From an optimization exercise on the open Yosys and OpenROAD flow, aimed at small area, a short achievable clock period and few clock cycles; shortcuts taken in it are not production practice.
At most, simulation tests tie the RTL to the original design; equivalence was not proved.
Not every run is shown, and edits may drop behaviour that the tests do not exercise.
Function not checked in runs 2 to 4: the RTL went through the layout flow alone.
Power is estimated from default activity; no workload was simulated.

==> design/flow/design.v <==
`timescale 1ns / 1ps
module levinson_top(clock, reset, start, done,
	scratch_mem_read_addr, scratch_mem_in,
	scratch_mem_write_addr, scratch_mem_out, scratch_mem_write_en);
	input clock, reset, start;
	output done;
	output [11:0] scratch_mem_read_addr;
	input [31:0] scratch_mem_in;
	output [11:0] scratch_mem_write_addr;
	output [31:0] scratch_mem_out;
	output scratch_mem_write_en;
	localparam [31:0] MAX32 = 32'h7fff_ffff;
	localparam [31:0] MIN32 = 32'h8000_0000;
	localparam [2:0] T_NONE = 3'd0, T_KK = 3'd1, T_AL = 3'd2, T_I1 = 3'd3,
	                 T_I2 = 3'd4, T_FI = 3'd5, T_U = 3'd6, T_S = 3'd7;
	localparam [2:0] C_NONE = 3'd0, C_AL = 3'd2, C_I1 = 3'd3, C_I2 = 3'd4,
	                 C_FI = 3'd5, C_NXT = 3'd6;
	localparam [1:0] M_IDLE = 2'd0, M_RUN = 2'd1, M_RST = 2'd2;
	function [31:0] sadd;    
		input [31:0] a, b;
		reg [31:0] s;
		begin
			s = a + b;
			if (a[31] == b[31] && s[31] != a[31])
				sadd = a[31] ? MIN32 : MAX32;
			else
				sadd = s;
		end
	endfunction
	function [31:0] fmt;     
		input [31:0] x;
		fmt = {x[31:16], 1'b0, x[15:1]};
	endfunction
	function [31:0] comp;    
		input [31:0] x;
		comp = {x[31:16], x[14:0], 1'b0};
	endfunction
	function [4:0] nrm;      
		input [31:0] x;
		reg [30:0] z;
		integer i;
		reg f;
		begin
			z = x[31:1] ^ x[30:0];
			nrm = x[31] ? 5'd31 : 5'd0;
			f = 1'b0;
			for (i = 30; i >= 0; i = i - 1)
				if (!f && z[i]) begin
					nrm = 30 - i;
					f = 1'b1;
				end
		end
	endfunction
	reg [1:0] mode;
	reg [1:0] ph;             
	reg pro;                  
	reg [3:0] it;             
	reg [2:0] jat, jbt, jct, jrt;
	reg [3:0] jak, jbk, jck, jrk;
	reg [2:0] ch;             
	reg [1:0] chw;            
	reg [3:0] nu, ns;         
	reg uf1, uf2, sf1, sf2;   
	reg [2:0] fin;            
	reg [2:0] tl;             
	reg unst;
	reg [2:0] dcnt;           
	reg [15:0] rem;
	reg [5:0] ec;             
	reg [3:0] rcn;            
	reg [3:0] wm;
	reg [31:0] X, Y, H, P, acc, sum, W, K, alp, inv, MI;
	reg [4:0] ex;
	reg [11:0] ra, wa;
	reg [31:0] wd;
	reg we, done_r;
	assign scratch_mem_read_addr = ra;
	assign scratch_mem_write_addr = wa;
	assign scratch_mem_out = wd;
	assign scratch_mem_write_en = we;
	assign done = done_r;
	function [11:0] bufa;
		input b;
		input [3:0] idx;
		bufa = {4'h1, b ? 4'h5 : 4'h3, idx};
	endfunction
	wire signed [15:0] ma = (ph == 2'd2) ? X[15:0] : X[31:16];
	wire signed [15:0] mb = (ph == 2'd1) ? Y[15:0] : Y[31:16];
	wire signed [31:0] mp = ma * mb;
	wire p_big = (P == 32'h4000_0000);
	wire p_small = (P[31:3] == 29'd0) && (P[2:0] != 3'd0);
	wire [15:0] mq = p_small ? P[15:0] : (p_big ? 16'h7fff : P[30:15]);
	wire [31:0] acc_lm = p_big ? MAX32 : {P[30:0], 1'b0};
	wire [31:0] acc_mq = sadd(acc, {{15{mq[15]}}, mq, 1'b0});
	reg [31:0] sh_in;
	reg [4:0] sh_n;
	wire [4:0] sh_norm = nrm(sh_in);
	wire [4:0] sh_s = (sh_n < sh_norm) ? sh_n : sh_norm;
	wire [31:0] sh_out = sh_in << sh_s;
	reg [31:0] ng_in;
	wire [31:0] ng_out = (ng_in == MIN32) ? MAX32 : (~ng_in + 32'd1);
	reg [31:0] oa, ob;
	wire [31:0] o_sum = sadd(oa, ob);
	wire last_it = (it == 4'd10);
	wire acc_neg = acc[31];
	wire sum_neg = sum[31];
	always @(*) begin
		sh_in = acc;
		sh_n = 5'd31;
		ng_in = acc;
		oa = sum;
		ob = acc;
		case (ph)
			2'd1: begin
				if (jrt == T_FI) sh_n = 5'd2;
				if (jrt == T_KK) ng_in = acc;
				else ng_in = sum;        
				if (jrt == T_U) begin
					oa = acc;
					ob = comp(MI);
				end else begin
					oa = (jrk == 4'd0) ? 32'd0 : sum;
					ob = acc;
				end
			end
			2'd2: begin
				ng_in = W;
				if (last_it) begin
					sh_in = {sum[31:1], 1'b0};
					sh_n = 5'd1;
				end else begin
					sh_in = sum;
					sh_n = 5'd4;
				end
				oa = sh_out;
				ob = 32'h0000_8000;
			end
			default: begin
				sh_in = W;
				sh_n = ex;
				oa = sum;
				ob = comp(MI);
			end
		endcase
	end
	wire [3:0] nU = (it == 4'd0) ? 4'd0 : (last_it ? 4'd9 : it - 4'd1);
	wire [3:0] nS = (it == 4'd0 || last_it) ? 4'd0 : it;
	wire [3:0] nu_ok = nu - {3'd0, uf1} - {3'd0, uf2};
	wire s_ready = (ns < nS) && (ns == 4'd0 || ns <= nu_ok);
	wire fin_ok = (ns == nS) && !sf1 && !sf2;
	wire u_avail = (nu < nU);
	reg [2:0] dt;
	reg [3:0] dk;
	always @(*) begin
		dt = T_NONE;
		dk = 4'd0;
		if (ch == C_NXT) begin
			if (chw == 2'd0) begin
				dt = (it == 4'd9) ? T_U : T_KK;
			end
		end else if (ch != C_NONE && chw == 2'd0 && (ch != C_FI || fin_ok)) begin
			dt = ch;
		end else if (u_avail && (nu - ns < 4'd2)) begin
			dt = T_U; dk = nu;
		end else if (s_ready) begin
			dt = T_S; dk = ns;
		end else if (u_avail) begin
			dt = T_U; dk = nu;
		end
	end
	wire signed [15:0] kh = K[31:16];
	wire k_unst = (kh > 16'sd32750) || (kh < -16'sd32750);
	wire [15:0] den = alp[31:16];
	wire [16:0] d1a = {rem, 1'b0};
	wire q1 = (d1a >= {1'b0, den});
	wire [15:0] r1 = q1 ? (d1a - {1'b0, den}) : d1a[15:0];
	wire [16:0] d2a = {r1, 1'b0};
	wire q2 = (d2a >= {1'b0, den});
	wire [15:0] r2 = q2 ? (d2a - {1'b0, den}) : d2a[15:0];
	wire [16:0] d3a = {r2, 1'b0};
	wire q3 = (d3a >= {1'b0, den});
	wire [15:0] r3 = q3 ? (d3a - {1'b0, den}) : d3a[15:0];
	wire [3:0] um = it - 4'd1 - jck;    
	wire [3:0] rm = it - 4'd1 - jrk;    
	always @(posedge clock) begin
		P <= mp;
		MI <= scratch_mem_in;
		if (ph == 2'd1) acc <= acc_lm;
		else acc <= acc_mq;
		we <= 1'b0;
		done_r <= 1'b0;
		if (reset) begin
			mode <= M_IDLE;
			ph <= 2'd0;
			pro <= 1'b0;
			ra <= 12'd272;
			jat <= T_NONE; jbt <= T_NONE; jct <= T_NONE; jrt <= T_NONE;
			ch <= C_NONE;
			chw <= 2'd0;
			fin <= 3'd0;
			tl <= 3'd0;
			dcnt <= 3'd0;
			unst <= 1'b0;
			ec <= 6'd0;
			rcn <= 4'd0;
			it <= 4'd0;
		end else begin
			if (dcnt != 3'd0) begin
				rem <= r3;
				inv[31:16] <= {inv[28:16], q1, q2, q3};
				dcnt <= dcnt - 3'd1;
			end
			case (mode)
			M_IDLE: begin
				ra <= 12'd272;
				if (start) begin
					mode <= M_RUN;
					ph <= 2'd1;
					pro <= 1'b1;
					ra <= 12'd273;            
					it <= 4'd0;
					ch <= C_I1;
					chw <= 2'd0;
					nu <= 4'd0; ns <= 4'd0;
					uf1 <= 1'b0; uf2 <= 1'b0; sf1 <= 1'b0; sf2 <= 1'b0;
					jat <= T_NONE; jbt <= T_NONE; jct <= T_NONE; jrt <= T_NONE;
					fin <= 3'd0;
					tl <= 3'd0;
					ec <= 6'd0;
				end
			end
			M_RST: begin
				rcn <= rcn + 4'd1;
				if (rcn < 4'd10) ra <= 12'd321 + {8'd0, rcn};
				else ra <= 12'd358 + {8'd0, rcn};      
				if (rcn == 4'd0) begin
					we <= 1'b1; wa <= 12'd784; wd <= 32'd4096;
				end else if (rcn >= 4'd3 && rcn <= 4'd12) begin
					we <= 1'b1; wa <= 12'd782 + {8'd0, rcn}; wd <= MI;
				end else if (rcn >= 4'd13) begin
					we <= 1'b1; wa <= 12'd339 + {8'd0, rcn}; wd <= MI;
				end
				if (rcn == 4'd14) done_r <= 1'b1;
				if (rcn == 4'd15) begin
					mode <= M_IDLE;
					ra <= 12'd272;
				end
			end
			default: begin    
				ph <= (ph == 2'd2) ? 2'd0 : ph + 2'd1;
				if (last_it) ec <= ec + 6'd1;
				if (pro) begin
					if (ph == 2'd1) begin
						sum <= 32'd0;
						tl <= 3'd1;
					end else begin
						alp <= MI;           
						ex <= 5'd0;
						dcnt <= 3'd5;
						rem <= 16'h3fff;
						inv <= 32'd0;
						pro <= 1'b0;
					end
				end
				case (ph)
				2'd0: begin
					if (jat == T_S) ra <= 12'd273 + {8'd0, jak};
					else if (jrt == T_S && jrk == it - 4'd1) ra <= 12'd273 + {8'd0, it};
					if (jbt == T_S) H <= MI;
					if (tl == 3'd2) begin
						sum <= o_sum;
						tl <= 3'd3;
					end
					if (fin == 3'd2) begin
						W <= sh_out;
						K <= fmt(sh_out);
						fin <= 3'd3;
					end
					if (last_it && ec >= 6'd10 && ec <= 6'd37) begin
						we <= 1'b1;
						wa <= {4'h3, 4'h1, wm};       
						wd <= {{16{sum[31]}}, sum[31:16]};
					end
					if (last_it && (ec == 6'd10 || ec == 6'd13))
						ra <= (ec == 6'd10) ? 12'd352 : 12'd353;
					if (last_it && (ec == 6'd13 || ec == 6'd16)) H <= MI;
				end
				2'd1: begin
					if (jct == T_U) ra <= bufa(~it[0], um);
					case (jrt)
					T_U: begin
						if (last_it) begin
							sum <= o_sum;
							wm <= 4'd9 - jrk;
						end else begin
							we <= 1'b1;
							wa <= bufa(it[0], rm);
							wd <= fmt(o_sum);
						end
					end
					T_S: begin
						sum <= o_sum;
						if (jrk == it - 4'd1) tl <= 3'd1;
					end
					T_KK: begin
						W <= {1'b0, ~(acc_neg ? ng_out[30:0] : acc[30:0])};
					end
					T_AL: begin
						alp <= fmt(sh_out);
						ex <= ({1'b0, ex} + {1'b0, sh_s} > 6'd31) ? 5'd31 : ex + sh_s;
						dcnt <= 3'd5;
						rem <= 16'h3fff;
						inv <= 32'd0;
					end
					T_I1: begin
						if (acc == MIN32) W <= 32'hffff_ffff;
						else if (acc_neg) W <= MAX32;
						else W <= {1'b0, ~acc[30:0]};
					end
					T_I2: begin
						inv <= fmt(acc);
					end
					T_FI: begin
						W <= sh_out;
						fin <= 3'd1;
					end
					default: ;
					endcase
					if (tl == 3'd3) begin
						H <= fmt(sum_neg ? ng_out : sum);
						tl <= 3'd0;
					end
					if (fin == 3'd3) begin
						we <= 1'b1;
						wa <= bufa(it[0], it);
						wd <= fmt({{4{W[31]}}, W[31:4]});
						unst <= (it >= 4'd2) && k_unst;
						fin <= 3'd4;
					end
					if (last_it && ec == 6'd8) begin
						sum <= {{4{K[31]}}, K[31:16], K[14:4], 1'b0};
						wm <= 4'd10;
					end
					if (last_it && ec >= 6'd11 && ec <= 6'd38) begin
						we <= 1'b1;
						wa <= {4'h1, 4'h4, wm};       
						wd <= {{16{sum[31]}}, sum[31:16]};
					end
					if (last_it && ec == 6'd38) done_r <= 1'b1;
				end
				default: begin    
					if (jat == T_U) ra <= bufa(~it[0], jak + 4'd1);
					else if (jat == T_S) ra <= bufa(it[0], it - jak);
					case (jbt)
					T_KK: begin X <= K; Y <= K; end
					T_AL: begin X <= alp; Y <= fmt(W); end
					T_I1: begin X <= alp; Y <= inv; end
					T_I2: begin X <= fmt(W); Y <= inv; end
					T_FI: begin X <= H; Y <= inv; end
					T_U: begin X <= K; Y <= MI; end
					T_S: begin X <= H; Y <= MI; end
					default: ;
					endcase
					if (tl == 3'd1) begin
						sum <= sh_out;
						tl <= 3'd2;
					end
					if (last_it && ec >= 6'd9)
						sum <= o_sum;
					if (fin == 3'd1) begin
						if (!sum_neg && sum != 32'd0) W <= ng_out;
						fin <= 3'd2;
					end
					if (last_it && (ec == 6'd15 || ec == 6'd18)) begin
						we <= 1'b1;
						wa <= (ec == 6'd15) ? 12'd368 : 12'd369;
						wd <= H;
					end
					if (last_it && ec == 6'd21) begin
						we <= 1'b1;
						wa <= 12'd784;
						wd <= 32'd4096;
					end
					if (last_it && ec == 6'd39) begin
						mode <= M_IDLE;
						ra <= 12'd272;
					end
					if (fin == 3'd4) begin
						we <= 1'b1;
						wa <= 12'd351 + {8'd0, it};
						wd <= {{16{K[31]}}, K[31:16]};
						fin <= 3'd0;
						if (unst) begin
							mode <= M_RST;
							rcn <= 4'd0;
							ec <= 6'd0;
							dcnt <= 3'd0;
						end
					end
					jrt <= jct; jrk <= jck;
					jct <= jbt; jck <= jbk;
					jbt <= jat; jbk <= jak;
					jat <= dt; jak <= dk;
					uf2 <= uf1; uf1 <= (dt == T_U);
					sf2 <= sf1; sf1 <= (dt == T_S);
					if (ch == C_NXT) begin
						if (chw == 2'd0) begin
							it <= it + 4'd1;
							ns <= 4'd0;
							if (it == 4'd9) begin
								nu <= 4'd1;
								ch <= C_NONE;
								ec <= 6'd1;
							end else begin
								nu <= 4'd0;
								ch <= C_AL;
								chw <= 2'd1;
							end
						end else
							chw <= chw - 2'd1;
					end else if (dt == ch && ch != C_NONE) begin
						case (ch)
						C_AL: begin ch <= C_I1; chw <= 2'd3; end
						C_I1: begin ch <= C_I2; chw <= 2'd1; end
						C_I2: begin ch <= C_FI; chw <= 2'd1; end
						default: begin ch <= C_NXT; chw <= 2'd2; end
						endcase
					end else begin
						if (chw != 2'd0) chw <= chw - 2'd1;
						if (dt == T_U) nu <= nu + 4'd1;
						if (dt == T_S) ns <= ns + 4'd1;
					end
				end
				endcase
			end
			endcase
		end
	end
endmodule
==> design/flow/run.sh <==
#!/bin/bash
# synth_recipe.tcl (not shown) runs the flow's synth.tcl, then flattens the netlist and writes it again
# the make line also repeats each setting of config.mk as NAME=value (left out here)
make -C /OpenROAD-flow-scripts/flow DESIGN_CONFIG=/design/flow/config.mk WORK_HOME=/design/flow/orfs CLKGATE_MAP_FILE= SYNTH_SCRIPT=/design/flow/synth_recipe.tcl finish
==> design/flow/config.mk <==
export PLATFORM = sky130hd
export DESIGN_NAME = levinson_top
export DESIGN_NICKNAME = levinson_top
export VERILOG_FILES = /design/flow/design.v
export SDC_FILE = /design/flow/constraint.sdc
export NUM_CORES = 8
export LEC_CHECK = 0
export CAP_MARGIN = 20
export CORE_MARGIN = 2
export CORE_UTILIZATION = 30
export PLACE_DENSITY = 0.5
export SLEW_MARGIN = 20
==> design/flow/constraint.sdc <==
create_clock -name core_clock -period 20.0 [get_ports {clock}]
set_input_delay 4.0000 -clock core_clock [delete_from_list [all_inputs] [get_ports {clock}]]
set_output_delay 4.0000 -clock core_clock [all_outputs]
set_load 0.01 [all_outputs]
Run 1, port wiring:
Scale: 1 px per micron.
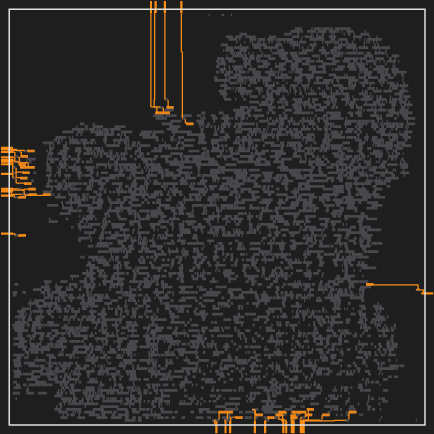
| colour | port | direction | end cells | buffers | wire |
|---|---|---|---|---|---|
| orange | `scratch_mem_in` | input | 32 | 32 | 996 microns |

Run 1, local utilization:
Scale: 1 px per micron. 21 x 21 tiles, from black (low) to pale yellow (high), 0 to 100% covered.
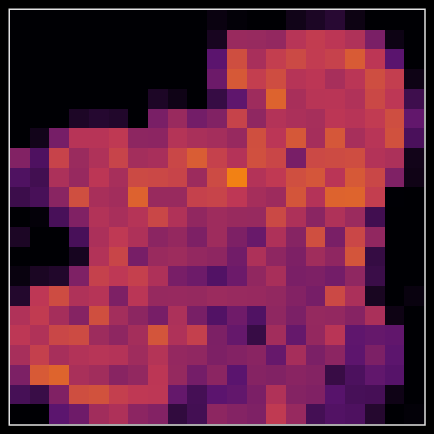
mean over tiles: 31%
nearly empty tiles: 20%
emptiest ninth of the die: north-west
fullest tile: 72%

Run 1, routed metal per tile:
Scale: 1 px per micron. 21 x 21 tiles, from black (low) to pale yellow (high), scaled to the fullest tile. Values are wire area over tile area, all layers added.
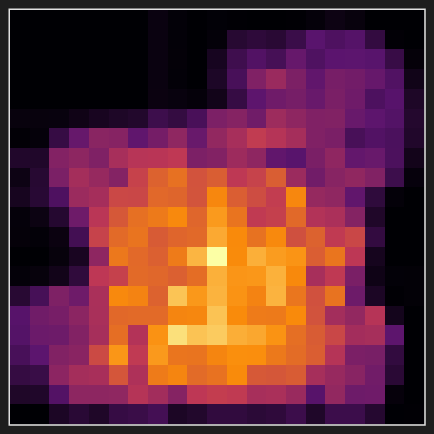
fullest tile: 0.76
tiles over half the peak: 28%
mean over tiles: 0.25
emptiest ninth of the die: north-west
nearly empty tiles: 20%

==> impl_results.html, run 1 <==
<table>
<tr><th>Metric</th><th>Value</th></tr>
<tr><th colspan="2">Outcome</th></tr>
<tr><td>Run status</td><td>timing/DRC/antenna clean</td></tr>
<tr><th colspan="2">Synthesis</th></tr>
<tr><td>Sequential fraction of the synthesis area</td><td>between 20% and 30%</td></tr>
<tr><td>Dominant cells by area after synthesis</td><td>sky130_fd_sc_hd__edfxtp_1 (21%), sky130_fd_sc_hd__fa_1 (11%), sky130_fd_sc_hd__ha_1 (6.3%), sky130_fd_sc_hd__dfxtp_1 (5.9%), sky130_fd_sc_hd__nor2_1 (5.0%)</td></tr>
<tr><td>Number of distinct library cell variants in the gate-level netlist after synthesis</td><td>between 100 and 150</td></tr>
<tr><td>Top-count cell post-synth</td><td>sky130_fd_sc_hd__nor2_1</td></tr>
<tr><td>Share of flip-flops with an asynchronous set or reset</td><td>0%</td></tr>
<tr><td>Share of the synthesized area in the top cell type</td><td>a little over a fifth</td></tr>
<tr><td>Mean instance size in the synthesized netlist</td><td>~8.4 sq um</td></tr>
<tr><td>Dominant synthesized flop cell</td><td>sky130_fd_sc_hd__edfxtp_1</td></tr>
<tr><td>Synthesis warning total</td><td>1</td></tr>
<tr><td>Largest area contributor in the synthesized netlist</td><td>sky130_fd_sc_hd__edfxtp_1</td></tr>
<tr><td>Cell count after synthesis</td><td>5993</td></tr>
<tr><td>Post-synthesis register bit count</td><td>about 500</td></tr>
<tr><td>Count of flip-flops with a built-in enable after synthesis</td><td>350</td></tr>
<tr><td>Synthesized cell area</td><td>a little over 0.05 sq mm</td></tr>
<tr><td>Most instantiated cells after synthesis</td><td>sky130_fd_sc_hd__nor2_1 (669), sky130_fd_sc_hd__nand2_1 (611), sky130_fd_sc_hd__a21oi_1 (476)</td></tr>
<tr><th colspan="2">Final layout</th></tr>
<tr><td>Layout fillers</td><td>17400</td></tr>
<tr><td>Footprint of the flip-flops and latches</td><td>roughly 0.014 sq mm</td></tr>
<tr><td>Layout cells sized above 1</td><td>8.96%</td></tr>
<tr><td>Net total in the final layout</td><td>between 6000 and 7000</td></tr>
<tr><td>Post-layout utilization of the core</td><td>33.6%</td></tr>
<tr><td>Combined area of the multi-input logic cells</td><td>between 0.03 and 0.04 sq mm</td></tr>
<tr><td>Non-filler instance count after layout</td><td>between 8000 and 9000</td></tr>
<tr><td>Layout area overhead</td><td>11.1%</td></tr>
<tr><th colspan="2">Setup path</th></tr>
<tr><td>Cell at the slowest stage of the critical path</td><td>sky130_fd_sc_hd__mux2_2</td></tr>
<tr><td>Crit end category</td><td>register</td></tr>
<tr><td>Setup slack on the worst flop-to-flop path</td><td>about 5.9 ns</td></tr>
<tr><td>Crit. Startpoint</td><td>ph[0]</td></tr>
<tr><td>Required @ worst endpoint</td><td>20.53 ns</td></tr>
<tr><td>Critical path launch point type</td><td>register</td></tr>
<tr><td>Longest individual stage delay on the worst path</td><td>~0.73 ns</td></tr>
<tr><td>Endpoint of the worst register-to-register path</td><td>sum[27]</td></tr>
<tr><td>Most Frequent Cell on Critical Path</td><td>sky130_fd_sc_hd__a21oi_1</td></tr>
<tr><td>Critical path data arrival time</td><td>approximately 15 ns</td></tr>
<tr><td>Worst setup path class</td><td>register to register</td></tr>
<tr><td>Worst-path fanout max</td><td>49</td></tr>
<tr><td>Worst r2r path cells</td><td>between 50 and 60</td></tr>
<tr><td>Reg-to-Reg Start</td><td>ph[0]</td></tr>
<tr><th colspan="2">Route</th></tr>
<tr><td>Final routed wirelength across all metal layers</td><td>~250000 microns</td></tr>
<tr><td>Iteration-0 DRC count of the detailed router</td><td>~7000</td></tr>
<tr><td>Detailed-route vias per instance</td><td>a little over 6</td></tr>
<tr><td>Number of antenna-violating nets in the routed design</td><td>0</td></tr>
<tr><td>Number of detailed-route iterations in the first pass</td><td>10</td></tr>
<tr><td>Max layer used</td><td>met5</td></tr>
<tr><td>Total number of vias</td><td>around 50000</td></tr>
<tr><td>Remaining design rule violation count</td><td>0</td></tr>
<tr><td>Met1 wire length</td><td>~100000 microns</td></tr>
<tr><td>Sum of met2 wire segment lengths after detailed routing</td><td>about 110000 microns</td></tr>
<tr><td>Wire length on met3</td><td>23400 microns</td></tr>
<tr><td>DR WL/cell</td><td>between 30 and 40 microns</td></tr>
<tr><th colspan="2">Power</th></tr>
<tr><td>Leakage</td><td>approximately 22 nW</td></tr>
<tr><td>Cell area power density</td><td>between 150 and 200 mW/mm^2</td></tr>
<tr><td>Highest ir drop seen on vdd</td><td>around 0.00014 V</td></tr>
<tr><td>Total power after layout</td><td>around 9.3 mW</td></tr>
<tr><th colspan="2">Clock tree</th></tr>
<tr><td>Number of sinks on the clock net</td><td>499</td></tr>
<tr><td>Clock buffer count from CTS</td><td>67</td></tr>
<tr><td>Buffer depth of the longest clock path</td><td>3</td></tr>
<tr><td>TritonCTS clock tree</td><td>yes</td></tr>
<tr><td>Setup repair bufs after CTS</td><td>0</td></tr>
<tr><td>Clock root buffer</td><td>sky130_fd_sc_hd__clkbuf_16</td></tr>
<tr><td>Clock network latency to the later pin of the worst-skew pair</td><td>~0.70 ns</td></tr>
<tr><td>Hold-fix buffer count after cts</td><td>0</td></tr>
<tr><td>Number of gates resized after cts</td><td>0</td></tr>
<tr><td>CTS clk-pin slew, worst paths</td><td>~0.06 ns</td></tr>
<tr><td>Number of H-tree branching levels</td><td>3</td></tr>
<tr><th colspan="2">GRT</th></tr>
<tr><td>First-pass GRT wire length</td><td>~350000 microns</td></tr>
<tr><td>Overall overflow remaining after global route</td><td>0</td></tr>
<tr><td>Largest net degree at the start of global routing</td><td>88</td></tr>
<tr><td>Antenna violations before repair</td><td>18</td></tr>
<tr><td>Via count of the first global-routing pass</td><td>roughly 47000</td></tr>
<tr><td>Overall track demand over capacity in global routing</td><td>27.7%</td></tr>
<tr><th colspan="2">Place</th></tr>
<tr><td>Placed insts</td><td>8019</td></tr>
<tr><td>Detailed Place HPWL</td><td>roughly 180000 microns</td></tr>
<tr><td>Final weighted congestion of routability-driven global placement</td><td>1.03</td></tr>
<tr><td>Buffers on Ports</td><td>slightly above 80</td></tr>
<tr><th colspan="2">Die</th></tr>
<tr><td>Floorplan die height</td><td>414 microns</td></tr>
<tr><td>Number of top-level pins</td><td>slightly above 90</td></tr>
<tr><td>Effective utilization at floorplan</td><td>between 30% and 40%</td></tr>
<tr><td>Die Area</td><td>0.172 sq mm</td></tr>
<tr><td>Die width</td><td>approximately 410 microns</td></tr>
<tr><td>Core region area</td><td>0.167 sq mm</td></tr>
<tr><td>Std cell rows</td><td>150</td></tr>
<tr><th colspan="2">Timing</th></tr>
<tr><td>Number of max-slew violations in the final report</td><td>0</td></tr>
<tr><td>Minimum clock period</td><td>between 10 and 15 ns</td></tr>
<tr><td>Final-report setup violation count</td><td>0</td></tr>
<tr><td>Tcrit/Tclk final</td><td>a little over two thirds</td></tr>
<tr><td>Number of hold-slack violations in the final timing report</td><td>0</td></tr>
<tr><td>RSZ-0062 raised after global routing</td><td>false</td></tr>
<tr><td>Maximum operating frequency</td><td>70.7 MHz</td></tr>
<tr><td>Final total negative setup slack</td><td>0 ns</td></tr>
<tr><td>Worst slew margin relative to its limit</td><td>24.9%</td></tr>
<tr><td>Worst clock skew</td><td>between 0.06 and 0.07 ns</td></tr>
<tr><td>Worst-margin pin slew</td><td>between 1 and 1.5 ns</td></tr>
<tr><td>Final worst hold slack</td><td>0.419 ns</td></tr>
<tr><th colspan="2">Min path</th></tr>
<tr><td>Startpoint of the lowest-slack hold path</td><td>jbk[1]</td></tr>
<tr><td>Worst hold-check path type</td><td>register to register</td></tr>
<tr><td>Worst Hold Path EP</td><td>jck[1]</td></tr>
<tr><td>Hold depth</td><td>0</td></tr>
<tr><th colspan="2">Flow run</th></tr>
<tr><td>Max-Cap Viols</td><td>0</td></tr>
</table>
Testbench counts for the RTL of run 1, summed over its fixed seeds: cycles 1,339,200.
run 1: how the worst max path moves through the flow:
stage,end,slack [ns],cells after the start
5_1_grt,sum[27],4.87,51
2_1_floorplan,wd[12],8.60,60
3_3_place_gp,sum[27],6.41,51
4_1_cts,sum[27],6.23,51
3_5_place_dp,sum[27],6.29,51
6_report,sum[27],5.86,51
run 1: cell families (layout without fill, tap and decap cells):
| group | count (synthesis) | in the layout | share of synthesized area [%] |
|---|---|---|---|
| AO/OA/AOI/OAI | 1808 | 1808 | 23.9 |
| XOR/XNOR | 183 | 183 | 3.17 |
| adder cells (fa/ha/maj) | 528 | 528 | 17.1 |
| buffers and inverters | 888 | 824 | 7.03 |
| flip-flops | 499 | 499 | 26.7 |
| multiplexers | 242 | 242 | 5.93 |
| other | 2 | 17 | 0.0149 |
| AND/OR/NAND/NOR | 1843 | 1843 | 16.1 |
run 1: per-stage QoR:
stage / cell area [sq um] / worst slack, ns
after CTS: 56100 / 6.23
after global placement: 53900 / 6.41
final: 56100 / 5.86
after floorplan: 50500 / 8.60
after detailed placement: 53900 / 6.29
after global routing: 56100 / 4.87
run 1: cell type report:
| type | count | share of cell area (%) |
|---|---|---|
| diodes | 8 | 0.0357 |
| clock inverters | 39 | 0.809 |
| multi-input cells | 4613 | 60.1 |
| well taps | 2204 | 4.91 |
| clock buffers | 81 | 3.17 |
| repair buffers | 272 | 4.04 |
| inverters | 432 | 2.90 |
| flip-flops and latches | 499 | 24.1 |
run 1: where the power goes:
part / switching [mW] / total [mW] / internal [mW]
sequential: 0.155 / 1.53 / 1.37
combinational: 4.01 / 6.44 / 2.43
clock: 0.547 / 1.29 / 0.742
total: 4.72 / 9.26 / 4.54
run 1: metal layers:
metal	vias to the layer above	global-route usage, %
met5	-	0
met4	12	15.9
met3	693	6.08
met2	2946	41.6
met1	24400	36.6
li1	21500	-
run 1: layout by cell type (no fill, tap or decap), types with 117 or more instances in the layout:
master,n
sky130_fd_sc_hd__a21oi_1,475
sky130_fd_sc_hd__o21ai_0,260
sky130_fd_sc_hd__nor2_1,662
sky130_fd_sc_hd__dfxtp_1,146
sky130_fd_sc_hd__ha_1,251
sky130_fd_sc_hd__xnor2_1,135
sky130_fd_sc_hd__buf_4,186
sky130_fd_sc_hd__nand3_1,117
sky130_fd_sc_hd__fa_1,273
sky130_fd_sc_hd__nand2_1,609
sky130_fd_sc_hd__inv_1,426
sky130_fd_sc_hd__edfxtp_1,350
run 1: worst max-delay path, delay by kind of cell, from the launching register on:
kind                       cells  cell delay, ns
AOI/OAI and AO/OA             31            6.76
muxes                          1            0.73
DFF                            1            0.38
adders and majority gates      4            1.59
and+or+nand+nor                9            2.14
buffers and inverters          6            2.28
## Run 2: files that changed since run 1, shown whole
==> design/flow/design.v <==
module bmul16(a, b, s, c);
	input [15:0] a, b;
	output [31:0] s, c;
	wire one0 = b[0] ^ 1'b0;
	wire two0 = (b[1] & ~b[0] & ~1'b0) | (~b[1] & b[0] & 1'b0);
	wire neg0 = b[1];
	wire pp0_0 = ((one0 & a[0]) | (two0 & 1'b0)) ^ neg0;
	wire pp0_1 = ((one0 & a[1]) | (two0 & a[0])) ^ neg0;
	wire pp0_2 = ((one0 & a[2]) | (two0 & a[1])) ^ neg0;
	wire pp0_3 = ((one0 & a[3]) | (two0 & a[2])) ^ neg0;
	wire pp0_4 = ((one0 & a[4]) | (two0 & a[3])) ^ neg0;
	wire pp0_5 = ((one0 & a[5]) | (two0 & a[4])) ^ neg0;
	wire pp0_6 = ((one0 & a[6]) | (two0 & a[5])) ^ neg0;
	wire pp0_7 = ((one0 & a[7]) | (two0 & a[6])) ^ neg0;
	wire pp0_8 = ((one0 & a[8]) | (two0 & a[7])) ^ neg0;
	wire pp0_9 = ((one0 & a[9]) | (two0 & a[8])) ^ neg0;
	wire pp0_10 = ((one0 & a[10]) | (two0 & a[9])) ^ neg0;
	wire pp0_11 = ((one0 & a[11]) | (two0 & a[10])) ^ neg0;
	wire pp0_12 = ((one0 & a[12]) | (two0 & a[11])) ^ neg0;
	wire pp0_13 = ((one0 & a[13]) | (two0 & a[12])) ^ neg0;
	wire pp0_14 = ((one0 & a[14]) | (two0 & a[13])) ^ neg0;
	wire pp0_15 = ((one0 & a[15]) | (two0 & a[14])) ^ neg0;
	wire pp0_16 = ((one0 & a[15]) | (two0 & a[15])) ^ neg0;
	wire ne0 = ~pp0_16;
	wire one1 = b[2] ^ b[1];
	wire two1 = (b[3] & ~b[2] & ~b[1]) | (~b[3] & b[2] & b[1]);
	wire neg1 = b[3];
	wire pp1_0 = ((one1 & a[0]) | (two1 & 1'b0)) ^ neg1;
	wire pp1_1 = ((one1 & a[1]) | (two1 & a[0])) ^ neg1;
	wire pp1_2 = ((one1 & a[2]) | (two1 & a[1])) ^ neg1;
	wire pp1_3 = ((one1 & a[3]) | (two1 & a[2])) ^ neg1;
	wire pp1_4 = ((one1 & a[4]) | (two1 & a[3])) ^ neg1;
	wire pp1_5 = ((one1 & a[5]) | (two1 & a[4])) ^ neg1;
	wire pp1_6 = ((one1 & a[6]) | (two1 & a[5])) ^ neg1;
	wire pp1_7 = ((one1 & a[7]) | (two1 & a[6])) ^ neg1;
	wire pp1_8 = ((one1 & a[8]) | (two1 & a[7])) ^ neg1;
	wire pp1_9 = ((one1 & a[9]) | (two1 & a[8])) ^ neg1;
	wire pp1_10 = ((one1 & a[10]) | (two1 & a[9])) ^ neg1;
	wire pp1_11 = ((one1 & a[11]) | (two1 & a[10])) ^ neg1;
	wire pp1_12 = ((one1 & a[12]) | (two1 & a[11])) ^ neg1;
	wire pp1_13 = ((one1 & a[13]) | (two1 & a[12])) ^ neg1;
	wire pp1_14 = ((one1 & a[14]) | (two1 & a[13])) ^ neg1;
	wire pp1_15 = ((one1 & a[15]) | (two1 & a[14])) ^ neg1;
	wire pp1_16 = ((one1 & a[15]) | (two1 & a[15])) ^ neg1;
	wire ne1 = ~pp1_16;
	wire one2 = b[4] ^ b[3];
	wire two2 = (b[5] & ~b[4] & ~b[3]) | (~b[5] & b[4] & b[3]);
	wire neg2 = b[5];
	wire pp2_0 = ((one2 & a[0]) | (two2 & 1'b0)) ^ neg2;
	wire pp2_1 = ((one2 & a[1]) | (two2 & a[0])) ^ neg2;
	wire pp2_2 = ((one2 & a[2]) | (two2 & a[1])) ^ neg2;
	wire pp2_3 = ((one2 & a[3]) | (two2 & a[2])) ^ neg2;
	wire pp2_4 = ((one2 & a[4]) | (two2 & a[3])) ^ neg2;
	wire pp2_5 = ((one2 & a[5]) | (two2 & a[4])) ^ neg2;
	wire pp2_6 = ((one2 & a[6]) | (two2 & a[5])) ^ neg2;
	wire pp2_7 = ((one2 & a[7]) | (two2 & a[6])) ^ neg2;
	wire pp2_8 = ((one2 & a[8]) | (two2 & a[7])) ^ neg2;
	wire pp2_9 = ((one2 & a[9]) | (two2 & a[8])) ^ neg2;
	wire pp2_10 = ((one2 & a[10]) | (two2 & a[9])) ^ neg2;
	wire pp2_11 = ((one2 & a[11]) | (two2 & a[10])) ^ neg2;
	wire pp2_12 = ((one2 & a[12]) | (two2 & a[11])) ^ neg2;
	wire pp2_13 = ((one2 & a[13]) | (two2 & a[12])) ^ neg2;
	wire pp2_14 = ((one2 & a[14]) | (two2 & a[13])) ^ neg2;
	wire pp2_15 = ((one2 & a[15]) | (two2 & a[14])) ^ neg2;
	wire pp2_16 = ((one2 & a[15]) | (two2 & a[15])) ^ neg2;
	wire ne2 = ~pp2_16;
	wire one3 = b[6] ^ b[5];
	wire two3 = (b[7] & ~b[6] & ~b[5]) | (~b[7] & b[6] & b[5]);
	wire neg3 = b[7];
	wire pp3_0 = ((one3 & a[0]) | (two3 & 1'b0)) ^ neg3;
	wire pp3_1 = ((one3 & a[1]) | (two3 & a[0])) ^ neg3;
	wire pp3_2 = ((one3 & a[2]) | (two3 & a[1])) ^ neg3;
	wire pp3_3 = ((one3 & a[3]) | (two3 & a[2])) ^ neg3;
	wire pp3_4 = ((one3 & a[4]) | (two3 & a[3])) ^ neg3;
	wire pp3_5 = ((one3 & a[5]) | (two3 & a[4])) ^ neg3;
	wire pp3_6 = ((one3 & a[6]) | (two3 & a[5])) ^ neg3;
	wire pp3_7 = ((one3 & a[7]) | (two3 & a[6])) ^ neg3;
	wire pp3_8 = ((one3 & a[8]) | (two3 & a[7])) ^ neg3;
	wire pp3_9 = ((one3 & a[9]) | (two3 & a[8])) ^ neg3;
	wire pp3_10 = ((one3 & a[10]) | (two3 & a[9])) ^ neg3;
	wire pp3_11 = ((one3 & a[11]) | (two3 & a[10])) ^ neg3;
	wire pp3_12 = ((one3 & a[12]) | (two3 & a[11])) ^ neg3;
	wire pp3_13 = ((one3 & a[13]) | (two3 & a[12])) ^ neg3;
	wire pp3_14 = ((one3 & a[14]) | (two3 & a[13])) ^ neg3;
	wire pp3_15 = ((one3 & a[15]) | (two3 & a[14])) ^ neg3;
	wire pp3_16 = ((one3 & a[15]) | (two3 & a[15])) ^ neg3;
	wire ne3 = ~pp3_16;
	wire one4 = b[8] ^ b[7];
	wire two4 = (b[9] & ~b[8] & ~b[7]) | (~b[9] & b[8] & b[7]);
	wire neg4 = b[9];
	wire pp4_0 = ((one4 & a[0]) | (two4 & 1'b0)) ^ neg4;
	wire pp4_1 = ((one4 & a[1]) | (two4 & a[0])) ^ neg4;
	wire pp4_2 = ((one4 & a[2]) | (two4 & a[1])) ^ neg4;
	wire pp4_3 = ((one4 & a[3]) | (two4 & a[2])) ^ neg4;
	wire pp4_4 = ((one4 & a[4]) | (two4 & a[3])) ^ neg4;
	wire pp4_5 = ((one4 & a[5]) | (two4 & a[4])) ^ neg4;
	wire pp4_6 = ((one4 & a[6]) | (two4 & a[5])) ^ neg4;
	wire pp4_7 = ((one4 & a[7]) | (two4 & a[6])) ^ neg4;
	wire pp4_8 = ((one4 & a[8]) | (two4 & a[7])) ^ neg4;
	wire pp4_9 = ((one4 & a[9]) | (two4 & a[8])) ^ neg4;
	wire pp4_10 = ((one4 & a[10]) | (two4 & a[9])) ^ neg4;
	wire pp4_11 = ((one4 & a[11]) | (two4 & a[10])) ^ neg4;
	wire pp4_12 = ((one4 & a[12]) | (two4 & a[11])) ^ neg4;
	wire pp4_13 = ((one4 & a[13]) | (two4 & a[12])) ^ neg4;
	wire pp4_14 = ((one4 & a[14]) | (two4 & a[13])) ^ neg4;
	wire pp4_15 = ((one4 & a[15]) | (two4 & a[14])) ^ neg4;
	wire pp4_16 = ((one4 & a[15]) | (two4 & a[15])) ^ neg4;
	wire ne4 = ~pp4_16;
	wire one5 = b[10] ^ b[9];
	wire two5 = (b[11] & ~b[10] & ~b[9]) | (~b[11] & b[10] & b[9]);
	wire neg5 = b[11];
	wire pp5_0 = ((one5 & a[0]) | (two5 & 1'b0)) ^ neg5;
	wire pp5_1 = ((one5 & a[1]) | (two5 & a[0])) ^ neg5;
	wire pp5_2 = ((one5 & a[2]) | (two5 & a[1])) ^ neg5;
	wire pp5_3 = ((one5 & a[3]) | (two5 & a[2])) ^ neg5;
	wire pp5_4 = ((one5 & a[4]) | (two5 & a[3])) ^ neg5;
	wire pp5_5 = ((one5 & a[5]) | (two5 & a[4])) ^ neg5;
	wire pp5_6 = ((one5 & a[6]) | (two5 & a[5])) ^ neg5;
	wire pp5_7 = ((one5 & a[7]) | (two5 & a[6])) ^ neg5;
	wire pp5_8 = ((one5 & a[8]) | (two5 & a[7])) ^ neg5;
	wire pp5_9 = ((one5 & a[9]) | (two5 & a[8])) ^ neg5;
	wire pp5_10 = ((one5 & a[10]) | (two5 & a[9])) ^ neg5;
	wire pp5_11 = ((one5 & a[11]) | (two5 & a[10])) ^ neg5;
	wire pp5_12 = ((one5 & a[12]) | (two5 & a[11])) ^ neg5;
	wire pp5_13 = ((one5 & a[13]) | (two5 & a[12])) ^ neg5;
	wire pp5_14 = ((one5 & a[14]) | (two5 & a[13])) ^ neg5;
	wire pp5_15 = ((one5 & a[15]) | (two5 & a[14])) ^ neg5;
	wire pp5_16 = ((one5 & a[15]) | (two5 & a[15])) ^ neg5;
	wire ne5 = ~pp5_16;
	wire one6 = b[12] ^ b[11];
	wire two6 = (b[13] & ~b[12] & ~b[11]) | (~b[13] & b[12] & b[11]);
	wire neg6 = b[13];
	wire pp6_0 = ((one6 & a[0]) | (two6 & 1'b0)) ^ neg6;
	wire pp6_1 = ((one6 & a[1]) | (two6 & a[0])) ^ neg6;
	wire pp6_2 = ((one6 & a[2]) | (two6 & a[1])) ^ neg6;
	wire pp6_3 = ((one6 & a[3]) | (two6 & a[2])) ^ neg6;
	wire pp6_4 = ((one6 & a[4]) | (two6 & a[3])) ^ neg6;
	wire pp6_5 = ((one6 & a[5]) | (two6 & a[4])) ^ neg6;
	wire pp6_6 = ((one6 & a[6]) | (two6 & a[5])) ^ neg6;
	wire pp6_7 = ((one6 & a[7]) | (two6 & a[6])) ^ neg6;
	wire pp6_8 = ((one6 & a[8]) | (two6 & a[7])) ^ neg6;
	wire pp6_9 = ((one6 & a[9]) | (two6 & a[8])) ^ neg6;
	wire pp6_10 = ((one6 & a[10]) | (two6 & a[9])) ^ neg6;
	wire pp6_11 = ((one6 & a[11]) | (two6 & a[10])) ^ neg6;
	wire pp6_12 = ((one6 & a[12]) | (two6 & a[11])) ^ neg6;
	wire pp6_13 = ((one6 & a[13]) | (two6 & a[12])) ^ neg6;
	wire pp6_14 = ((one6 & a[14]) | (two6 & a[13])) ^ neg6;
	wire pp6_15 = ((one6 & a[15]) | (two6 & a[14])) ^ neg6;
	wire pp6_16 = ((one6 & a[15]) | (two6 & a[15])) ^ neg6;
	wire ne6 = ~pp6_16;
	wire one7 = b[14] ^ b[13];
	wire two7 = (b[15] & ~b[14] & ~b[13]) | (~b[15] & b[14] & b[13]);
	wire neg7 = b[15];
	wire pp7_0 = ((one7 & a[0]) | (two7 & 1'b0)) ^ neg7;
	wire pp7_1 = ((one7 & a[1]) | (two7 & a[0])) ^ neg7;
	wire pp7_2 = ((one7 & a[2]) | (two7 & a[1])) ^ neg7;
	wire pp7_3 = ((one7 & a[3]) | (two7 & a[2])) ^ neg7;
	wire pp7_4 = ((one7 & a[4]) | (two7 & a[3])) ^ neg7;
	wire pp7_5 = ((one7 & a[5]) | (two7 & a[4])) ^ neg7;
	wire pp7_6 = ((one7 & a[6]) | (two7 & a[5])) ^ neg7;
	wire pp7_7 = ((one7 & a[7]) | (two7 & a[6])) ^ neg7;
	wire pp7_8 = ((one7 & a[8]) | (two7 & a[7])) ^ neg7;
	wire pp7_9 = ((one7 & a[9]) | (two7 & a[8])) ^ neg7;
	wire pp7_10 = ((one7 & a[10]) | (two7 & a[9])) ^ neg7;
	wire pp7_11 = ((one7 & a[11]) | (two7 & a[10])) ^ neg7;
	wire pp7_12 = ((one7 & a[12]) | (two7 & a[11])) ^ neg7;
	wire pp7_13 = ((one7 & a[13]) | (two7 & a[12])) ^ neg7;
	wire pp7_14 = ((one7 & a[14]) | (two7 & a[13])) ^ neg7;
	wire pp7_15 = ((one7 & a[15]) | (two7 & a[14])) ^ neg7;
	wire pp7_16 = ((one7 & a[15]) | (two7 & a[15])) ^ neg7;
	wire ne7 = ~pp7_16;
	wire s1 = pp0_10 ^ pp1_8;
	wire c2 = pp0_10 & pp1_8;
	wire s3 = pp0_11 ^ pp1_9;
	wire c4 = pp0_11 & pp1_9;
	wire s5 = pp0_12 ^ pp1_10 ^ pp2_8;
	wire c6 = (pp0_12 & pp1_10) | (pp0_12 & pp2_8) | (pp1_10 & pp2_8);
	wire s7 = pp3_6 ^ pp4_4;
	wire c8 = pp3_6 & pp4_4;
	wire s9 = pp0_13 ^ pp1_11 ^ pp2_9;
	wire c10 = (pp0_13 & pp1_11) | (pp0_13 & pp2_9) | (pp1_11 & pp2_9);
	wire s11 = pp3_7 ^ pp4_5;
	wire c12 = pp3_7 & pp4_5;
	wire s13 = pp0_14 ^ pp1_12 ^ pp2_10;
	wire c14 = (pp0_14 & pp1_12) | (pp0_14 & pp2_10) | (pp1_12 & pp2_10);
	wire s15 = pp3_8 ^ pp4_6 ^ pp5_4;
	wire c16 = (pp3_8 & pp4_6) | (pp3_8 & pp5_4) | (pp4_6 & pp5_4);
	wire s17 = pp6_2 ^ pp7_0;
	wire c18 = pp6_2 & pp7_0;
	wire s19 = pp0_15 ^ pp1_13 ^ pp2_11;
	wire c20 = (pp0_15 & pp1_13) | (pp0_15 & pp2_11) | (pp1_13 & pp2_11);
	wire s21 = pp3_9 ^ pp4_7 ^ pp5_5;
	wire c22 = (pp3_9 & pp4_7) | (pp3_9 & pp5_5) | (pp4_7 & pp5_5);
	wire s23 = pp6_3 ^ pp7_1;
	wire c24 = pp6_3 & pp7_1;
	wire s25 = ne0 ^ pp1_14 ^ pp2_12;
	wire c26 = (ne0 & pp1_14) | (ne0 & pp2_12) | (pp1_14 & pp2_12);
	wire s27 = pp3_10 ^ pp4_8 ^ pp5_6;
	wire c28 = (pp3_10 & pp4_8) | (pp3_10 & pp5_6) | (pp4_8 & pp5_6);
	wire s29 = pp6_4 ^ pp7_2 ^ 1'b1;
	wire c30 = (pp6_4 & pp7_2) | (pp6_4 & 1'b1) | (pp7_2 & 1'b1);
	wire s31 = pp1_15 ^ pp2_13 ^ pp3_11;
	wire c32 = (pp1_15 & pp2_13) | (pp1_15 & pp3_11) | (pp2_13 & pp3_11);
	wire s33 = pp4_9 ^ pp5_7 ^ pp6_5;
	wire c34 = (pp4_9 & pp5_7) | (pp4_9 & pp6_5) | (pp5_7 & pp6_5);
	wire s35 = pp7_3 ^ 1'b1;
	wire c36 = pp7_3 & 1'b1;
	wire s37 = ne1 ^ pp2_14 ^ pp3_12;
	wire c38 = (ne1 & pp2_14) | (ne1 & pp3_12) | (pp2_14 & pp3_12);
	wire s39 = pp4_10 ^ pp5_8 ^ pp6_6;
	wire c40 = (pp4_10 & pp5_8) | (pp4_10 & pp6_6) | (pp5_8 & pp6_6);
	wire s41 = pp2_15 ^ pp3_13 ^ pp4_11;
	wire c42 = (pp2_15 & pp3_13) | (pp2_15 & pp4_11) | (pp3_13 & pp4_11);
	wire s43 = pp5_9 ^ pp6_7;
	wire c44 = pp5_9 & pp6_7;
	wire s45 = ne2 ^ pp3_14 ^ pp4_12;
	wire c46 = (ne2 & pp3_14) | (ne2 & pp4_12) | (pp3_14 & pp4_12);
	wire s47 = pp3_15 ^ pp4_13;
	wire c48 = pp3_15 & pp4_13;
	wire s49 = pp0_6 ^ pp1_4;
	wire c50 = pp0_6 & pp1_4;
	wire s51 = pp0_7 ^ pp1_5;
	wire c52 = pp0_7 & pp1_5;
	wire s53 = pp0_8 ^ pp1_6 ^ pp2_4;
	wire c54 = (pp0_8 & pp1_6) | (pp0_8 & pp2_4) | (pp1_6 & pp2_4);
	wire s55 = pp3_2 ^ pp4_0;
	wire c56 = pp3_2 & pp4_0;
	wire s57 = pp0_9 ^ pp1_7 ^ pp2_5;
	wire c58 = (pp0_9 & pp1_7) | (pp0_9 & pp2_5) | (pp1_7 & pp2_5);
	wire s59 = pp3_3 ^ pp4_1;
	wire c60 = pp3_3 & pp4_1;
	wire s61 = s1 ^ pp2_6 ^ pp3_4;
	wire c62 = (s1 & pp2_6) | (s1 & pp3_4) | (pp2_6 & pp3_4);
	wire s63 = pp4_2 ^ pp5_0 ^ neg5;
	wire c64 = (pp4_2 & pp5_0) | (pp4_2 & neg5) | (pp5_0 & neg5);
	wire s65 = c2 ^ s3 ^ pp2_7;
	wire c66 = (c2 & s3) | (c2 & pp2_7) | (s3 & pp2_7);
	wire s67 = pp3_5 ^ pp4_3 ^ pp5_1;
	wire c68 = (pp3_5 & pp4_3) | (pp3_5 & pp5_1) | (pp4_3 & pp5_1);
	wire s69 = c4 ^ s5 ^ s7;
	wire c70 = (c4 & s5) | (c4 & s7) | (s5 & s7);
	wire s71 = pp5_2 ^ pp6_0 ^ neg6;
	wire c72 = (pp5_2 & pp6_0) | (pp5_2 & neg6) | (pp6_0 & neg6);
	wire s73 = c6 ^ c8 ^ s9;
	wire c74 = (c6 & c8) | (c6 & s9) | (c8 & s9);
	wire s75 = s11 ^ pp5_3 ^ pp6_1;
	wire c76 = (s11 & pp5_3) | (s11 & pp6_1) | (pp5_3 & pp6_1);
	wire s77 = c10 ^ c12 ^ s13;
	wire c78 = (c10 & c12) | (c10 & s13) | (c12 & s13);
	wire s79 = s15 ^ s17 ^ neg7;
	wire c80 = (s15 & s17) | (s15 & neg7) | (s17 & neg7);
	wire s81 = c14 ^ c16 ^ c18;
	wire c82 = (c14 & c16) | (c14 & c18) | (c16 & c18);
	wire s83 = s19 ^ s21 ^ s23;
	wire c84 = (s19 & s21) | (s19 & s23) | (s21 & s23);
	wire s85 = c20 ^ c22 ^ c24;
	wire c86 = (c20 & c22) | (c20 & c24) | (c22 & c24);
	wire s87 = s25 ^ s27 ^ s29;
	wire c88 = (s25 & s27) | (s25 & s29) | (s27 & s29);
	wire s89 = c26 ^ c28 ^ c30;
	wire c90 = (c26 & c28) | (c26 & c30) | (c28 & c30);
	wire s91 = s31 ^ s33 ^ s35;
	wire c92 = (s31 & s33) | (s31 & s35) | (s33 & s35);
	wire s93 = c32 ^ c34 ^ c36;
	wire c94 = (c32 & c34) | (c32 & c36) | (c34 & c36);
	wire s95 = s37 ^ s39 ^ pp7_4;
	wire c96 = (s37 & s39) | (s37 & pp7_4) | (s39 & pp7_4);
	wire s97 = c38 ^ c40 ^ s41;
	wire c98 = (c38 & c40) | (c38 & s41) | (c40 & s41);
	wire s99 = s43 ^ pp7_5 ^ 1'b1;
	wire c100 = (s43 & pp7_5) | (s43 & 1'b1) | (pp7_5 & 1'b1);
	wire s101 = c42 ^ c44 ^ s45;
	wire c102 = (c42 & c44) | (c42 & s45) | (c44 & s45);
	wire s103 = pp5_10 ^ pp6_8 ^ pp7_6;
	wire c104 = (pp5_10 & pp6_8) | (pp5_10 & pp7_6) | (pp6_8 & pp7_6);
	wire s105 = c46 ^ s47 ^ pp5_11;
	wire c106 = (c46 & s47) | (c46 & pp5_11) | (s47 & pp5_11);
	wire s107 = pp6_9 ^ pp7_7 ^ 1'b1;
	wire c108 = (pp6_9 & pp7_7) | (pp6_9 & 1'b1) | (pp7_7 & 1'b1);
	wire s109 = c48 ^ ne3 ^ pp4_14;
	wire c110 = (c48 & ne3) | (c48 & pp4_14) | (ne3 & pp4_14);
	wire s111 = pp5_12 ^ pp6_10 ^ pp7_8;
	wire c112 = (pp5_12 & pp6_10) | (pp5_12 & pp7_8) | (pp6_10 & pp7_8);
	wire s113 = pp4_15 ^ pp5_13 ^ pp6_11;
	wire c114 = (pp4_15 & pp5_13) | (pp4_15 & pp6_11) | (pp5_13 & pp6_11);
	wire s115 = pp7_9 ^ 1'b1;
	wire c116 = pp7_9 & 1'b1;
	wire s117 = ne4 ^ pp5_14 ^ pp6_12;
	wire c118 = (ne4 & pp5_14) | (ne4 & pp6_12) | (pp5_14 & pp6_12);
	wire s119 = pp5_15 ^ pp6_13;
	wire c120 = pp5_15 & pp6_13;
	wire s121 = pp0_4 ^ pp1_2;
	wire c122 = pp0_4 & pp1_2;
	wire s123 = pp0_5 ^ pp1_3;
	wire c124 = pp0_5 & pp1_3;
	wire s125 = s49 ^ pp2_2 ^ pp3_0;
	wire c126 = (s49 & pp2_2) | (s49 & pp3_0) | (pp2_2 & pp3_0);
	wire s127 = c50 ^ s51 ^ pp2_3;
	wire c128 = (c50 & s51) | (c50 & pp2_3) | (s51 & pp2_3);
	wire s129 = c52 ^ s53 ^ s55;
	wire c130 = (c52 & s53) | (c52 & s55) | (s53 & s55);
	wire s131 = c54 ^ c56 ^ s57;
	wire c132 = (c54 & c56) | (c54 & s57) | (c56 & s57);
	wire s133 = c58 ^ c60 ^ s61;
	wire c134 = (c58 & c60) | (c58 & s61) | (c60 & s61);
	wire s135 = c62 ^ c64 ^ s65;
	wire c136 = (c62 & c64) | (c62 & s65) | (c64 & s65);
	wire s137 = c66 ^ c68 ^ s69;
	wire c138 = (c66 & c68) | (c66 & s69) | (c68 & s69);
	wire s139 = c70 ^ c72 ^ s73;
	wire c140 = (c70 & c72) | (c70 & s73) | (c72 & s73);
	wire s141 = c74 ^ c76 ^ s77;
	wire c142 = (c74 & c76) | (c74 & s77) | (c76 & s77);
	wire s143 = c78 ^ c80 ^ s81;
	wire c144 = (c78 & c80) | (c78 & s81) | (c80 & s81);
	wire s145 = c82 ^ c84 ^ s85;
	wire c146 = (c82 & c84) | (c82 & s85) | (c84 & s85);
	wire s147 = c86 ^ c88 ^ s89;
	wire c148 = (c86 & c88) | (c86 & s89) | (c88 & s89);
	wire s149 = c90 ^ c92 ^ s93;
	wire c150 = (c90 & c92) | (c90 & s93) | (c92 & s93);
	wire s151 = c94 ^ c96 ^ s97;
	wire c152 = (c94 & c96) | (c94 & s97) | (c96 & s97);
	wire s153 = c98 ^ c100 ^ s101;
	wire c154 = (c98 & c100) | (c98 & s101) | (c100 & s101);
	wire s155 = c102 ^ c104 ^ s105;
	wire c156 = (c102 & c104) | (c102 & s105) | (c104 & s105);
	wire s157 = c106 ^ c108 ^ s109;
	wire c158 = (c106 & c108) | (c106 & s109) | (c108 & s109);
	wire s159 = c110 ^ c112 ^ s113;
	wire c160 = (c110 & c112) | (c110 & s113) | (c112 & s113);
	wire s161 = c114 ^ c116 ^ s117;
	wire c162 = (c114 & c116) | (c114 & s117) | (c116 & s117);
	wire s163 = c118 ^ s119 ^ pp7_11;
	wire c164 = (c118 & s119) | (c118 & pp7_11) | (s119 & pp7_11);
	wire s165 = c120 ^ ne5 ^ pp6_14;
	wire c166 = (c120 & ne5) | (c120 & pp6_14) | (ne5 & pp6_14);
	wire s167 = pp6_15 ^ pp7_13;
	wire c168 = pp6_15 & pp7_13;
	wire s169 = pp0_2 ^ pp1_0;
	wire c170 = pp0_2 & pp1_0;
	wire s171 = pp0_3 ^ pp1_1;
	wire c172 = pp0_3 & pp1_1;
	wire s173 = s121 ^ pp2_0 ^ neg2;
	wire c174 = (s121 & pp2_0) | (s121 & neg2) | (pp2_0 & neg2);
	wire s175 = c122 ^ s123 ^ pp2_1;
	wire c176 = (c122 & s123) | (c122 & pp2_1) | (s123 & pp2_1);
	wire s177 = c124 ^ s125 ^ neg3;
	wire c178 = (c124 & s125) | (c124 & neg3) | (s125 & neg3);
	wire s179 = c126 ^ s127 ^ pp3_1;
	wire c180 = (c126 & s127) | (c126 & pp3_1) | (s127 & pp3_1);
	wire s181 = c128 ^ s129 ^ neg4;
	wire c182 = (c128 & s129) | (c128 & neg4) | (s129 & neg4);
	wire s183 = c130 ^ s131 ^ s59;
	wire c184 = (c130 & s131) | (c130 & s59) | (s131 & s59);
	wire s185 = c132 ^ s133 ^ s63;
	wire c186 = (c132 & s133) | (c132 & s63) | (s133 & s63);
	wire s187 = c134 ^ s135 ^ s67;
	wire c188 = (c134 & s135) | (c134 & s67) | (s135 & s67);
	wire s189 = c136 ^ s137 ^ s71;
	wire c190 = (c136 & s137) | (c136 & s71) | (s137 & s71);
	wire s191 = c138 ^ s139 ^ s75;
	wire c192 = (c138 & s139) | (c138 & s75) | (s139 & s75);
	wire s193 = c140 ^ s141 ^ s79;
	wire c194 = (c140 & s141) | (c140 & s79) | (s141 & s79);
	wire s195 = c142 ^ s143 ^ s83;
	wire c196 = (c142 & s143) | (c142 & s83) | (s143 & s83);
	wire s197 = c144 ^ s145 ^ s87;
	wire c198 = (c144 & s145) | (c144 & s87) | (s145 & s87);
	wire s199 = c146 ^ s147 ^ s91;
	wire c200 = (c146 & s147) | (c146 & s91) | (s147 & s91);
	wire s201 = c148 ^ s149 ^ s95;
	wire c202 = (c148 & s149) | (c148 & s95) | (s149 & s95);
	wire s203 = c150 ^ s151 ^ s99;
	wire c204 = (c150 & s151) | (c150 & s99) | (s151 & s99);
	wire s205 = c152 ^ s153 ^ s103;
	wire c206 = (c152 & s153) | (c152 & s103) | (s153 & s103);
	wire s207 = c154 ^ s155 ^ s107;
	wire c208 = (c154 & s155) | (c154 & s107) | (s155 & s107);
	wire s209 = c156 ^ s157 ^ s111;
	wire c210 = (c156 & s157) | (c156 & s111) | (s157 & s111);
	wire s211 = c158 ^ s159 ^ s115;
	wire c212 = (c158 & s159) | (c158 & s115) | (s159 & s115);
	wire s213 = c160 ^ s161 ^ pp7_10;
	wire c214 = (c160 & s161) | (c160 & pp7_10) | (s161 & pp7_10);
	wire s215 = c162 ^ s163 ^ 1'b1;
	wire c216 = (c162 & s163) | (c162 & 1'b1) | (s163 & 1'b1);
	wire s217 = c164 ^ s165 ^ pp7_12;
	wire c218 = (c164 & s165) | (c164 & pp7_12) | (s165 & pp7_12);
	wire s219 = c166 ^ s167 ^ 1'b1;
	wire c220 = (c166 & s167) | (c166 & 1'b1) | (s167 & 1'b1);
	wire s221 = c168 ^ ne6 ^ pp7_14;
	wire c222 = (c168 & ne6) | (c168 & pp7_14) | (ne6 & pp7_14);
	wire s223 = pp7_15 ^ 1'b1;
	wire c224 = pp7_15 & 1'b1;
	assign s = {1'b1, c224, c222, c220, c218, c216, c214, c212, c210, c208, c206, c204, c202, c200, c198, c196, c194, c192, c190, c188, c186, c184, c182, c180, c178, c176, c174, c172, c170, s169, pp0_1, pp0_0};
	assign c = {1'b0, ne7, s223, s221, s219, s217, s215, s213, s211, s209, s207, s205, s203, s201, s199, s197, s195, s193, s191, s189, s187, s185, s183, s181, s179, s177, s175, s173, s171, neg1, 1'b0, neg0};
endmodule
`timescale 1ns / 1ps
module levinson_top(clock, reset, start, done,
	scratch_mem_read_addr, scratch_mem_in,
	scratch_mem_write_addr, scratch_mem_out, scratch_mem_write_en);
	input clock, reset, start;
	output done;
	output [11:0] scratch_mem_read_addr;
	input [31:0] scratch_mem_in;
	output [11:0] scratch_mem_write_addr;
	output [31:0] scratch_mem_out;
	output scratch_mem_write_en;
	localparam [31:0] MAX32 = 32'h7fff_ffff;
	localparam [31:0] MIN32 = 32'h8000_0000;
	localparam [2:0] T_NONE = 3'd0, T_KK = 3'd1, T_AL = 3'd2, T_I1 = 3'd3,
	                 T_I2 = 3'd4, T_FI = 3'd5, T_U = 3'd6, T_S = 3'd7;
	localparam [2:0] C_NONE = 3'd0, C_AL = 3'd2, C_I1 = 3'd3, C_I2 = 3'd4,
	                 C_FI = 3'd5, C_NXT = 3'd6;
	localparam [1:0] M_IDLE = 2'd0, M_RUN = 2'd1, M_RST = 2'd2;
	function [31:0] sadd;    
		input [31:0] a, b;
		reg [31:0] s;
		begin
			s = a + b;
			if (a[31] == b[31] && s[31] != a[31])
				sadd = a[31] ? MIN32 : MAX32;
			else
				sadd = s;
		end
	endfunction
	function [31:0] fmt;     
		input [31:0] x;
		fmt = {x[31:16], 1'b0, x[15:1]};
	endfunction
	function [31:0] comp;    
		input [31:0] x;
		comp = {x[31:16], x[14:0], 1'b0};
	endfunction
	function [4:0] nrm;      
		input [31:0] x;
		reg [30:0] z;
		integer i;
		reg f;
		begin
			z = x[31:1] ^ x[30:0];
			nrm = x[31] ? 5'd31 : 5'd0;
			f = 1'b0;
			for (i = 30; i >= 0; i = i - 1)
				if (!f && z[i]) begin
					nrm = 30 - i;
					f = 1'b1;
				end
		end
	endfunction
	function [31:0] shl4;
		input [31:0] x;
		begin
			if (x[31] != x[30]) shl4 = x;
			else if (x[31] != x[29]) shl4 = {x[30:0], 1'b0};
			else if (x[31] != x[28]) shl4 = {x[29:0], 2'b0};
			else if (x[31] != x[27]) shl4 = {x[28:0], 3'b0};
			else shl4 = {x[27:0], 4'b0};
		end
	endfunction
	function [11:0] bufa;    
		input b;
		input [3:0] idx;
		bufa = {4'h1, b ? 4'h5 : 4'h3, idx};
	endfunction
	reg [1:0] mode;
	reg p0, p1, p2;           
	reg pro;                  
	reg [3:0] it;             
	reg [2:0] jat, jbt, jct, jrt;
	reg [3:0] jak, jbk, jck, jrk;
	reg [2:0] ch;             
	reg [1:0] chw;            
	reg [3:0] nu, ns;         
	reg uf1, uf2, uf3, sf1, sf2;
	reg young;                
	reg f1, f2, f3, f4;       
	reg t1, t2;               
	reg unst;
	reg [2:0] dcnt;           
	reg [15:0] rem;
	reg [5:0] ec;             
	reg [3:0] rcn;            
	reg [3:0] wm;
	reg rnd;
	reg [31:0] X, Y, H, AD, acc, sum, K, alp, inv, MI;
	reg [31:0] ms, mc, T;
	reg [4:0] ex;
	reg [11:0] ra, wa;
	reg [31:0] wd;
	reg we, done_r;
	assign scratch_mem_read_addr = ra;
	assign scratch_mem_write_addr = wa;
	assign scratch_mem_out = wd;
	assign scratch_mem_write_en = we;
	assign done = done_r;
	wire last_it = (it == 4'd10);
	wire [15:0] ma = p2 ? X[15:0] : X[31:16];
	wire [15:0] mb = p1 ? Y[15:0] : Y[31:16];
	wire [31:0] mps, mpc;
	bmul16 i_mul(.a(ma), .b(mb), .s(mps), .c(mpc));
	wire [31:0] P = ms + mc;
	wire p_big = (P == 32'h4000_0000);
	wire p_small = (P[31:3] == 29'd0) && (P[2:0] != 3'd0);
	wire [15:0] mq = p_small ? P[15:0] : (p_big ? 16'h7fff : P[30:15]);
	wire [31:0] t_next = p1 ? (p_big ? MAX32 : {P[30:0], 1'b0}) : {{15{mq[15]}}, mq, 1'b0};
	wire [31:0] acc_next = p2 ? T : sadd(acc, T);
	wire [31:0] sh_in = p1 ? K : acc;
	wire [4:0] sh_n = p1 ? ex : ((jrt == T_FI) ? 5'd2 : 5'd31);
	wire [4:0] sh_norm = nrm(sh_in);
	wire [4:0] sh_s = (sh_n < sh_norm) ? sh_n : sh_norm;
	wire [31:0] sh_out = sh_in << sh_s;
	wire [31:0] ng_in = p0 ? K : (p1 ? sum : acc);
	wire [31:0] ng_out = (ng_in == MIN32) ? MAX32 : (~ng_in + 32'd1);
	reg [31:0] oa, ob;
	always @(*) begin
		if (p2) begin
			if (jrt == T_U) begin
				oa = acc;                      
				ob = comp(AD);
			end else begin
				oa = (jrk == 4'd0) ? 32'd0 : sum;   
				ob = acc;
			end
		end else if (last_it) begin
			oa = (sum[31] == sum[30]) ? {sum[30:1], 2'b00} : {sum[31:1], 1'b0};
			ob = 32'h0000_8000;
		end else begin
			oa = sum;                          
			ob = comp(MI);
		end
	end
	wire [31:0] o_sum = sadd(oa, ob);
	wire [31:0] kk_post = {1'b0, ~(acc[31] ? ng_out[30:0] : acc[30:0])};    
	wire [31:0] i1_post = (acc == MIN32) ? 32'hffff_ffff :
	                      (acc[31] ? MAX32 : {1'b0, ~acc[30:0]});           
	wire [3:0] nU = (it == 4'd0) ? 4'd0 : (last_it ? 4'd9 : it - 4'd1);
	wire [3:0] nS = (it == 4'd0 || last_it) ? 4'd0 : it;
	wire [3:0] nu_ok = nu - {3'd0, uf1} - {3'd0, uf2} - {3'd0, uf3};
	wire s_ready = (ns < nS) && (ns == 4'd0 ? !young : (ns <= nu_ok));
	wire fin_ok = (ns == nS) && !sf1 && !sf2;
	wire u_avail = (nu < nU);
	reg [2:0] dt;
	reg [3:0] dk;
	always @(*) begin
		dt = T_NONE;
		dk = 4'd0;
		if (ch == C_NXT) begin
			if (chw == 2'd0)
				dt = (it == 4'd9) ? T_U : T_KK;
		end else if (ch != C_NONE && chw == 2'd0 && (ch != C_FI || fin_ok)) begin
			dt = ch;
		end else if (u_avail && (nu - ns < 4'd3)) begin
			dt = T_U; dk = nu;
		end else if (s_ready) begin
			dt = T_S; dk = ns;
		end else if (u_avail) begin
			dt = T_U; dk = nu;
		end
	end
	wire signed [15:0] kh = K[31:16];
	wire k_unst = (kh > 16'sd32750) || (kh < -16'sd32750);
	wire [15:0] den = alp[31:16];
	function [16:0] dstep;   
		input [15:0] r;
		input [15:0] d;
		reg [17:0] t;
		begin
			t = {1'b0, r, 1'b0} - {2'b0, d};
			dstep = t[17] ? {1'b0, r[14:0], 1'b0} : {1'b1, t[15:0]};
		end
	endfunction
	wire [16:0] s1 = dstep(rem, den);
	wire [16:0] s2a = dstep({rem[14:0], 1'b0}, den);           
	wire [16:0] s2b = dstep(s1[15:0], den);
	wire [16:0] s2 = s1[16] ? s2b : s2a;
	wire [16:0] s3 = dstep(s2[15:0], den);
	wire [3:0] um = it - 4'd1 - jck;    
	wire [3:0] rm = it - 4'd1 - jrk;    
	always @(posedge clock) begin
		ms <= mps;
		mc <= mpc;
		T <= t_next;
		acc <= acc_next;
		MI <= scratch_mem_in;
		we <= 1'b0;
		done_r <= 1'b0;
		if (dcnt != 3'd0) begin
			rem <= s3[15:0];
			inv[31:16] <= {inv[28:16], s1[16], s2[16], s3[16]};
			dcnt <= dcnt - 3'd1;
		end
		case (mode)
		M_IDLE: begin
			ra <= start ? 12'd273 : 12'd272;    
			mode <= start ? M_RUN : M_IDLE;
			pro <= start;
			p0 <= 1'b0; p1 <= 1'b1; p2 <= 1'b0;
			it <= 4'd0;
			ch <= C_I1;
			chw <= 2'd0;
			nu <= 4'd0; ns <= 4'd0;
			uf1 <= 1'b0; uf2 <= 1'b0; uf3 <= 1'b0; sf1 <= 1'b0; sf2 <= 1'b0;
			young <= 1'b0;
			jat <= T_NONE; jbt <= T_NONE; jct <= T_NONE; jrt <= T_NONE;
			f1 <= 1'b0; f2 <= 1'b0; f3 <= 1'b0; f4 <= 1'b0;
			t1 <= 1'b0; t2 <= 1'b0;
			ec <= 6'd0;
		end
		M_RST: begin
			rcn <= rcn + 4'd1;
			if (rcn < 4'd10) ra <= 12'd321 + {8'd0, rcn};
			else ra <= 12'd358 + {8'd0, rcn};      
			if (rcn == 4'd0) begin
				we <= 1'b1; wa <= 12'd784; wd <= 32'd4096;
			end else if (rcn >= 4'd3 && rcn <= 4'd12) begin
				we <= 1'b1; wa <= 12'd782 + {8'd0, rcn}; wd <= MI;
			end else if (rcn >= 4'd13) begin
				we <= 1'b1; wa <= 12'd339 + {8'd0, rcn}; wd <= MI;
			end
			if (rcn == 4'd14) done_r <= 1'b1;
			if (rcn == 4'd15) begin
				mode <= M_IDLE;
				ra <= 12'd272;
			end
		end
		default: begin    
			p0 <= p2; p1 <= p0; p2 <= p1;
			if (last_it) ec <= ec + 6'd1;
			if (p0) begin
				if (jat == T_S) ra <= 12'd273 + {8'd0, jak};
				if (jrt == T_S && jrk == it - 4'd1) ra <= 12'd273 + {8'd0, it};
				if (jbt == T_S) H <= MI;
				if (f1) begin
					if (!sum[31] && sum != 32'd0) K <= ng_out;
					f1 <= 1'b0;
					f2 <= 1'b1;
				end
				if (t1) begin
					sum <= o_sum;
					t1 <= 1'b0;
					t2 <= 1'b1;
				end
				if (f4) begin
					we <= 1'b1;
					wa <= 12'd351 + {8'd0, it};
					wd <= {{16{K[31]}}, K[31:16]};
					f4 <= 1'b0;
					if (unst) begin
						mode <= M_RST;
						rcn <= 4'd0;
						dcnt <= 3'd0;
					end
				end
				if (last_it) begin
					if (rnd) sum <= o_sum;
					rnd <= 1'b0;
					if (ec == 6'd7) ra <= 12'd352;
					if (ec == 6'd10) ra <= 12'd353;
					if (ec == 6'd10 || ec == 6'd13) begin
						we <= 1'b1;
						wa <= (ec == 6'd10) ? 12'd368 : 12'd369;
						wd <= MI;
					end
					if (ec == 6'd16) begin
						we <= 1'b1;
						wa <= 12'd784;
						wd <= 32'd4096;
					end
				end
			end
			if (p1) begin
				if (jct == T_U) ra <= bufa(~it[0], um);
				if (jrt == T_U) AD <= MI;
				if (t2) begin
					H <= fmt(sum[31] ? ng_out : sum);
					t2 <= 1'b0;
				end
				if (f2) begin
					K <= sh_out;
					f2 <= 1'b0;
					f3 <= 1'b1;
				end
				if (last_it) begin
					if (ec == 6'd8 || (ec >= 6'd14 && ec <= 6'd38)) begin
						we <= 1'b1;
						wa <= {4'h3, 4'h1, wm};       
						wd <= {{16{sum[31]}}, sum[31:16]};
					end
				end
				if (pro) begin
					sum <= 32'd0;
					t1 <= 1'b1;
				end
			end
			if (p2) begin
				if (jat == T_U) ra <= bufa(~it[0], jak + 4'd1);
				else if (jat == T_S) ra <= bufa(it[0], it - jak);
				case (jrt)
				T_U: begin
					if (last_it) begin
						sum <= o_sum;
						rnd <= 1'b1;
						wm <= 4'd9 - jrk;
					end else begin
						we <= 1'b1;
						wa <= bufa(it[0], rm);
						wd <= fmt(o_sum);
					end
				end
				T_S: begin
					if (jrk == it - 4'd1) begin
						sum <= shl4(o_sum);
						t1 <= 1'b1;
					end else
						sum <= o_sum;
				end
				T_AL: begin
					alp <= fmt(sh_out);
					ex <= ({1'b0, ex} + {1'b0, sh_s} > 6'd31) ? 5'd31 : ex + sh_s;
					dcnt <= 3'd5;
					rem <= 16'h3fff;
					inv <= 32'd0;
				end
				T_I2: inv <= fmt(acc);
				T_FI: begin
					K <= sh_out;
					f1 <= 1'b1;
				end
				default: ;
				endcase
				case (jbt)
				T_KK: begin X <= fmt(K); Y <= fmt(K); end
				T_AL: begin X <= alp; Y <= fmt(kk_post); end
				T_I1: begin X <= alp; Y <= inv; end
				T_I2: begin X <= fmt(i1_post); Y <= inv; end
				T_FI: begin X <= H; Y <= (jrt == T_I2) ? fmt(acc) : inv; end
				T_U: begin X <= fmt(K); Y <= MI; end
				T_S: begin X <= H; Y <= MI; end
				default: ;
				endcase
				if (f3) begin
					we <= 1'b1;
					wa <= bufa(it[0], it);
					wd <= fmt({{4{K[31]}}, K[31:4]});
					unst <= (it >= 4'd2) && k_unst;
					f3 <= 1'b0;
					f4 <= 1'b1;
				end
				if (pro) begin
					pro <= 1'b0;
					alp <= MI;           
					ex <= 5'd0;
					dcnt <= 3'd5;
					rem <= 16'h3fff;
					inv <= 32'd0;
				end
				if (last_it) begin
					if (ec == 6'd6) begin
						sum <= {{4{K[31]}}, K[31:5], 1'b0};
						rnd <= 1'b1;
						wm <= 4'd10;
					end
					if (ec == 6'd9 || (ec >= 6'd15 && ec <= 6'd39)) begin
						we <= 1'b1;
						wa <= {4'h1, 4'h4, wm};       
						wd <= {{16{sum[31]}}, sum[31:16]};
					end
					if (ec == 6'd39) done_r <= 1'b1;
				end
				jrt <= jct; jrk <= jck;
				jct <= jbt; jck <= jbk;
				jbt <= jat; jbk <= jak;
				jat <= dt; jak <= dk;
				uf3 <= uf2; uf2 <= uf1; uf1 <= (dt == T_U);
				sf2 <= sf1; sf1 <= (dt == T_S);
				young <= 1'b0;
				if (ch == C_NXT) begin
					if (chw == 2'd0) begin
						it <= it + 4'd1;
						ns <= 4'd0;
						young <= 1'b1;
						if (it == 4'd9) begin
							nu <= 4'd1;
							ch <= C_NONE;
							ec <= 6'd1;
						end else begin
							nu <= 4'd0;
							ch <= C_AL;
							chw <= 2'd1;
						end
					end else
						chw <= chw - 2'd1;
				end else if (dt == ch && ch != C_NONE) begin
					case (ch)
					C_AL: begin ch <= C_I1; chw <= 2'd3; end
					C_I1: begin ch <= C_I2; chw <= 2'd1; end
					C_I2: begin ch <= C_FI; chw <= 2'd1; end
					default: begin ch <= C_NXT; chw <= 2'd2; end
					endcase
				end else begin
					if (chw != 2'd0) chw <= chw - 2'd1;
					if (dt == T_U) nu <= nu + 4'd1;
					if (dt == T_S) ns <= ns + 4'd1;
				end
				if (last_it && ec == 6'd39) begin
					mode <= M_IDLE;
					ra <= 12'd272;
				end
			end
		end
		endcase
		if (reset) begin
			mode <= M_IDLE;
			ra <= 12'd272;
			we <= 1'b0;
			done_r <= 1'b0;
		end
	end
endmodule
Run 2, gate-type map:
Scale: 1.5 px per micron.
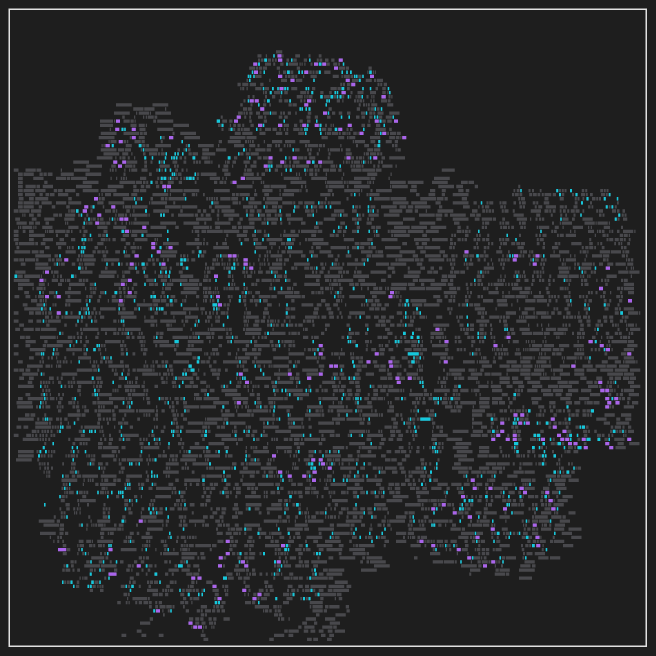
| colour | family | cells | most used | where |
|---|---|---|---|---|
| cyan | nand cells | 859 | nand2_1 | widely spread |
| purple | xor and xnor cells | 222 | xnor2_1 | widely spread |

Run 2, port wiring:
Scale: 1 px per micron.
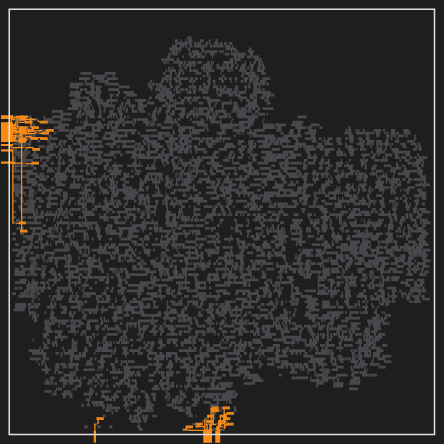
| colour | port | direction | end cells | buffers | wire |
|---|---|---|---|---|---|
| orange | `scratch_mem_in` | input | 32 | 32 | 806 microns |

Run 2, zoomed window:
Window x 96 to 116, y 308 to 328 microns. Cells in grey, sequential cells in the stronger grey; small squares are vias.
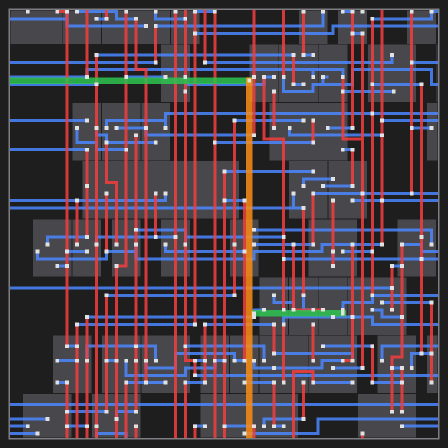
| colour | layer |
|---|---|
| blue | metal 1 |
| green | metal 3 |
| orange | metal 4 |
| red | metal 2 |
cells with their middle in the window: 41
most frequent: nand2_1 (15), o21ai_0 (4)
sequential cells in the window: 0

Run 2, supply voltage drop heat map:
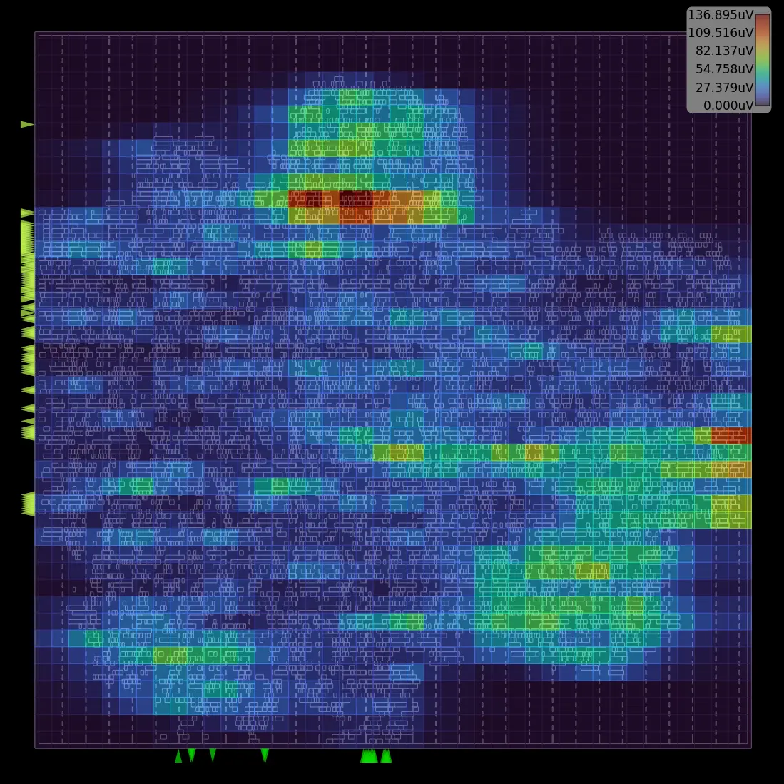
sw power: 4.81 mW
internal power: 4.71 mW
cell area power density: 161 mW/mm^2

==> impl_results.html, run 2 <==
<table>
<tr><th>Metric</th><th>Value</th></tr>
<tr><th colspan="2">Setup path</th></tr>
<tr><td>Reg-to-Reg Start</td><td>alp[26]</td></tr>
<tr><td>Most Frequent Cell on Critical Path</td><td>sky130_fd_sc_hd__a21oi_1</td></tr>
<tr><td>Capture point of the worst path</td><td>rem[1]</td></tr>
<tr><td>Cell at the slowest stage of the critical path</td><td>sky130_fd_sc_hd__a21boi_0</td></tr>
<tr><td>Crit end category</td><td>register</td></tr>
<tr><td>Worst r2r path cells</td><td>37 (-27%)</td></tr>
<tr><td>Required @ worst endpoint</td><td>20.58 ns (+0.05 ns)</td></tr>
<tr><td>Critical path launch point type</td><td>register</td></tr>
<tr><td>Worst setup path class</td><td>register to register</td></tr>
<tr><td>Crit. Startpoint</td><td>alp[26]</td></tr>
<tr><td>Worst-path fanout max</td><td>27 (-45%)</td></tr>
<tr><th colspan="2">Clock tree</th></tr>
<tr><td>Setup repair bufs after CTS</td><td>0 (unchanged)</td></tr>
<tr><td>Clock network latency to the later pin of the worst-skew pair</td><td>0.71 ns (about the same)</td></tr>
<tr><td>CTS clk-pin slew, worst paths</td><td>0.06 ns (about the same)</td></tr>
<tr><td>Clock root buffer</td><td>sky130_fd_sc_hd__clkbuf_16</td></tr>
<tr><td>Number of gates resized after cts</td><td>0 (unchanged)</td></tr>
<tr><td>Number of sinks on the clock net</td><td>572 (+15%)</td></tr>
<tr><td>Buffer depth of the longest clock path</td><td>3 (unchanged)</td></tr>
<tr><td>TritonCTS clock tree</td><td>yes</td></tr>
<tr><th colspan="2">Final layout</th></tr>
<tr><td>Non-filler instance count after layout</td><td>8705 (+6.8%)</td></tr>
<tr><td>Layout cells sized above 1</td><td>9.03% (+0.071 points)</td></tr>
<tr><td>Layout area overhead</td><td>11.6%</td></tr>
<tr><td>Net total in the final layout</td><td>6667 (+3.4%)</td></tr>
<tr><td>Most frequent cells in the layout</td><td>sky130_fd_sc_hd__a21oi_1 (651), sky130_fd_sc_hd__nand2_1 (613), sky130_fd_sc_hd__nor2_1 (578)</td></tr>
<tr><td>Summed area of non-filler cells in the final layout</td><td>0.0590 sq mm (+5.0%)</td></tr>
<tr><th colspan="2">Outcome</th></tr>
<tr><td>Run status</td><td>timing/DRC/antenna clean</td></tr>
<tr><th colspan="2">Die</th></tr>
<tr><td>Effective utilization at floorplan</td><td>30.1% (-0.11 points)</td></tr>
<tr><td>Die width</td><td>424 microns (+2.2%)</td></tr>
<tr><td>Floorplan die height</td><td>424 microns (+2.2%)</td></tr>
<tr><td>Number of top-level pins</td><td>93 (unchanged)</td></tr>
<tr><td>Core region area</td><td>0.176 sq mm (+5.0%)</td></tr>
<tr><td>Std cell rows</td><td>154 (+2.7%)</td></tr>
<tr><th colspan="2">Synthesis</th></tr>
<tr><td>Post-synthesis register bit count</td><td>572 (+15%)</td></tr>
<tr><td>Dominant synthesized flop cell</td><td>sky130_fd_sc_hd__edfxtp_1</td></tr>
<tr><td>Share of the synthesized area in the top cell type</td><td>20.7% (-0.061 points)</td></tr>
<tr><td>Most instantiated cells after synthesis</td><td>sky130_fd_sc_hd__a21oi_1 (652), sky130_fd_sc_hd__nand2_1 (614), sky130_fd_sc_hd__nor2_1 (586)</td></tr>
<tr><td>Count of flip-flops with a built-in enable after synthesis</td><td>365 (+4.3%)</td></tr>
<tr><td>Top-count cell post-synth</td><td>sky130_fd_sc_hd__a21oi_1</td></tr>
<tr><td>Largest area contributor in the synthesized netlist</td><td>sky130_fd_sc_hd__edfxtp_1</td></tr>
<tr><th colspan="2">Route</th></tr>
<tr><td>Number of antenna-violating nets in the routed design</td><td>0 (unchanged)</td></tr>
<tr><td>Total number of vias</td><td>53000 (+7.0%)</td></tr>
<tr><td>Iteration-0 DRC count of the detailed router</td><td>6812 (-0.22%)</td></tr>
<tr><td>Detailed-route vias per instance</td><td>6.09 (+0.16%)</td></tr>
<tr><td>Number of detailed-route iterations in the first pass</td><td>9 (-1)</td></tr>
<tr><th colspan="2">Timing</th></tr>
<tr><td>Number of max-slew violations in the final report</td><td>0 (unchanged)</td></tr>
<tr><td>Final total negative setup slack</td><td>0 ns (unchanged)</td></tr>
<tr><td>Final-report setup violation count</td><td>0 (unchanged)</td></tr>
<tr><td>Worst setup margin</td><td>10.69 ns (+4.82 ns)</td></tr>
<tr><td>Worst-margin pin slew</td><td>1.27 ns (+0.140 ns)</td></tr>
<tr><th colspan="2">GRT</th></tr>
<tr><td>Overall track demand over capacity in global routing</td><td>26.2% (-1.5 points)</td></tr>
<tr><td>First-pass GRT wire length</td><td>351000 microns (+0.20%)</td></tr>
<tr><td>Via count of the first global-routing pass</td><td>48900 (+3.6%)</td></tr>
<tr><td>Antenna violations before repair</td><td>14 (-4)</td></tr>
<tr><td>Layer carrying the most global-route usage</td><td>met2</td></tr>
<tr><th colspan="2">Power</th></tr>
<tr><td>Leakage</td><td>22.5 nW (+3.8%)</td></tr>
<tr><td>Highest ir drop seen on vdd</td><td>0.000124 V (-11%)</td></tr>
<tr><th colspan="2">Min path</th></tr>
<tr><td>Startpoint of the lowest-slack hold path</td><td>jbk[0]</td></tr>
<tr><td>Worst hold-check path type</td><td>register to register</td></tr>
<tr><th colspan="2">Place</th></tr>
<tr><td>Setup WS pre-CTS</td><td>10.85 ns (+4.56 ns)</td></tr>
<tr><th colspan="2">Flow run</th></tr>
<tr><td>Max-Cap Viols</td><td>0 (unchanged)</td></tr>
</table>
-- run 2: cell count changes in the layout (fill, tap and decap cells not counted), moves of 93 or more --
cell / change
sky130_fd_sc_hd__o21ai_0: +263
sky130_fd_sc_hd__mux2i_1: +218
sky130_fd_sc_hd__inv_1: -181
sky130_fd_sc_hd__fa_1: -178
sky130_fd_sc_hd__a21oi_1: +176
sky130_fd_sc_hd__a22o_1: -93
-- run 2: logic make-up after synthesis --
kind of cell / synth area share [%]
adder cells (fa/ha/maj): 9.28
buffers and inverters: 5.97
multiplexers: 9.33
AO/OA/AOI/OAI: 27.2
AND/OR/NAND/NOR: 15.9
flip-flops: 28.6
XOR/XNOR: 3.69
-- run 2: worst min path at each step --
stage                  end  slack [ns]  depth (start not counted)
finish              jck[0]        0.42                          0
global route        jck[2]        0.42                          0
CTS                 jck[0]        0.42                          0
detailed placement  jck[0]        0.41                          0
global placement    jck[3]        0.40                          0
floorplan           jck[0]        0.40                          0
-- run 2: area by class of cell --
class | count | area [sq um]
fill | 18300 | 117000
multi-input combinational | 5090 | 34900
sequential | 572 | 15100
tap | 2340 | 2930
timing repair buffer | 306 | 2550
clock buffer | 98 | 2080
inverter | 253 | 952
clock inverter | 35 | 430
antenna | 11 | 27.5
-- run 2: worst register-to-register path, delay by kind of cell, from the launching register on --
family                   cells  cell delay [ns]
buffers and inverters        2             0.44
adder cells (fa/ha/maj)      3             1.04
AO/OA/AOI/OAI               26             5.61
flip-flops                   1             0.38
AND/OR/NAND/NOR              6             1.73
-- run 2: report_power, final --
part | leakage, nW | switching (mW) | internal [mW]
Sequential | 5.20 | 0.255 | 1.55
Combinational | 16.1 | 3.97 | 2.32
Clock | 1.22 | 0.588 | 0.838
-- run 2: layer usage --
metal	vias up	part of all wire (%)	routed length, microns
li1	23700	-	-
met1	25800	41	100000
met2	2926	43	105000
met3	646	9.5	23300
met4	10	6.5	16000
met5	-	0.027	65
==> run 3, diff against run 2 <==
--- a/design/flow/design.v
+++ b/design/flow/design.v
@@ -466,12 +466,19 @@
 	endfunction
 	reg [1:0] mode;
-	reg p0, p1, p2;           
+	reg p0, p1, p2;
+	reg ma_lo, mb_lo, t_lm, a_ld, sh_k, ng_k, ng_s;
 	reg pro;                  
 	reg [3:0] it;             
-	reg [2:0] jat, jbt, jct, jrt;
+	reg lit;                  
+	reg [2:0] jat, jbt, jct;
 	reg [3:0] jak, jbk, jck, jrk;
+	reg ja_l, jb_l, jc_l;     
+	reg r_u, r_s, r_s0, r_sl, r_al, r_i2, r_fi;
 	reg [2:0] ch;             
-	reg [1:0] chw;            
+	reg [2:0] chw;            
 	reg [3:0] nu, ns;         
+	reg [3:0] ul, sl;         
+	reg [3:0] du;             
+	reg sfirst;
 	reg uf1, uf2, uf3, sf1, sf2;
 	reg young;                
@@ -479,6 +486,7 @@
 	reg t1, t2;               
 	reg unst;
-	reg [2:0] dcnt;           
+	reg [3:0] dcnt;           
 	reg [15:0] rem;
+	reg [16:0] d3;            
 	reg [5:0] ec;             
 	reg [3:0] rcn;            
@@ -496,7 +504,6 @@
 	assign scratch_mem_write_en = we;
 	assign done = done_r;
-	wire last_it = (it == 4'd10);
-	wire [15:0] ma = p2 ? X[15:0] : X[31:16];
-	wire [15:0] mb = p1 ? Y[15:0] : Y[31:16];
+	wire [15:0] ma = ma_lo ? X[15:0] : X[31:16];
+	wire [15:0] mb = mb_lo ? Y[15:0] : Y[31:16];
 	wire [31:0] mps, mpc;
 	bmul16 i_mul(.a(ma), .b(mb), .s(mps), .c(mpc));
@@ -505,41 +512,25 @@
 	wire p_small = (P[31:3] == 29'd0) && (P[2:0] != 3'd0);
 	wire [15:0] mq = p_small ? P[15:0] : (p_big ? 16'h7fff : P[30:15]);
-	wire [31:0] t_next = p1 ? (p_big ? MAX32 : {P[30:0], 1'b0}) : {{15{mq[15]}}, mq, 1'b0};
-	wire [31:0] acc_next = p2 ? T : sadd(acc, T);
-	wire [31:0] sh_in = p1 ? K : acc;
-	wire [4:0] sh_n = p1 ? ex : ((jrt == T_FI) ? 5'd2 : 5'd31);
+	wire [31:0] t_next = t_lm ? (p_big ? MAX32 : {P[30:0], 1'b0}) : {{15{mq[15]}}, mq, 1'b0};
+	wire [31:0] acc_next = a_ld ? T : sadd(acc, T);
+	wire [31:0] sh_in = sh_k ? K : acc;
+	wire [4:0] sh_n = sh_k ? ex : (r_fi ? 5'd2 : 5'd31);
 	wire [4:0] sh_norm = nrm(sh_in);
 	wire [4:0] sh_s = (sh_n < sh_norm) ? sh_n : sh_norm;
 	wire [31:0] sh_out = sh_in << sh_s;
-	wire [31:0] ng_in = p0 ? K : (p1 ? sum : acc);
+	wire [31:0] ng_in = ng_k ? K : (ng_s ? sum : acc);
 	wire [31:0] ng_out = (ng_in == MIN32) ? MAX32 : (~ng_in + 32'd1);
-	reg [31:0] oa, ob;
-	always @(*) begin
-		if (p2) begin
-			if (jrt == T_U) begin
-				oa = acc;                      
-				ob = comp(AD);
-			end else begin
-				oa = (jrk == 4'd0) ? 32'd0 : sum;   
-				ob = acc;
-			end
-		end else if (last_it) begin
-			oa = (sum[31] == sum[30]) ? {sum[30:1], 2'b00} : {sum[31:1], 1'b0};
-			ob = 32'h0000_8000;
-		end else begin
-			oa = sum;                          
-			ob = comp(MI);
-		end
-	end
+	wire [31:0] oa = p2 ? (r_u ? acc : (r_s0 ? 32'd0 : sum)) :
+	                 (lit ? ((sum[31] == sum[30]) ? {sum[30:1], 2'b00} : {sum[31:1], 1'b0}) : sum);
+	wire [31:0] ob = p2 ? (r_u ? comp(AD) : acc) : (lit ? 32'h0000_8000 : comp(MI));
 	wire [31:0] o_sum = sadd(oa, ob);
 	wire [31:0] kk_post = {1'b0, ~(acc[31] ? ng_out[30:0] : acc[30:0])};    
 	wire [31:0] i1_post = (acc == MIN32) ? 32'hffff_ffff :
 	                      (acc[31] ? MAX32 : {1'b0, ~acc[30:0]});           
-	wire [3:0] nU = (it == 4'd0) ? 4'd0 : (last_it ? 4'd9 : it - 4'd1);
-	wire [3:0] nS = (it == 4'd0 || last_it) ? 4'd0 : it;
-	wire [3:0] nu_ok = nu - {3'd0, uf1} - {3'd0, uf2} - {3'd0, uf3};
-	wire s_ready = (ns < nS) && (ns == 4'd0 ? !young : (ns <= nu_ok));
-	wire fin_ok = (ns == nS) && !sf1 && !sf2;
-	wire u_avail = (nu < nU);
+	wire u_avail = (ul != 4'd0);
+	wire s_avail = (sl != 4'd0);
+	wire [1:0] recent = {1'b0, uf1} + {1'b0, uf2} + {1'b0, uf3};
+	wire s_ready = s_avail && (sfirst ? !young : (du >= {2'b0, recent}));
+	wire fin_ok = !s_avail && !sf1 && !sf2;
 	reg [2:0] dt;
 	reg [3:0] dk;
@@ -548,9 +539,9 @@
 		dk = 4'd0;
 		if (ch == C_NXT) begin
-			if (chw == 2'd0)
+			if (chw == 3'd0)
 				dt = (it == 4'd9) ? T_U : T_KK;
-		end else if (ch != C_NONE && chw == 2'd0 && (ch != C_FI || fin_ok)) begin
+		end else if (ch != C_NONE && chw == 3'd0 && (ch != C_FI || fin_ok)) begin
 			dt = ch;
-		end else if (u_avail && (nu - ns < 4'd3)) begin
+		end else if (u_avail && du < 4'd3) begin
 			dt = T_U; dk = nu;
 		end else if (s_ready) begin
@@ -563,18 +554,9 @@
 	wire k_unst = (kh > 16'sd32750) || (kh < -16'sd32750);
 	wire [15:0] den = alp[31:16];
-	function [16:0] dstep;   
-		input [15:0] r;
-		input [15:0] d;
-		reg [17:0] t;
-		begin
-			t = {1'b0, r, 1'b0} - {2'b0, d};
-			dstep = t[17] ? {1'b0, r[14:0], 1'b0} : {1'b1, t[15:0]};
-		end
-	endfunction
-	wire [16:0] s1 = dstep(rem, den);
-	wire [16:0] s2a = dstep({rem[14:0], 1'b0}, den);           
-	wire [16:0] s2b = dstep(s1[15:0], den);
-	wire [16:0] s2 = s1[16] ? s2b : s2a;
-	wire [16:0] s3 = dstep(s2[15:0], den);
+	wire [17:0] rb = {rem, 2'b00};                          
+	wire [18:0] q1t = {1'b0, rb} - {3'b0, den};
+	wire [18:0] q2t = {1'b0, rb} - {2'b0, den, 1'b0};
+	wire [18:0] q3t = {1'b0, rb} - {2'b0, d3};
+	wire [16:0] r2t = {rem, 1'b0} - {1'b0, den};            
 	wire [3:0] um = it - 4'd1 - jck;    
 	wire [3:0] rm = it - 4'd1 - jrk;    
@@ -587,8 +569,17 @@
 		we <= 1'b0;
 		done_r <= 1'b0;
-		if (dcnt != 3'd0) begin
-			rem <= s3[15:0];
-			inv[31:16] <= {inv[28:16], s1[16], s2[16], s3[16]};
-			dcnt <= dcnt - 3'd1;
+		if (dcnt != 4'd0) begin
+			dcnt <= dcnt - 4'd1;
+			if (dcnt == 4'd8) begin
+				d3 <= {1'b0, den} + {den, 1'b0};
+				rem <= r2t[16] ? {rem[14:0], 1'b0} : r2t[15:0];
+				inv <= {15'd0, ~r2t[16], 16'd0};
+			end else begin
+				if (!q3t[18]) rem <= q3t[15:0];
+				else if (!q2t[18]) rem <= q2t[15:0];
+				else if (!q1t[18]) rem <= q1t[15:0];
+				else rem <= rb[15:0];
+				inv[31:16] <= {inv[29:16], !q3t[18] || !q2t[18], !q3t[18] || (q2t[18] && !q1t[18])};
+			end
 		end
 		case (mode)
@@ -598,11 +589,17 @@
 			pro <= start;
 			p0 <= 1'b0; p1 <= 1'b1; p2 <= 1'b0;
+			ma_lo <= 1'b0; mb_lo <= 1'b1; t_lm <= 1'b1; a_ld <= 1'b0;
+			sh_k <= 1'b1; ng_k <= 1'b0; ng_s <= 1'b1;
 			it <= 4'd0;
+			lit <= 1'b0;
 			ch <= C_I1;
-			chw <= 2'd0;
-			nu <= 4'd0; ns <= 4'd0;
+			chw <= 3'd1;
+			nu <= 4'd0; ns <= 4'd0; ul <= 4'd0; sl <= 4'd0; du <= 4'd0;
+			sfirst <= 1'b1;
 			uf1 <= 1'b0; uf2 <= 1'b0; uf3 <= 1'b0; sf1 <= 1'b0; sf2 <= 1'b0;
 			young <= 1'b0;
-			jat <= T_NONE; jbt <= T_NONE; jct <= T_NONE; jrt <= T_NONE;
+			jat <= T_NONE; jbt <= T_NONE; jct <= T_NONE;
+			r_u <= 1'b0; r_s <= 1'b0; r_s0 <= 1'b0; r_sl <= 1'b0;
+			r_al <= 1'b0; r_i2 <= 1'b0; r_fi <= 1'b0;
 			f1 <= 1'b0; f2 <= 1'b0; f3 <= 1'b0; f4 <= 1'b0;
 			t1 <= 1'b0; t2 <= 1'b0;
@@ -628,8 +625,11 @@
 		default: begin    
 			p0 <= p2; p1 <= p0; p2 <= p1;
-			if (last_it) ec <= ec + 6'd1;
+			ma_lo <= ~(p0 | p2); a_ld <= p1 & ~p0;
+			mb_lo <= ~(p1 | p2); t_lm <= p0 & ~p2; sh_k <= p0 & ~p1;
+			ng_s <= p0 | (p1 & p2); ng_k <= ~(p0 | p1);
+			if (lit) ec <= ec + 6'd1;
 			if (p0) begin
 				if (jat == T_S) ra <= 12'd273 + {8'd0, jak};
-				if (jrt == T_S && jrk == it - 4'd1) ra <= 12'd273 + {8'd0, it};
+				if (r_sl) ra <= 12'd273 + {8'd0, it};
 				if (jbt == T_S) H <= MI;
 				if (f1) begin
@@ -651,8 +651,8 @@
 						mode <= M_RST;
 						rcn <= 4'd0;
-						dcnt <= 3'd0;
+						dcnt <= 4'd0;
 					end
 				end
-				if (last_it) begin
+				if (lit) begin
 					if (rnd) sum <= o_sum;
 					rnd <= 1'b0;
@@ -673,5 +673,5 @@
 			if (p1) begin
 				if (jct == T_U) ra <= bufa(~it[0], um);
-				if (jrt == T_U) AD <= MI;
+				if (r_u) AD <= MI;
 				if (t2) begin
 					H <= fmt(sum[31] ? ng_out : sum);
@@ -683,10 +683,8 @@
 					f3 <= 1'b1;
 				end
-				if (last_it) begin
-					if (ec == 6'd8 || (ec >= 6'd14 && ec <= 6'd38)) begin
-						we <= 1'b1;
-						wa <= {4'h3, 4'h1, wm};       
-						wd <= {{16{sum[31]}}, sum[31:16]};
-					end
+				if (lit && (ec == 6'd8 || (ec >= 6'd14 && ec <= 6'd38))) begin
+					we <= 1'b1;
+					wa <= {4'h3, 4'h1, wm};       
+					wd <= {{16{sum[31]}}, sum[31:16]};
 				end
 				if (pro) begin
@@ -698,7 +696,6 @@
 				if (jat == T_U) ra <= bufa(~it[0], jak + 4'd1);
 				else if (jat == T_S) ra <= bufa(it[0], it - jak);
-				case (jrt)
-				T_U: begin
-					if (last_it) begin
+				if (r_u) begin
+					if (lit) begin
 						sum <= o_sum;
 						rnd <= 1'b1;
@@ -710,6 +707,6 @@
 					end
 				end
-				T_S: begin
-					if (jrk == it - 4'd1) begin
+				if (r_s) begin
+					if (r_sl) begin
 						sum <= shl4(o_sum);
 						t1 <= 1'b1;
@@ -717,18 +714,15 @@
 						sum <= o_sum;
 				end
-				T_AL: begin
+				if (r_al) begin
 					alp <= fmt(sh_out);
 					ex <= ({1'b0, ex} + {1'b0, sh_s} > 6'd31) ? 5'd31 : ex + sh_s;
-					dcnt <= 3'd5;
+					dcnt <= 4'd8;
 					rem <= 16'h3fff;
-					inv <= 32'd0;
 				end
-				T_I2: inv <= fmt(acc);
-				T_FI: begin
+				if (r_i2) inv <= fmt(acc);
+				if (r_fi) begin
 					K <= sh_out;
 					f1 <= 1'b1;
 				end
-				default: ;
-				endcase
 				case (jbt)
 				T_KK: begin X <= fmt(K); Y <= fmt(K); end
@@ -736,5 +730,5 @@
 				T_I1: begin X <= alp; Y <= inv; end
 				T_I2: begin X <= fmt(i1_post); Y <= inv; end
-				T_FI: begin X <= H; Y <= (jrt == T_I2) ? fmt(acc) : inv; end
+				T_FI: begin X <= H; Y <= r_i2 ? fmt(acc) : inv; end
 				T_U: begin X <= fmt(K); Y <= MI; end
 				T_S: begin X <= H; Y <= MI; end
@@ -753,9 +747,8 @@
 					alp <= MI;           
 					ex <= 5'd0;
-					dcnt <= 3'd5;
+					dcnt <= 4'd8;
 					rem <= 16'h3fff;
-					inv <= 32'd0;
 				end
-				if (last_it) begin
+				if (lit) begin
 					if (ec == 6'd6) begin
 						sum <= {{4{K[31]}}, K[31:5], 1'b0};
@@ -770,40 +763,64 @@
 					if (ec == 6'd39) done_r <= 1'b1;
 				end
-				jrt <= jct; jrk <= jck;
-				jct <= jbt; jck <= jbk;
-				jbt <= jat; jbk <= jak;
-				jat <= dt; jak <= dk;
+				jrk <= jck;
+				r_u <= (jct == T_U);
+				r_s <= (jct == T_S);
+				r_s0 <= (jct == T_S) && (jck == 4'd0);
+				r_sl <= (jct == T_S) && jc_l;
+				r_al <= (jct == T_AL);
+				r_i2 <= (jct == T_I2);
+				r_fi <= (jct == T_FI);
+				jct <= jbt; jck <= jbk; jc_l <= jb_l;
+				jbt <= jat; jbk <= jak; jb_l <= ja_l;
+				jat <= dt; jak <= dk; ja_l <= (dt == T_S) && (sl == 4'd1);
 				uf3 <= uf2; uf2 <= uf1; uf1 <= (dt == T_U);
 				sf2 <= sf1; sf1 <= (dt == T_S);
 				young <= 1'b0;
 				if (ch == C_NXT) begin
-					if (chw == 2'd0) begin
+					if (chw == 3'd0) begin
 						it <= it + 4'd1;
 						ns <= 4'd0;
+						sfirst <= 1'b1;
 						young <= 1'b1;
 						if (it == 4'd9) begin
+							lit <= 1'b1;
 							nu <= 4'd1;
+							ul <= 4'd8;
+							sl <= 4'd0;
+							du <= 4'd1;
 							ch <= C_NONE;
 							ec <= 6'd1;
 						end else begin
 							nu <= 4'd0;
+							ul <= it;
+							sl <= it + 4'd1;
+							du <= 4'd0;
 							ch <= C_AL;
-							chw <= 2'd1;
+							chw <= 3'd1;
 						end
 					end else
-						chw <= chw - 2'd1;
+						chw <= chw - 3'd1;
 				end else if (dt == ch && ch != C_NONE) begin
 					case (ch)
-					C_AL: begin ch <= C_I1; chw <= 2'd3; end
-					C_I1: begin ch <= C_I2; chw <= 2'd1; end
-					C_I2: begin ch <= C_FI; chw <= 2'd1; end
-					default: begin ch <= C_NXT; chw <= 2'd2; end
+					C_AL: begin ch <= C_I1; chw <= 3'd4; end
+					C_I1: begin ch <= C_I2; chw <= 3'd1; end
+					C_I2: begin ch <= C_FI; chw <= 3'd1; end
+					default: begin ch <= C_NXT; chw <= 3'd2; end
 					endcase
 				end else begin
-					if (chw != 2'd0) chw <= chw - 2'd1;
-					if (dt == T_U) nu <= nu + 4'd1;
-					if (dt == T_S) ns <= ns + 4'd1;
+					if (chw != 3'd0) chw <= chw - 3'd1;
+					if (dt == T_U) begin
+						nu <= nu + 4'd1;
+						ul <= ul - 4'd1;
+						du <= du + 4'd1;
+					end
+					if (dt == T_S) begin
+						ns <= ns + 4'd1;
+						sl <= sl - 4'd1;
+						du <= du - 4'd1;
+						sfirst <= 1'b0;
+					end
 				end
-				if (last_it && ec == 6'd39) begin
+				if (lit && ec == 6'd39) begin
 					mode <= M_IDLE;
 					ra <= 12'd272;
Run 3, supply voltage drop heat map:
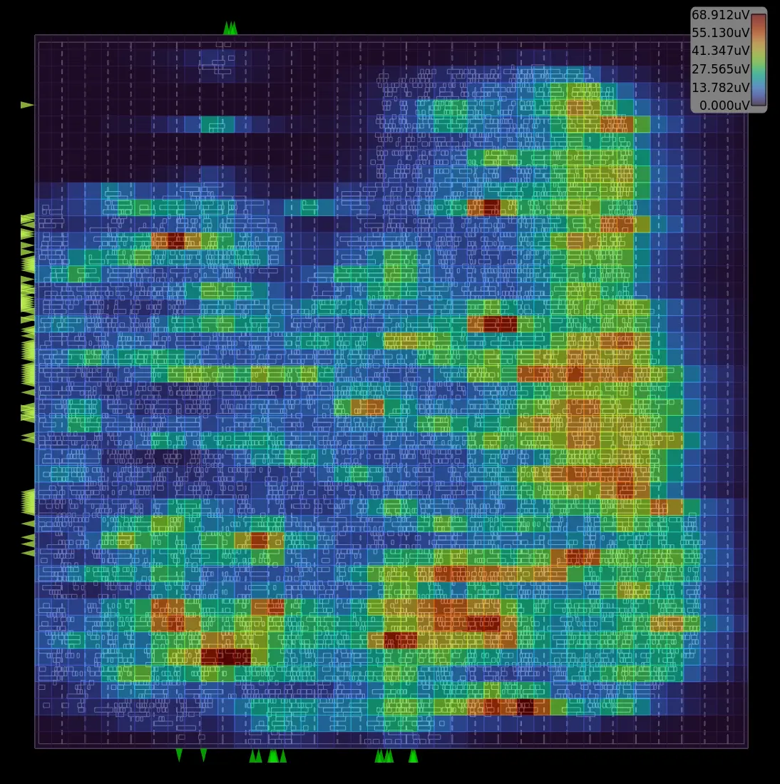
cell area power density: 159 mW/mm^2
internal power: 4.74 mW

Run 3, port wiring:
Scale: 1 px per micron.
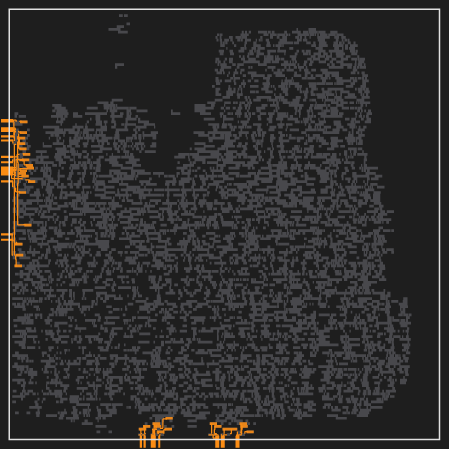
| colour | port | direction | end cells | buffers | wire |
|---|---|---|---|---|---|
| orange | `scratch_mem_in` | input | 32 | 32 | 683 microns |
Buffers on Ports: 92
number of top-level pins: 93

Run 3, routed metal per tile:
21 x 21 tiles, from black (low) to pale yellow (high), scaled to the fullest tile. Values are wire area over tile area, all layers added.
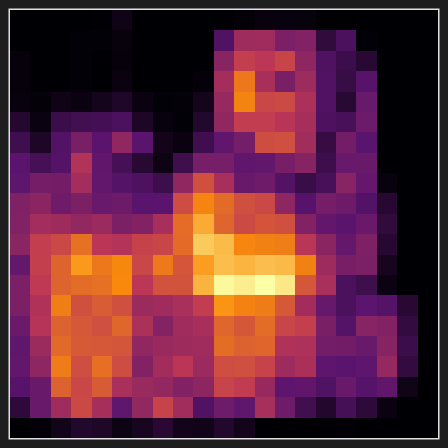
densest ninth of the die: centre
fullest tile: 0.81
tiles over half the peak: 22%

Run 3, gate-type map:
Scale: 1.5 px per micron.
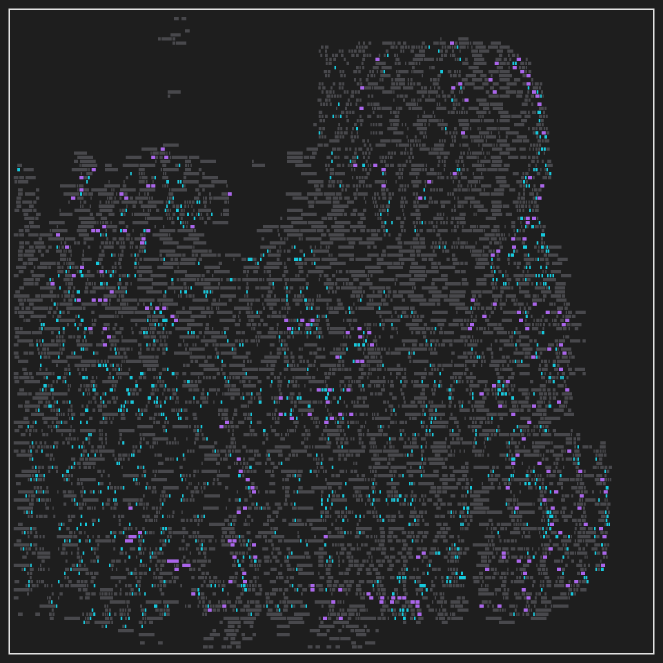
| colour | family | cells | most used |
|---|---|---|---|
| purple | xor and xnor cells | 219 | xnor2_1 |
| cyan | nand cells | 832 | nand2_1 |
non-filler instance count after layout: 8966
multi-input logic portion of the cell area: 57.1%
most common library cell in the layout ignoring fill and taps: sky130_fd_sc_hd__a21oi_1

==> impl_results.html, run 3 <==
<table>
<tr><th>Metric</th><th>Value</th></tr>
<tr><th colspan="2">Timing</th></tr>
<tr><td>Tcrit/Tclk final</td><td>roughly 45%</td></tr>
<tr><td>Number of hold-slack violations in the final timing report</td><td>0</td></tr>
<tr><td>Minimum clock period</td><td>9.00 ns</td></tr>
<tr><td>Worst clock skew</td><td>0.0396 ns</td></tr>
<tr><td>RSZ-0062 raised after global routing</td><td>false</td></tr>
<tr><td>Worst slew margin relative to its limit</td><td>roughly a fifth</td></tr>
<tr><td>Worst-margin pin slew</td><td>1.22 ns (-0.0509 ns)</td></tr>
<tr><td>Number of max-slew violations in the final report</td><td>0 (unchanged)</td></tr>
<tr><td>Final total negative setup slack</td><td>0 ns (unchanged)</td></tr>
<tr><td>Final worst hold slack</td><td>0.418 ns</td></tr>
<tr><td>Final-report setup violation count</td><td>0 (unchanged)</td></tr>
<tr><td>Worst setup margin</td><td>11.00 ns (+0.318 ns)</td></tr>
<tr><td>Maximum operating frequency</td><td>around 110 MHz</td></tr>
<tr><th colspan="2">Route</th></tr>
<tr><td>Number of antenna-violating nets in the routed design</td><td>0 (unchanged)</td></tr>
<tr><td>Number of detailed-route iterations in the first pass</td><td>10 (+1)</td></tr>
<tr><td>Iteration-0 DRC count of the detailed router</td><td>7299 (+7.1%)</td></tr>
<tr><td>Final routed wirelength across all metal layers</td><td>around 250000 microns</td></tr>
<tr><td>Detailed-route vias per instance</td><td>6.09 (about the same)</td></tr>
<tr><td>Total number of vias</td><td>54600 (+3.0%)</td></tr>
<tr><td>Remaining design rule violation count</td><td>0</td></tr>
<tr><td>DR WL/cell</td><td>28.1 microns</td></tr>
<tr><th colspan="2">Clock tree</th></tr>
<tr><td>TritonCTS clock tree</td><td>yes</td></tr>
<tr><td>Clock root buffer</td><td>sky130_fd_sc_hd__clkbuf_16</td></tr>
<tr><td>Clock buffer count from CTS</td><td>81</td></tr>
<tr><td>CTS clk-pin slew, worst paths</td><td>0.06 ns (about the same)</td></tr>
<tr><td>Number of sinks on the clock net</td><td>620 (+8.4%)</td></tr>
<tr><td>Buffer depth of the longest clock path</td><td>3 (unchanged)</td></tr>
<tr><td>Number of H-tree branching levels</td><td>3</td></tr>
<tr><td>Hold-fix buffer count after cts</td><td>0</td></tr>
<tr><td>Number of gates resized after cts</td><td>0 (unchanged)</td></tr>
<tr><td>Setup repair bufs after CTS</td><td>0 (unchanged)</td></tr>
<tr><td>Clock network latency to the later pin of the worst-skew pair</td><td>0.71 ns (about the same)</td></tr>
<tr><th colspan="2">Synthesis</th></tr>
<tr><td>Sequential fraction of the synthesis area</td><td>between 30% and 40%</td></tr>
<tr><td>Post-synthesis register bit count</td><td>620 (+8.4%)</td></tr>
<tr><td>Share of flip-flops with an asynchronous set or reset</td><td>0%</td></tr>
<tr><td>Synthesis warning total</td><td>1</td></tr>
<tr><td>Dominant cells by area after synthesis</td><td>sky130_fd_sc_hd__edfxtp_1 (22%), sky130_fd_sc_hd__dfxtp_1 (8.3%), sky130_fd_sc_hd__a21oi_1 (6.3%), sky130_fd_sc_hd__mux2i_1 (5.7%), sky130_fd_sc_hd__o21ai_0 (5.7%)</td></tr>
<tr><td>Mean instance size in the synthesized netlist</td><td>8.09 sq um</td></tr>
<tr><td>Largest area contributor in the synthesized netlist</td><td>sky130_fd_sc_hd__edfxtp_1</td></tr>
<tr><td>Dominant synthesized flop cell</td><td>sky130_fd_sc_hd__edfxtp_1</td></tr>
<tr><td>Most instantiated cells after synthesis</td><td>sky130_fd_sc_hd__a21oi_1 (685), sky130_fd_sc_hd__nor2_1 (657), sky130_fd_sc_hd__nand2_1 (617)</td></tr>
<tr><td>Synthesized cell area</td><td>0.0541 sq mm</td></tr>
<tr><td>Number of distinct library cell variants in the gate-level netlist after synthesis</td><td>103</td></tr>
<tr><td>Count of flip-flops with a built-in enable after synthesis</td><td>396 (+8.5%)</td></tr>
<tr><td>Cell count after synthesis</td><td>approximately 6700</td></tr>
<tr><td>Top-count cell post-synth</td><td>sky130_fd_sc_hd__a21oi_1</td></tr>
<tr><td>Share of the synthesized area in the top cell type</td><td>22.0% (+1.2 points)</td></tr>
<tr><th colspan="2">Setup path</th></tr>
<tr><td>Longest individual stage delay on the worst path</td><td>between 0.8 and 0.9 ns</td></tr>
<tr><td>Required @ worst endpoint</td><td>20.52 ns (-0.06 ns)</td></tr>
<tr><td>Worst r2r path cells</td><td>29 (-22%)</td></tr>
<tr><td>Crit. Startpoint</td><td>sum[30]</td></tr>
<tr><td>Critical path data arrival time</td><td>between 9 and 10 ns</td></tr>
<tr><td>Critical path launch point type</td><td>register</td></tr>
<tr><td>Worst-path fanout max</td><td>31 (+15%)</td></tr>
<tr><td>Worst setup path class</td><td>register to register</td></tr>
<tr><td>Crit end category</td><td>register</td></tr>
<tr><td>Setup slack on the worst flop-to-flop path</td><td>11.00 ns</td></tr>
<tr><td>Cell at the slowest stage of the critical path</td><td>sky130_fd_sc_hd__nor2_1</td></tr>
<tr><td>Reg-to-Reg Start</td><td>sum[30]</td></tr>
<tr><td>Capture point of the worst path</td><td>sum[17]</td></tr>
<tr><td>Endpoint of the worst register-to-register path</td><td>sum[17]</td></tr>
<tr><th colspan="2">Power</th></tr>
<tr><td>Sw power</td><td>4.92 mW (+2.2%)</td></tr>
<tr><td>Highest ir drop seen on vdd</td><td>0.0000756 V (-39%)</td></tr>
<tr><td>Flop pwr share</td><td>19.8% (+0.9 points)</td></tr>
<tr><td>Leakage</td><td>23.4 nW (+4.1%)</td></tr>
<tr><td>Net switching share of the total power</td><td>50.9% (+0.37 points)</td></tr>
<tr><td>Relative contribution of combinational cells to total power</td><td>63.8% (-2.3 points)</td></tr>
<tr><td>Share of power burned in the clock network</td><td>16.4% (+1.4 points)</td></tr>
<tr><th colspan="2">Die</th></tr>
<tr><td>Effective utilization at floorplan</td><td>30.3% (+0.16 points)</td></tr>
<tr><td>Die Area</td><td>~0.18 sq mm</td></tr>
<tr><td>Die width</td><td>429 microns (+1.2%)</td></tr>
<tr><td>Floorplan die height</td><td>429 microns (+1.2%)</td></tr>
<tr><td>Std cell rows</td><td>155 (+0.65%)</td></tr>
<tr><td>Core region area</td><td>0.179 sq mm (+1.9%)</td></tr>
<tr><th colspan="2">Final layout</th></tr>
<tr><td>Post-layout utilization of the core</td><td>33.9%</td></tr>
<tr><td>Most frequent cells in the layout</td><td>sky130_fd_sc_hd__a21oi_1 (683), sky130_fd_sc_hd__nor2_1 (644), sky130_fd_sc_hd__nand2_1 (616)</td></tr>
<tr><td>Net total in the final layout</td><td>6892 (+3.4%)</td></tr>
<tr><td>Layout cells sized above 1</td><td>9.07% (+0.041 points)</td></tr>
<tr><td>Layout area overhead</td><td>12.0%</td></tr>
<tr><th colspan="2">GRT</th></tr>
<tr><td>First-pass GRT wire length</td><td>363000 microns (+3.5%)</td></tr>
<tr><td>Largest net degree at the start of global routing</td><td>84</td></tr>
<tr><td>Overall track demand over capacity in global routing</td><td>26.3% (+0.11 points)</td></tr>
<tr><td>Overall overflow remaining after global route</td><td>0</td></tr>
<tr><td>Via count of the first global-routing pass</td><td>50900 (+4.1%)</td></tr>
<tr><td>Antenna violations before repair</td><td>22 (+8)</td></tr>
<tr><th colspan="2">Outcome</th></tr>
<tr><td>Run status</td><td>timing/DRC/antenna clean</td></tr>
<tr><th colspan="2">Flow run</th></tr>
<tr><td>Max-Cap Viols</td><td>0 (unchanged)</td></tr>
<tr><th colspan="2">Place</th></tr>
<tr><td>Placed insts</td><td>a little under 9000</td></tr>
<tr><td>Detailed Place HPWL</td><td>roughly 180000 microns</td></tr>
<tr><td>Final weighted congestion of routability-driven global placement</td><td>1.00</td></tr>
<tr><td>Setup WS pre-CTS</td><td>11.17 ns (+0.325 ns)</td></tr>
<tr><th colspan="2">Min path</th></tr>
<tr><td>Worst hold-check path type</td><td>register to register</td></tr>
</table>
run 3: cell types whose count changed after synthesis, moves of 20 or more:
cell,delta
sky130_fd_sc_hd__a221oi_1,+34
sky130_fd_sc_hd__clkbuf_1,+54
sky130_fd_sc_hd__a21o_1,-22
sky130_fd_sc_hd__edfxtp_1,+31
sky130_fd_sc_hd__or2_2,+20
sky130_fd_sc_hd__mux2i_1,-23
sky130_fd_sc_hd__a21oi_1,+33
sky130_fd_sc_hd__o21ai_0,+89
sky130_fd_sc_hd__xnor2_1,-20
sky130_fd_sc_hd__nor2_1,+71
sky130_fd_sc_hd__inv_1,+51
sky130_fd_sc_hd__nand3_1,-33
sky130_fd_sc_hd__and3_1,+21
sky130_fd_sc_hd__o21ai_1,-22
run 3: how the worst min path moves through the flow:
stage	end	slack, ns	from	cells after the start
floorplan	jb_l	0.40	ja_l	0
CTS	jck[0]	0.42	jbk[0]	0
global route	jck[0]	0.43	jbk[0]	0
detailed placement	jck[0]	0.41	jbk[0]	0
finish	jck[0]	0.42	jbk[0]	0
global placement	jck[2]	0.40	jbk[2]	0
run 3: cells by family after synthesis:
kind of cell / Yosys count / synth area share, %
fa+ha+maj: 325 / 8.82
flops: 620 / 30.3
compound gates: 2369 / 27.7
buf+inv: 871 / 6.26
xor+xnor: 219 / 3.58
mux: 403 / 7.74
simple gates: 1881 / 15.6
run 3: cell type report:
class                   count  area [sq um]
fillers                 18800        118000
clock inverters            50           561
multi-input cells        5197         34600
well taps                2355          2950
repair buffers            325          2670
diodes                     10          25.0
inverters                 307          1150
flip-flops and latches    620         16400
clock buffers             102          2270
run 3: power groups by stage:
stage / Clock (mW) / Combinational [mW] / Sequential, mW
detailed placement: 0 / 5.98 / 1.93
global route: 1.66 / 6.64 / 1.93
finish: 1.59 / 6.16 / 1.91
global placement: 0 / 5.96 / 1.93
floorplan: 0 / 4.11 / 1.82
CTS: 1.62 / 6.02 / 1.91
run 3: per-layer routing:
metal	GRT usage, %	wire length (microns)
met1	34.4	102000
met2	39.7	108000
met3	6.31	26600
met4	14.4	15600
met5	0	71
run 3: metrics by stage:
step	instance area [sq um]	total power, mW
2_1_floorplan	54100	5.93
3_3_place_gp	57700	7.89
3_5_place_dp	57700	7.92
4_1_cts	60600	9.54
5_1_grt	60600	10.2
6_report	60600	9.66
run 3: worst max-delay path, delay by kind of cell, from the launching register on:
kind                       cells  cell delay (ns)
adders and majority gates      3             1.15
AOI/OAI and AO/OA             13             3.60
DFF                            1             0.66
buffers and inverters          4             0.97
and+or+nand+nor                8             2.20
xor gates and xnor gates       1             0.21
## Run 4: large edit since run 3, in outline
design/flow/design.v: 838 -> 868 lines; modules unchanged: 1
  levinson_top: edited, 439 -> 469 lines
Run 4, port wiring:
Scale: 1 px per micron.
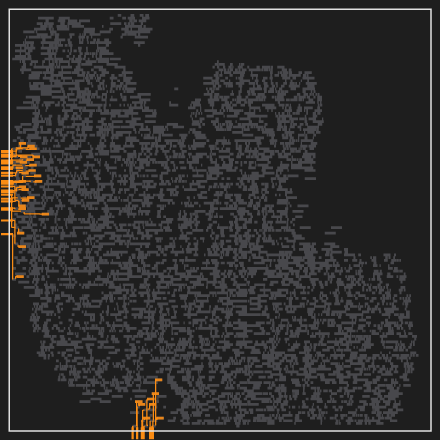
| colour | port | direction | end cells | buffers | wire |
|---|---|---|---|---|---|
| orange | `scratch_mem_in` | input | 32 | 32 | 704 microns |

Run 4, routed metal per tile:
Scale: 1 px per micron. 21 x 21 tiles, from black (low) to pale yellow (high), scaled to the fullest tile. Values are wire area over tile area, all layers added.
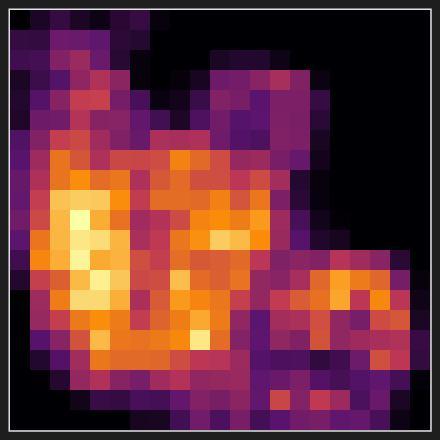
mean over tiles: 0.22
fullest tile: 0.69
emptiest ninth of the die: north-east
total number of vias: 50600
final routed wirelength across all metal layers: 230000 microns

Run 4, zoomed window:
Window x 95 to 115, y 305 to 325 microns. Cells in grey, sequential cells in the stronger grey; small squares are vias.
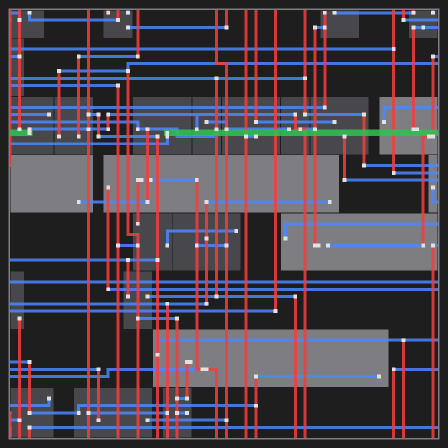
| colour | layer |
|---|---|
| red | metal 2 |
| green | metal 3 |
| blue | metal 1 |
sequential cells in the window: 3
most frequent: edfxtp_1 (3), buf_4 (3), nand2_1 (2)
cells with their middle in the window: 16
netlist names of flops here include: `ec` (2), `r_s0` (1)

Run 4, gate-type map:
Scale: 1.5 px per micron.
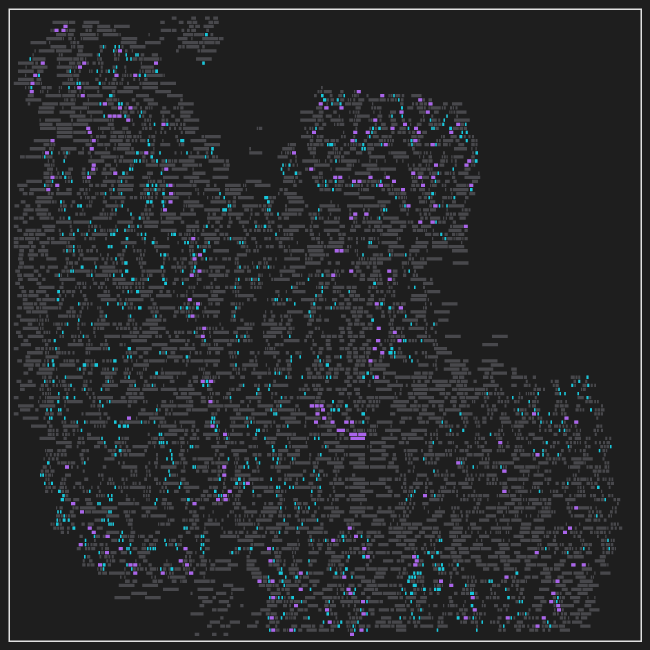
| colour | family | cells | most used | where |
|---|---|---|---|---|
| cyan | nand cells | 733 | nand2_1 | widely spread |
| purple | xor and xnor cells | 221 | xnor2_1 | widely spread |

==> impl_results.html, run 4 <==
<table>
<tr><th>Metric</th><th>Value</th></tr>
<tr><th colspan="2">Outcome</th></tr>
<tr><td>Run status</td><td>timing/DRC/antenna clean</td></tr>
<tr><th colspan="2">Clock tree</th></tr>
<tr><td>Hold-fix buffer count after cts</td><td>0 (unchanged)</td></tr>
<tr><td>Setup repair bufs after CTS</td><td>0 (unchanged)</td></tr>
<tr><td>Number of H-tree branching levels</td><td>3 (unchanged)</td></tr>
<tr><td>Clock root buffer</td><td>sky130_fd_sc_hd__clkbuf_16</td></tr>
<tr><td>Clock buffer count from CTS</td><td>80 (-1.2%)</td></tr>
<tr><td>Number of gates resized after cts</td><td>0 (unchanged)</td></tr>
<tr><th colspan="2">Synthesis</th></tr>
<tr><td>Sequential fraction of the synthesis area</td><td>32.2% (+1.9 points)</td></tr>
<tr><td>Most instantiated cells after synthesis</td><td>sky130_fd_sc_hd__nor2_1 (614), sky130_fd_sc_hd__a21oi_1 (588), sky130_fd_sc_hd__nand2_1 (520)</td></tr>
<tr><td>Synthesis warning total</td><td>1 (unchanged)</td></tr>
<tr><td>Synthesized cell area</td><td>0.0520 sq mm (-3.9%)</td></tr>
<tr><td>Dominant synthesized flop cell</td><td>sky130_fd_sc_hd__edfxtp_1</td></tr>
<tr><td>Simple-gate portion of the synthesized area</td><td>15.1% (-0.49 points)</td></tr>
<tr><td>Mux share of post-synthesis cell area</td><td>6.84% (-0.90 points)</td></tr>
<tr><td>Number of distinct library cell variants in the gate-level netlist after synthesis</td><td>96 (-6.8%)</td></tr>
<tr><td>Top-count cell post-synth</td><td>sky130_fd_sc_hd__nor2_1</td></tr>
<tr><td>Adder-cell area share of the yosys netlist</td><td>9.49% (+0.67 points)</td></tr>
<tr><th colspan="2">Route</th></tr>
<tr><td>Remaining design rule violation count</td><td>0 (unchanged)</td></tr>
<tr><td>Number of antenna-violating nets in the routed design</td><td>0 (unchanged)</td></tr>
<tr><th colspan="2">Flow run</th></tr>
<tr><td>Max-Cap Viols</td><td>0 (unchanged)</td></tr>
<tr><th colspan="2">Die</th></tr>
<tr><td>Die width</td><td>420 microns (-2.0%)</td></tr>
<tr><td>Effective utilization at floorplan</td><td>30.2% (about the same)</td></tr>
<tr><td>Core region area</td><td>0.172 sq mm (-3.8%)</td></tr>
<tr><td>Std cell rows</td><td>152 (-1.9%)</td></tr>
<tr><td>Number of top-level pins</td><td>93 (unchanged)</td></tr>
<tr><th colspan="2">GRT</th></tr>
<tr><td>Antenna violations before repair</td><td>9 (-59%)</td></tr>
<tr><th colspan="2">Setup path</th></tr>
<tr><td>Worst setup path class</td><td>register to register</td></tr>
<tr><td>Cell at the slowest stage of the critical path</td><td>sky130_fd_sc_hd__a311oi_1</td></tr>
<tr><td>Worst r2r path cells</td><td>22 (-24%)</td></tr>
<tr><th colspan="2">Timing</th></tr>
<tr><td>Minimum clock period</td><td>7.85 ns (-1.15 ns)</td></tr>
<tr><td>Number of max-slew violations in the final report</td><td>0 (unchanged)</td></tr>
<tr><td>Worst clock skew</td><td>0.0398 ns (+0.000185 ns)</td></tr>
<tr><th colspan="2">Place</th></tr>
<tr><td>Detailed Place HPWL</td><td>166000 microns (-7.5%)</td></tr>
<tr><th colspan="2">Min path</th></tr>
<tr><td>Worst hold-check path type</td><td>register to register</td></tr>
<tr><th colspan="2">Final layout</th></tr>
<tr><td>Layout fillers</td><td>18100 (-3.8%)</td></tr>
<tr><td>Most common library cell in the layout ignoring fill and taps</td><td>sky130_fd_sc_hd__nor2_1</td></tr>
<tr><th colspan="2">Power</th></tr>
<tr><td>Highest ir drop seen on vdd</td><td>0.0000901 V (+19%)</td></tr>
</table>
-- run 4: changes by cell type in the layout (fill, tap and decap cells not counted), sizes merged, moves of 25 or more --
| cell | delta |
|---|---|
| o21ai | -180 |
| a222oi | +92 |
| nand2 | -97 |
| buf | -33 |
| a21oi | -98 |
| a221oi | -42 |
| nor2 | -43 |
| mux2i | -62 |
| a31oi | +25 |
-- run 4: power breakdown --
| group | switching (mW) | internal [mW] | leakage (nW) |
|---|---|---|---|
| combinational | 2.99 | 1.77 | 15.8 |
| clock | 0.655 | 0.865 | 1.33 |
| sequential | 0.292 | 1.70 | 5.82 |
| total | 3.94 | 4.33 | 23.0 |
-- run 4: final cells by class --
cell class              count  area share, %
clock buffers             119           4.11
multi-input cells        4718           55.3
clock inverters            30          0.556
repair buffers            292           4.23
inverters                 328           2.11
well taps                2310           4.96
flip-flops and latches    632           28.7
diodes                      5         0.0215
-- run 4: per-layer routing --
layer,track usage (%),wire [microns]
met4,13.8,14300
met5,0,69
met3,4.72,21200
met2,38.2,98900
met1,34.0,95700
-- run 4: cell families after synthesis --
group | count (synthesis)
adder cells (fa/ha/maj) | 338
XOR/XNOR | 221
AND/OR/NAND/NOR | 1729
AO/OA/AOI/OAI | 2088
buffers and inverters | 844
multiplexers | 342
flip-flops | 632
-- run 4: path summary, 6_finish.rpt --
kind              slack, ns  endpoint    from
setup reg to reg      12.15     s4[2]   s4[3]
setup / recovery      12.15     s4[2]   s4[3]
hold reg to reg        0.42    jck[2]  jbk[2]
hold / removal         0.42    jck[2]  jbk[2]
-- run 4: stage by stage --
| stage | hold slack (ns) | instance area (sq um) | util, % | setup WS [ns] |
|---|---|---|---|---|
| 2_1_floorplan | 0.400 | 52000 | - | 13.53 |
| 3_3_place_gp | 0.402 | 55400 | 32.2 | 12.13 |
| 3_5_place_dp | 0.405 | 55500 | 32.3 | 12.31 |
| 4_1_cts | 0.418 | 58200 | 33.9 | 12.26 |
| 5_1_grt | 0.424 | 58200 | 33.9 | 11.57 |
| 6_report | 0.417 | 58200 | 33.9 | 12.15 |

-- port drivers added, routing unchanged --
Ports are ideal in the flow. The routed layouts listed here were re-timed in OpenROAD.
Step 1 assumes that a clkbuf_16 drives the clock port and a buf_2 every other input.
Step 2 times the ports against the registers' clock, not the clock port: input delays grow and output delays shrink by t, the midpoint of the rising clock arrivals with the driver on.
Slacks: ideal ports / drivers / drivers and shift; pairs: ideal ports / drivers.
run | t (ns) | slack for setup (ns) | worst setup path after step 2
run 1 | 0.742 | 5.862 / 5.862 / 5.862 | register to register
run 2 | 0.769 | 10.686 / 10.686 / 10.686 | register to register
run 3 | 0.780 | 11.004 / 11.004 / 11.004 | register to register
run 4 | 0.785 | 12.153 / 12.153 / 12.153 | register to register
After both steps setup and hold are still met in every run listed.
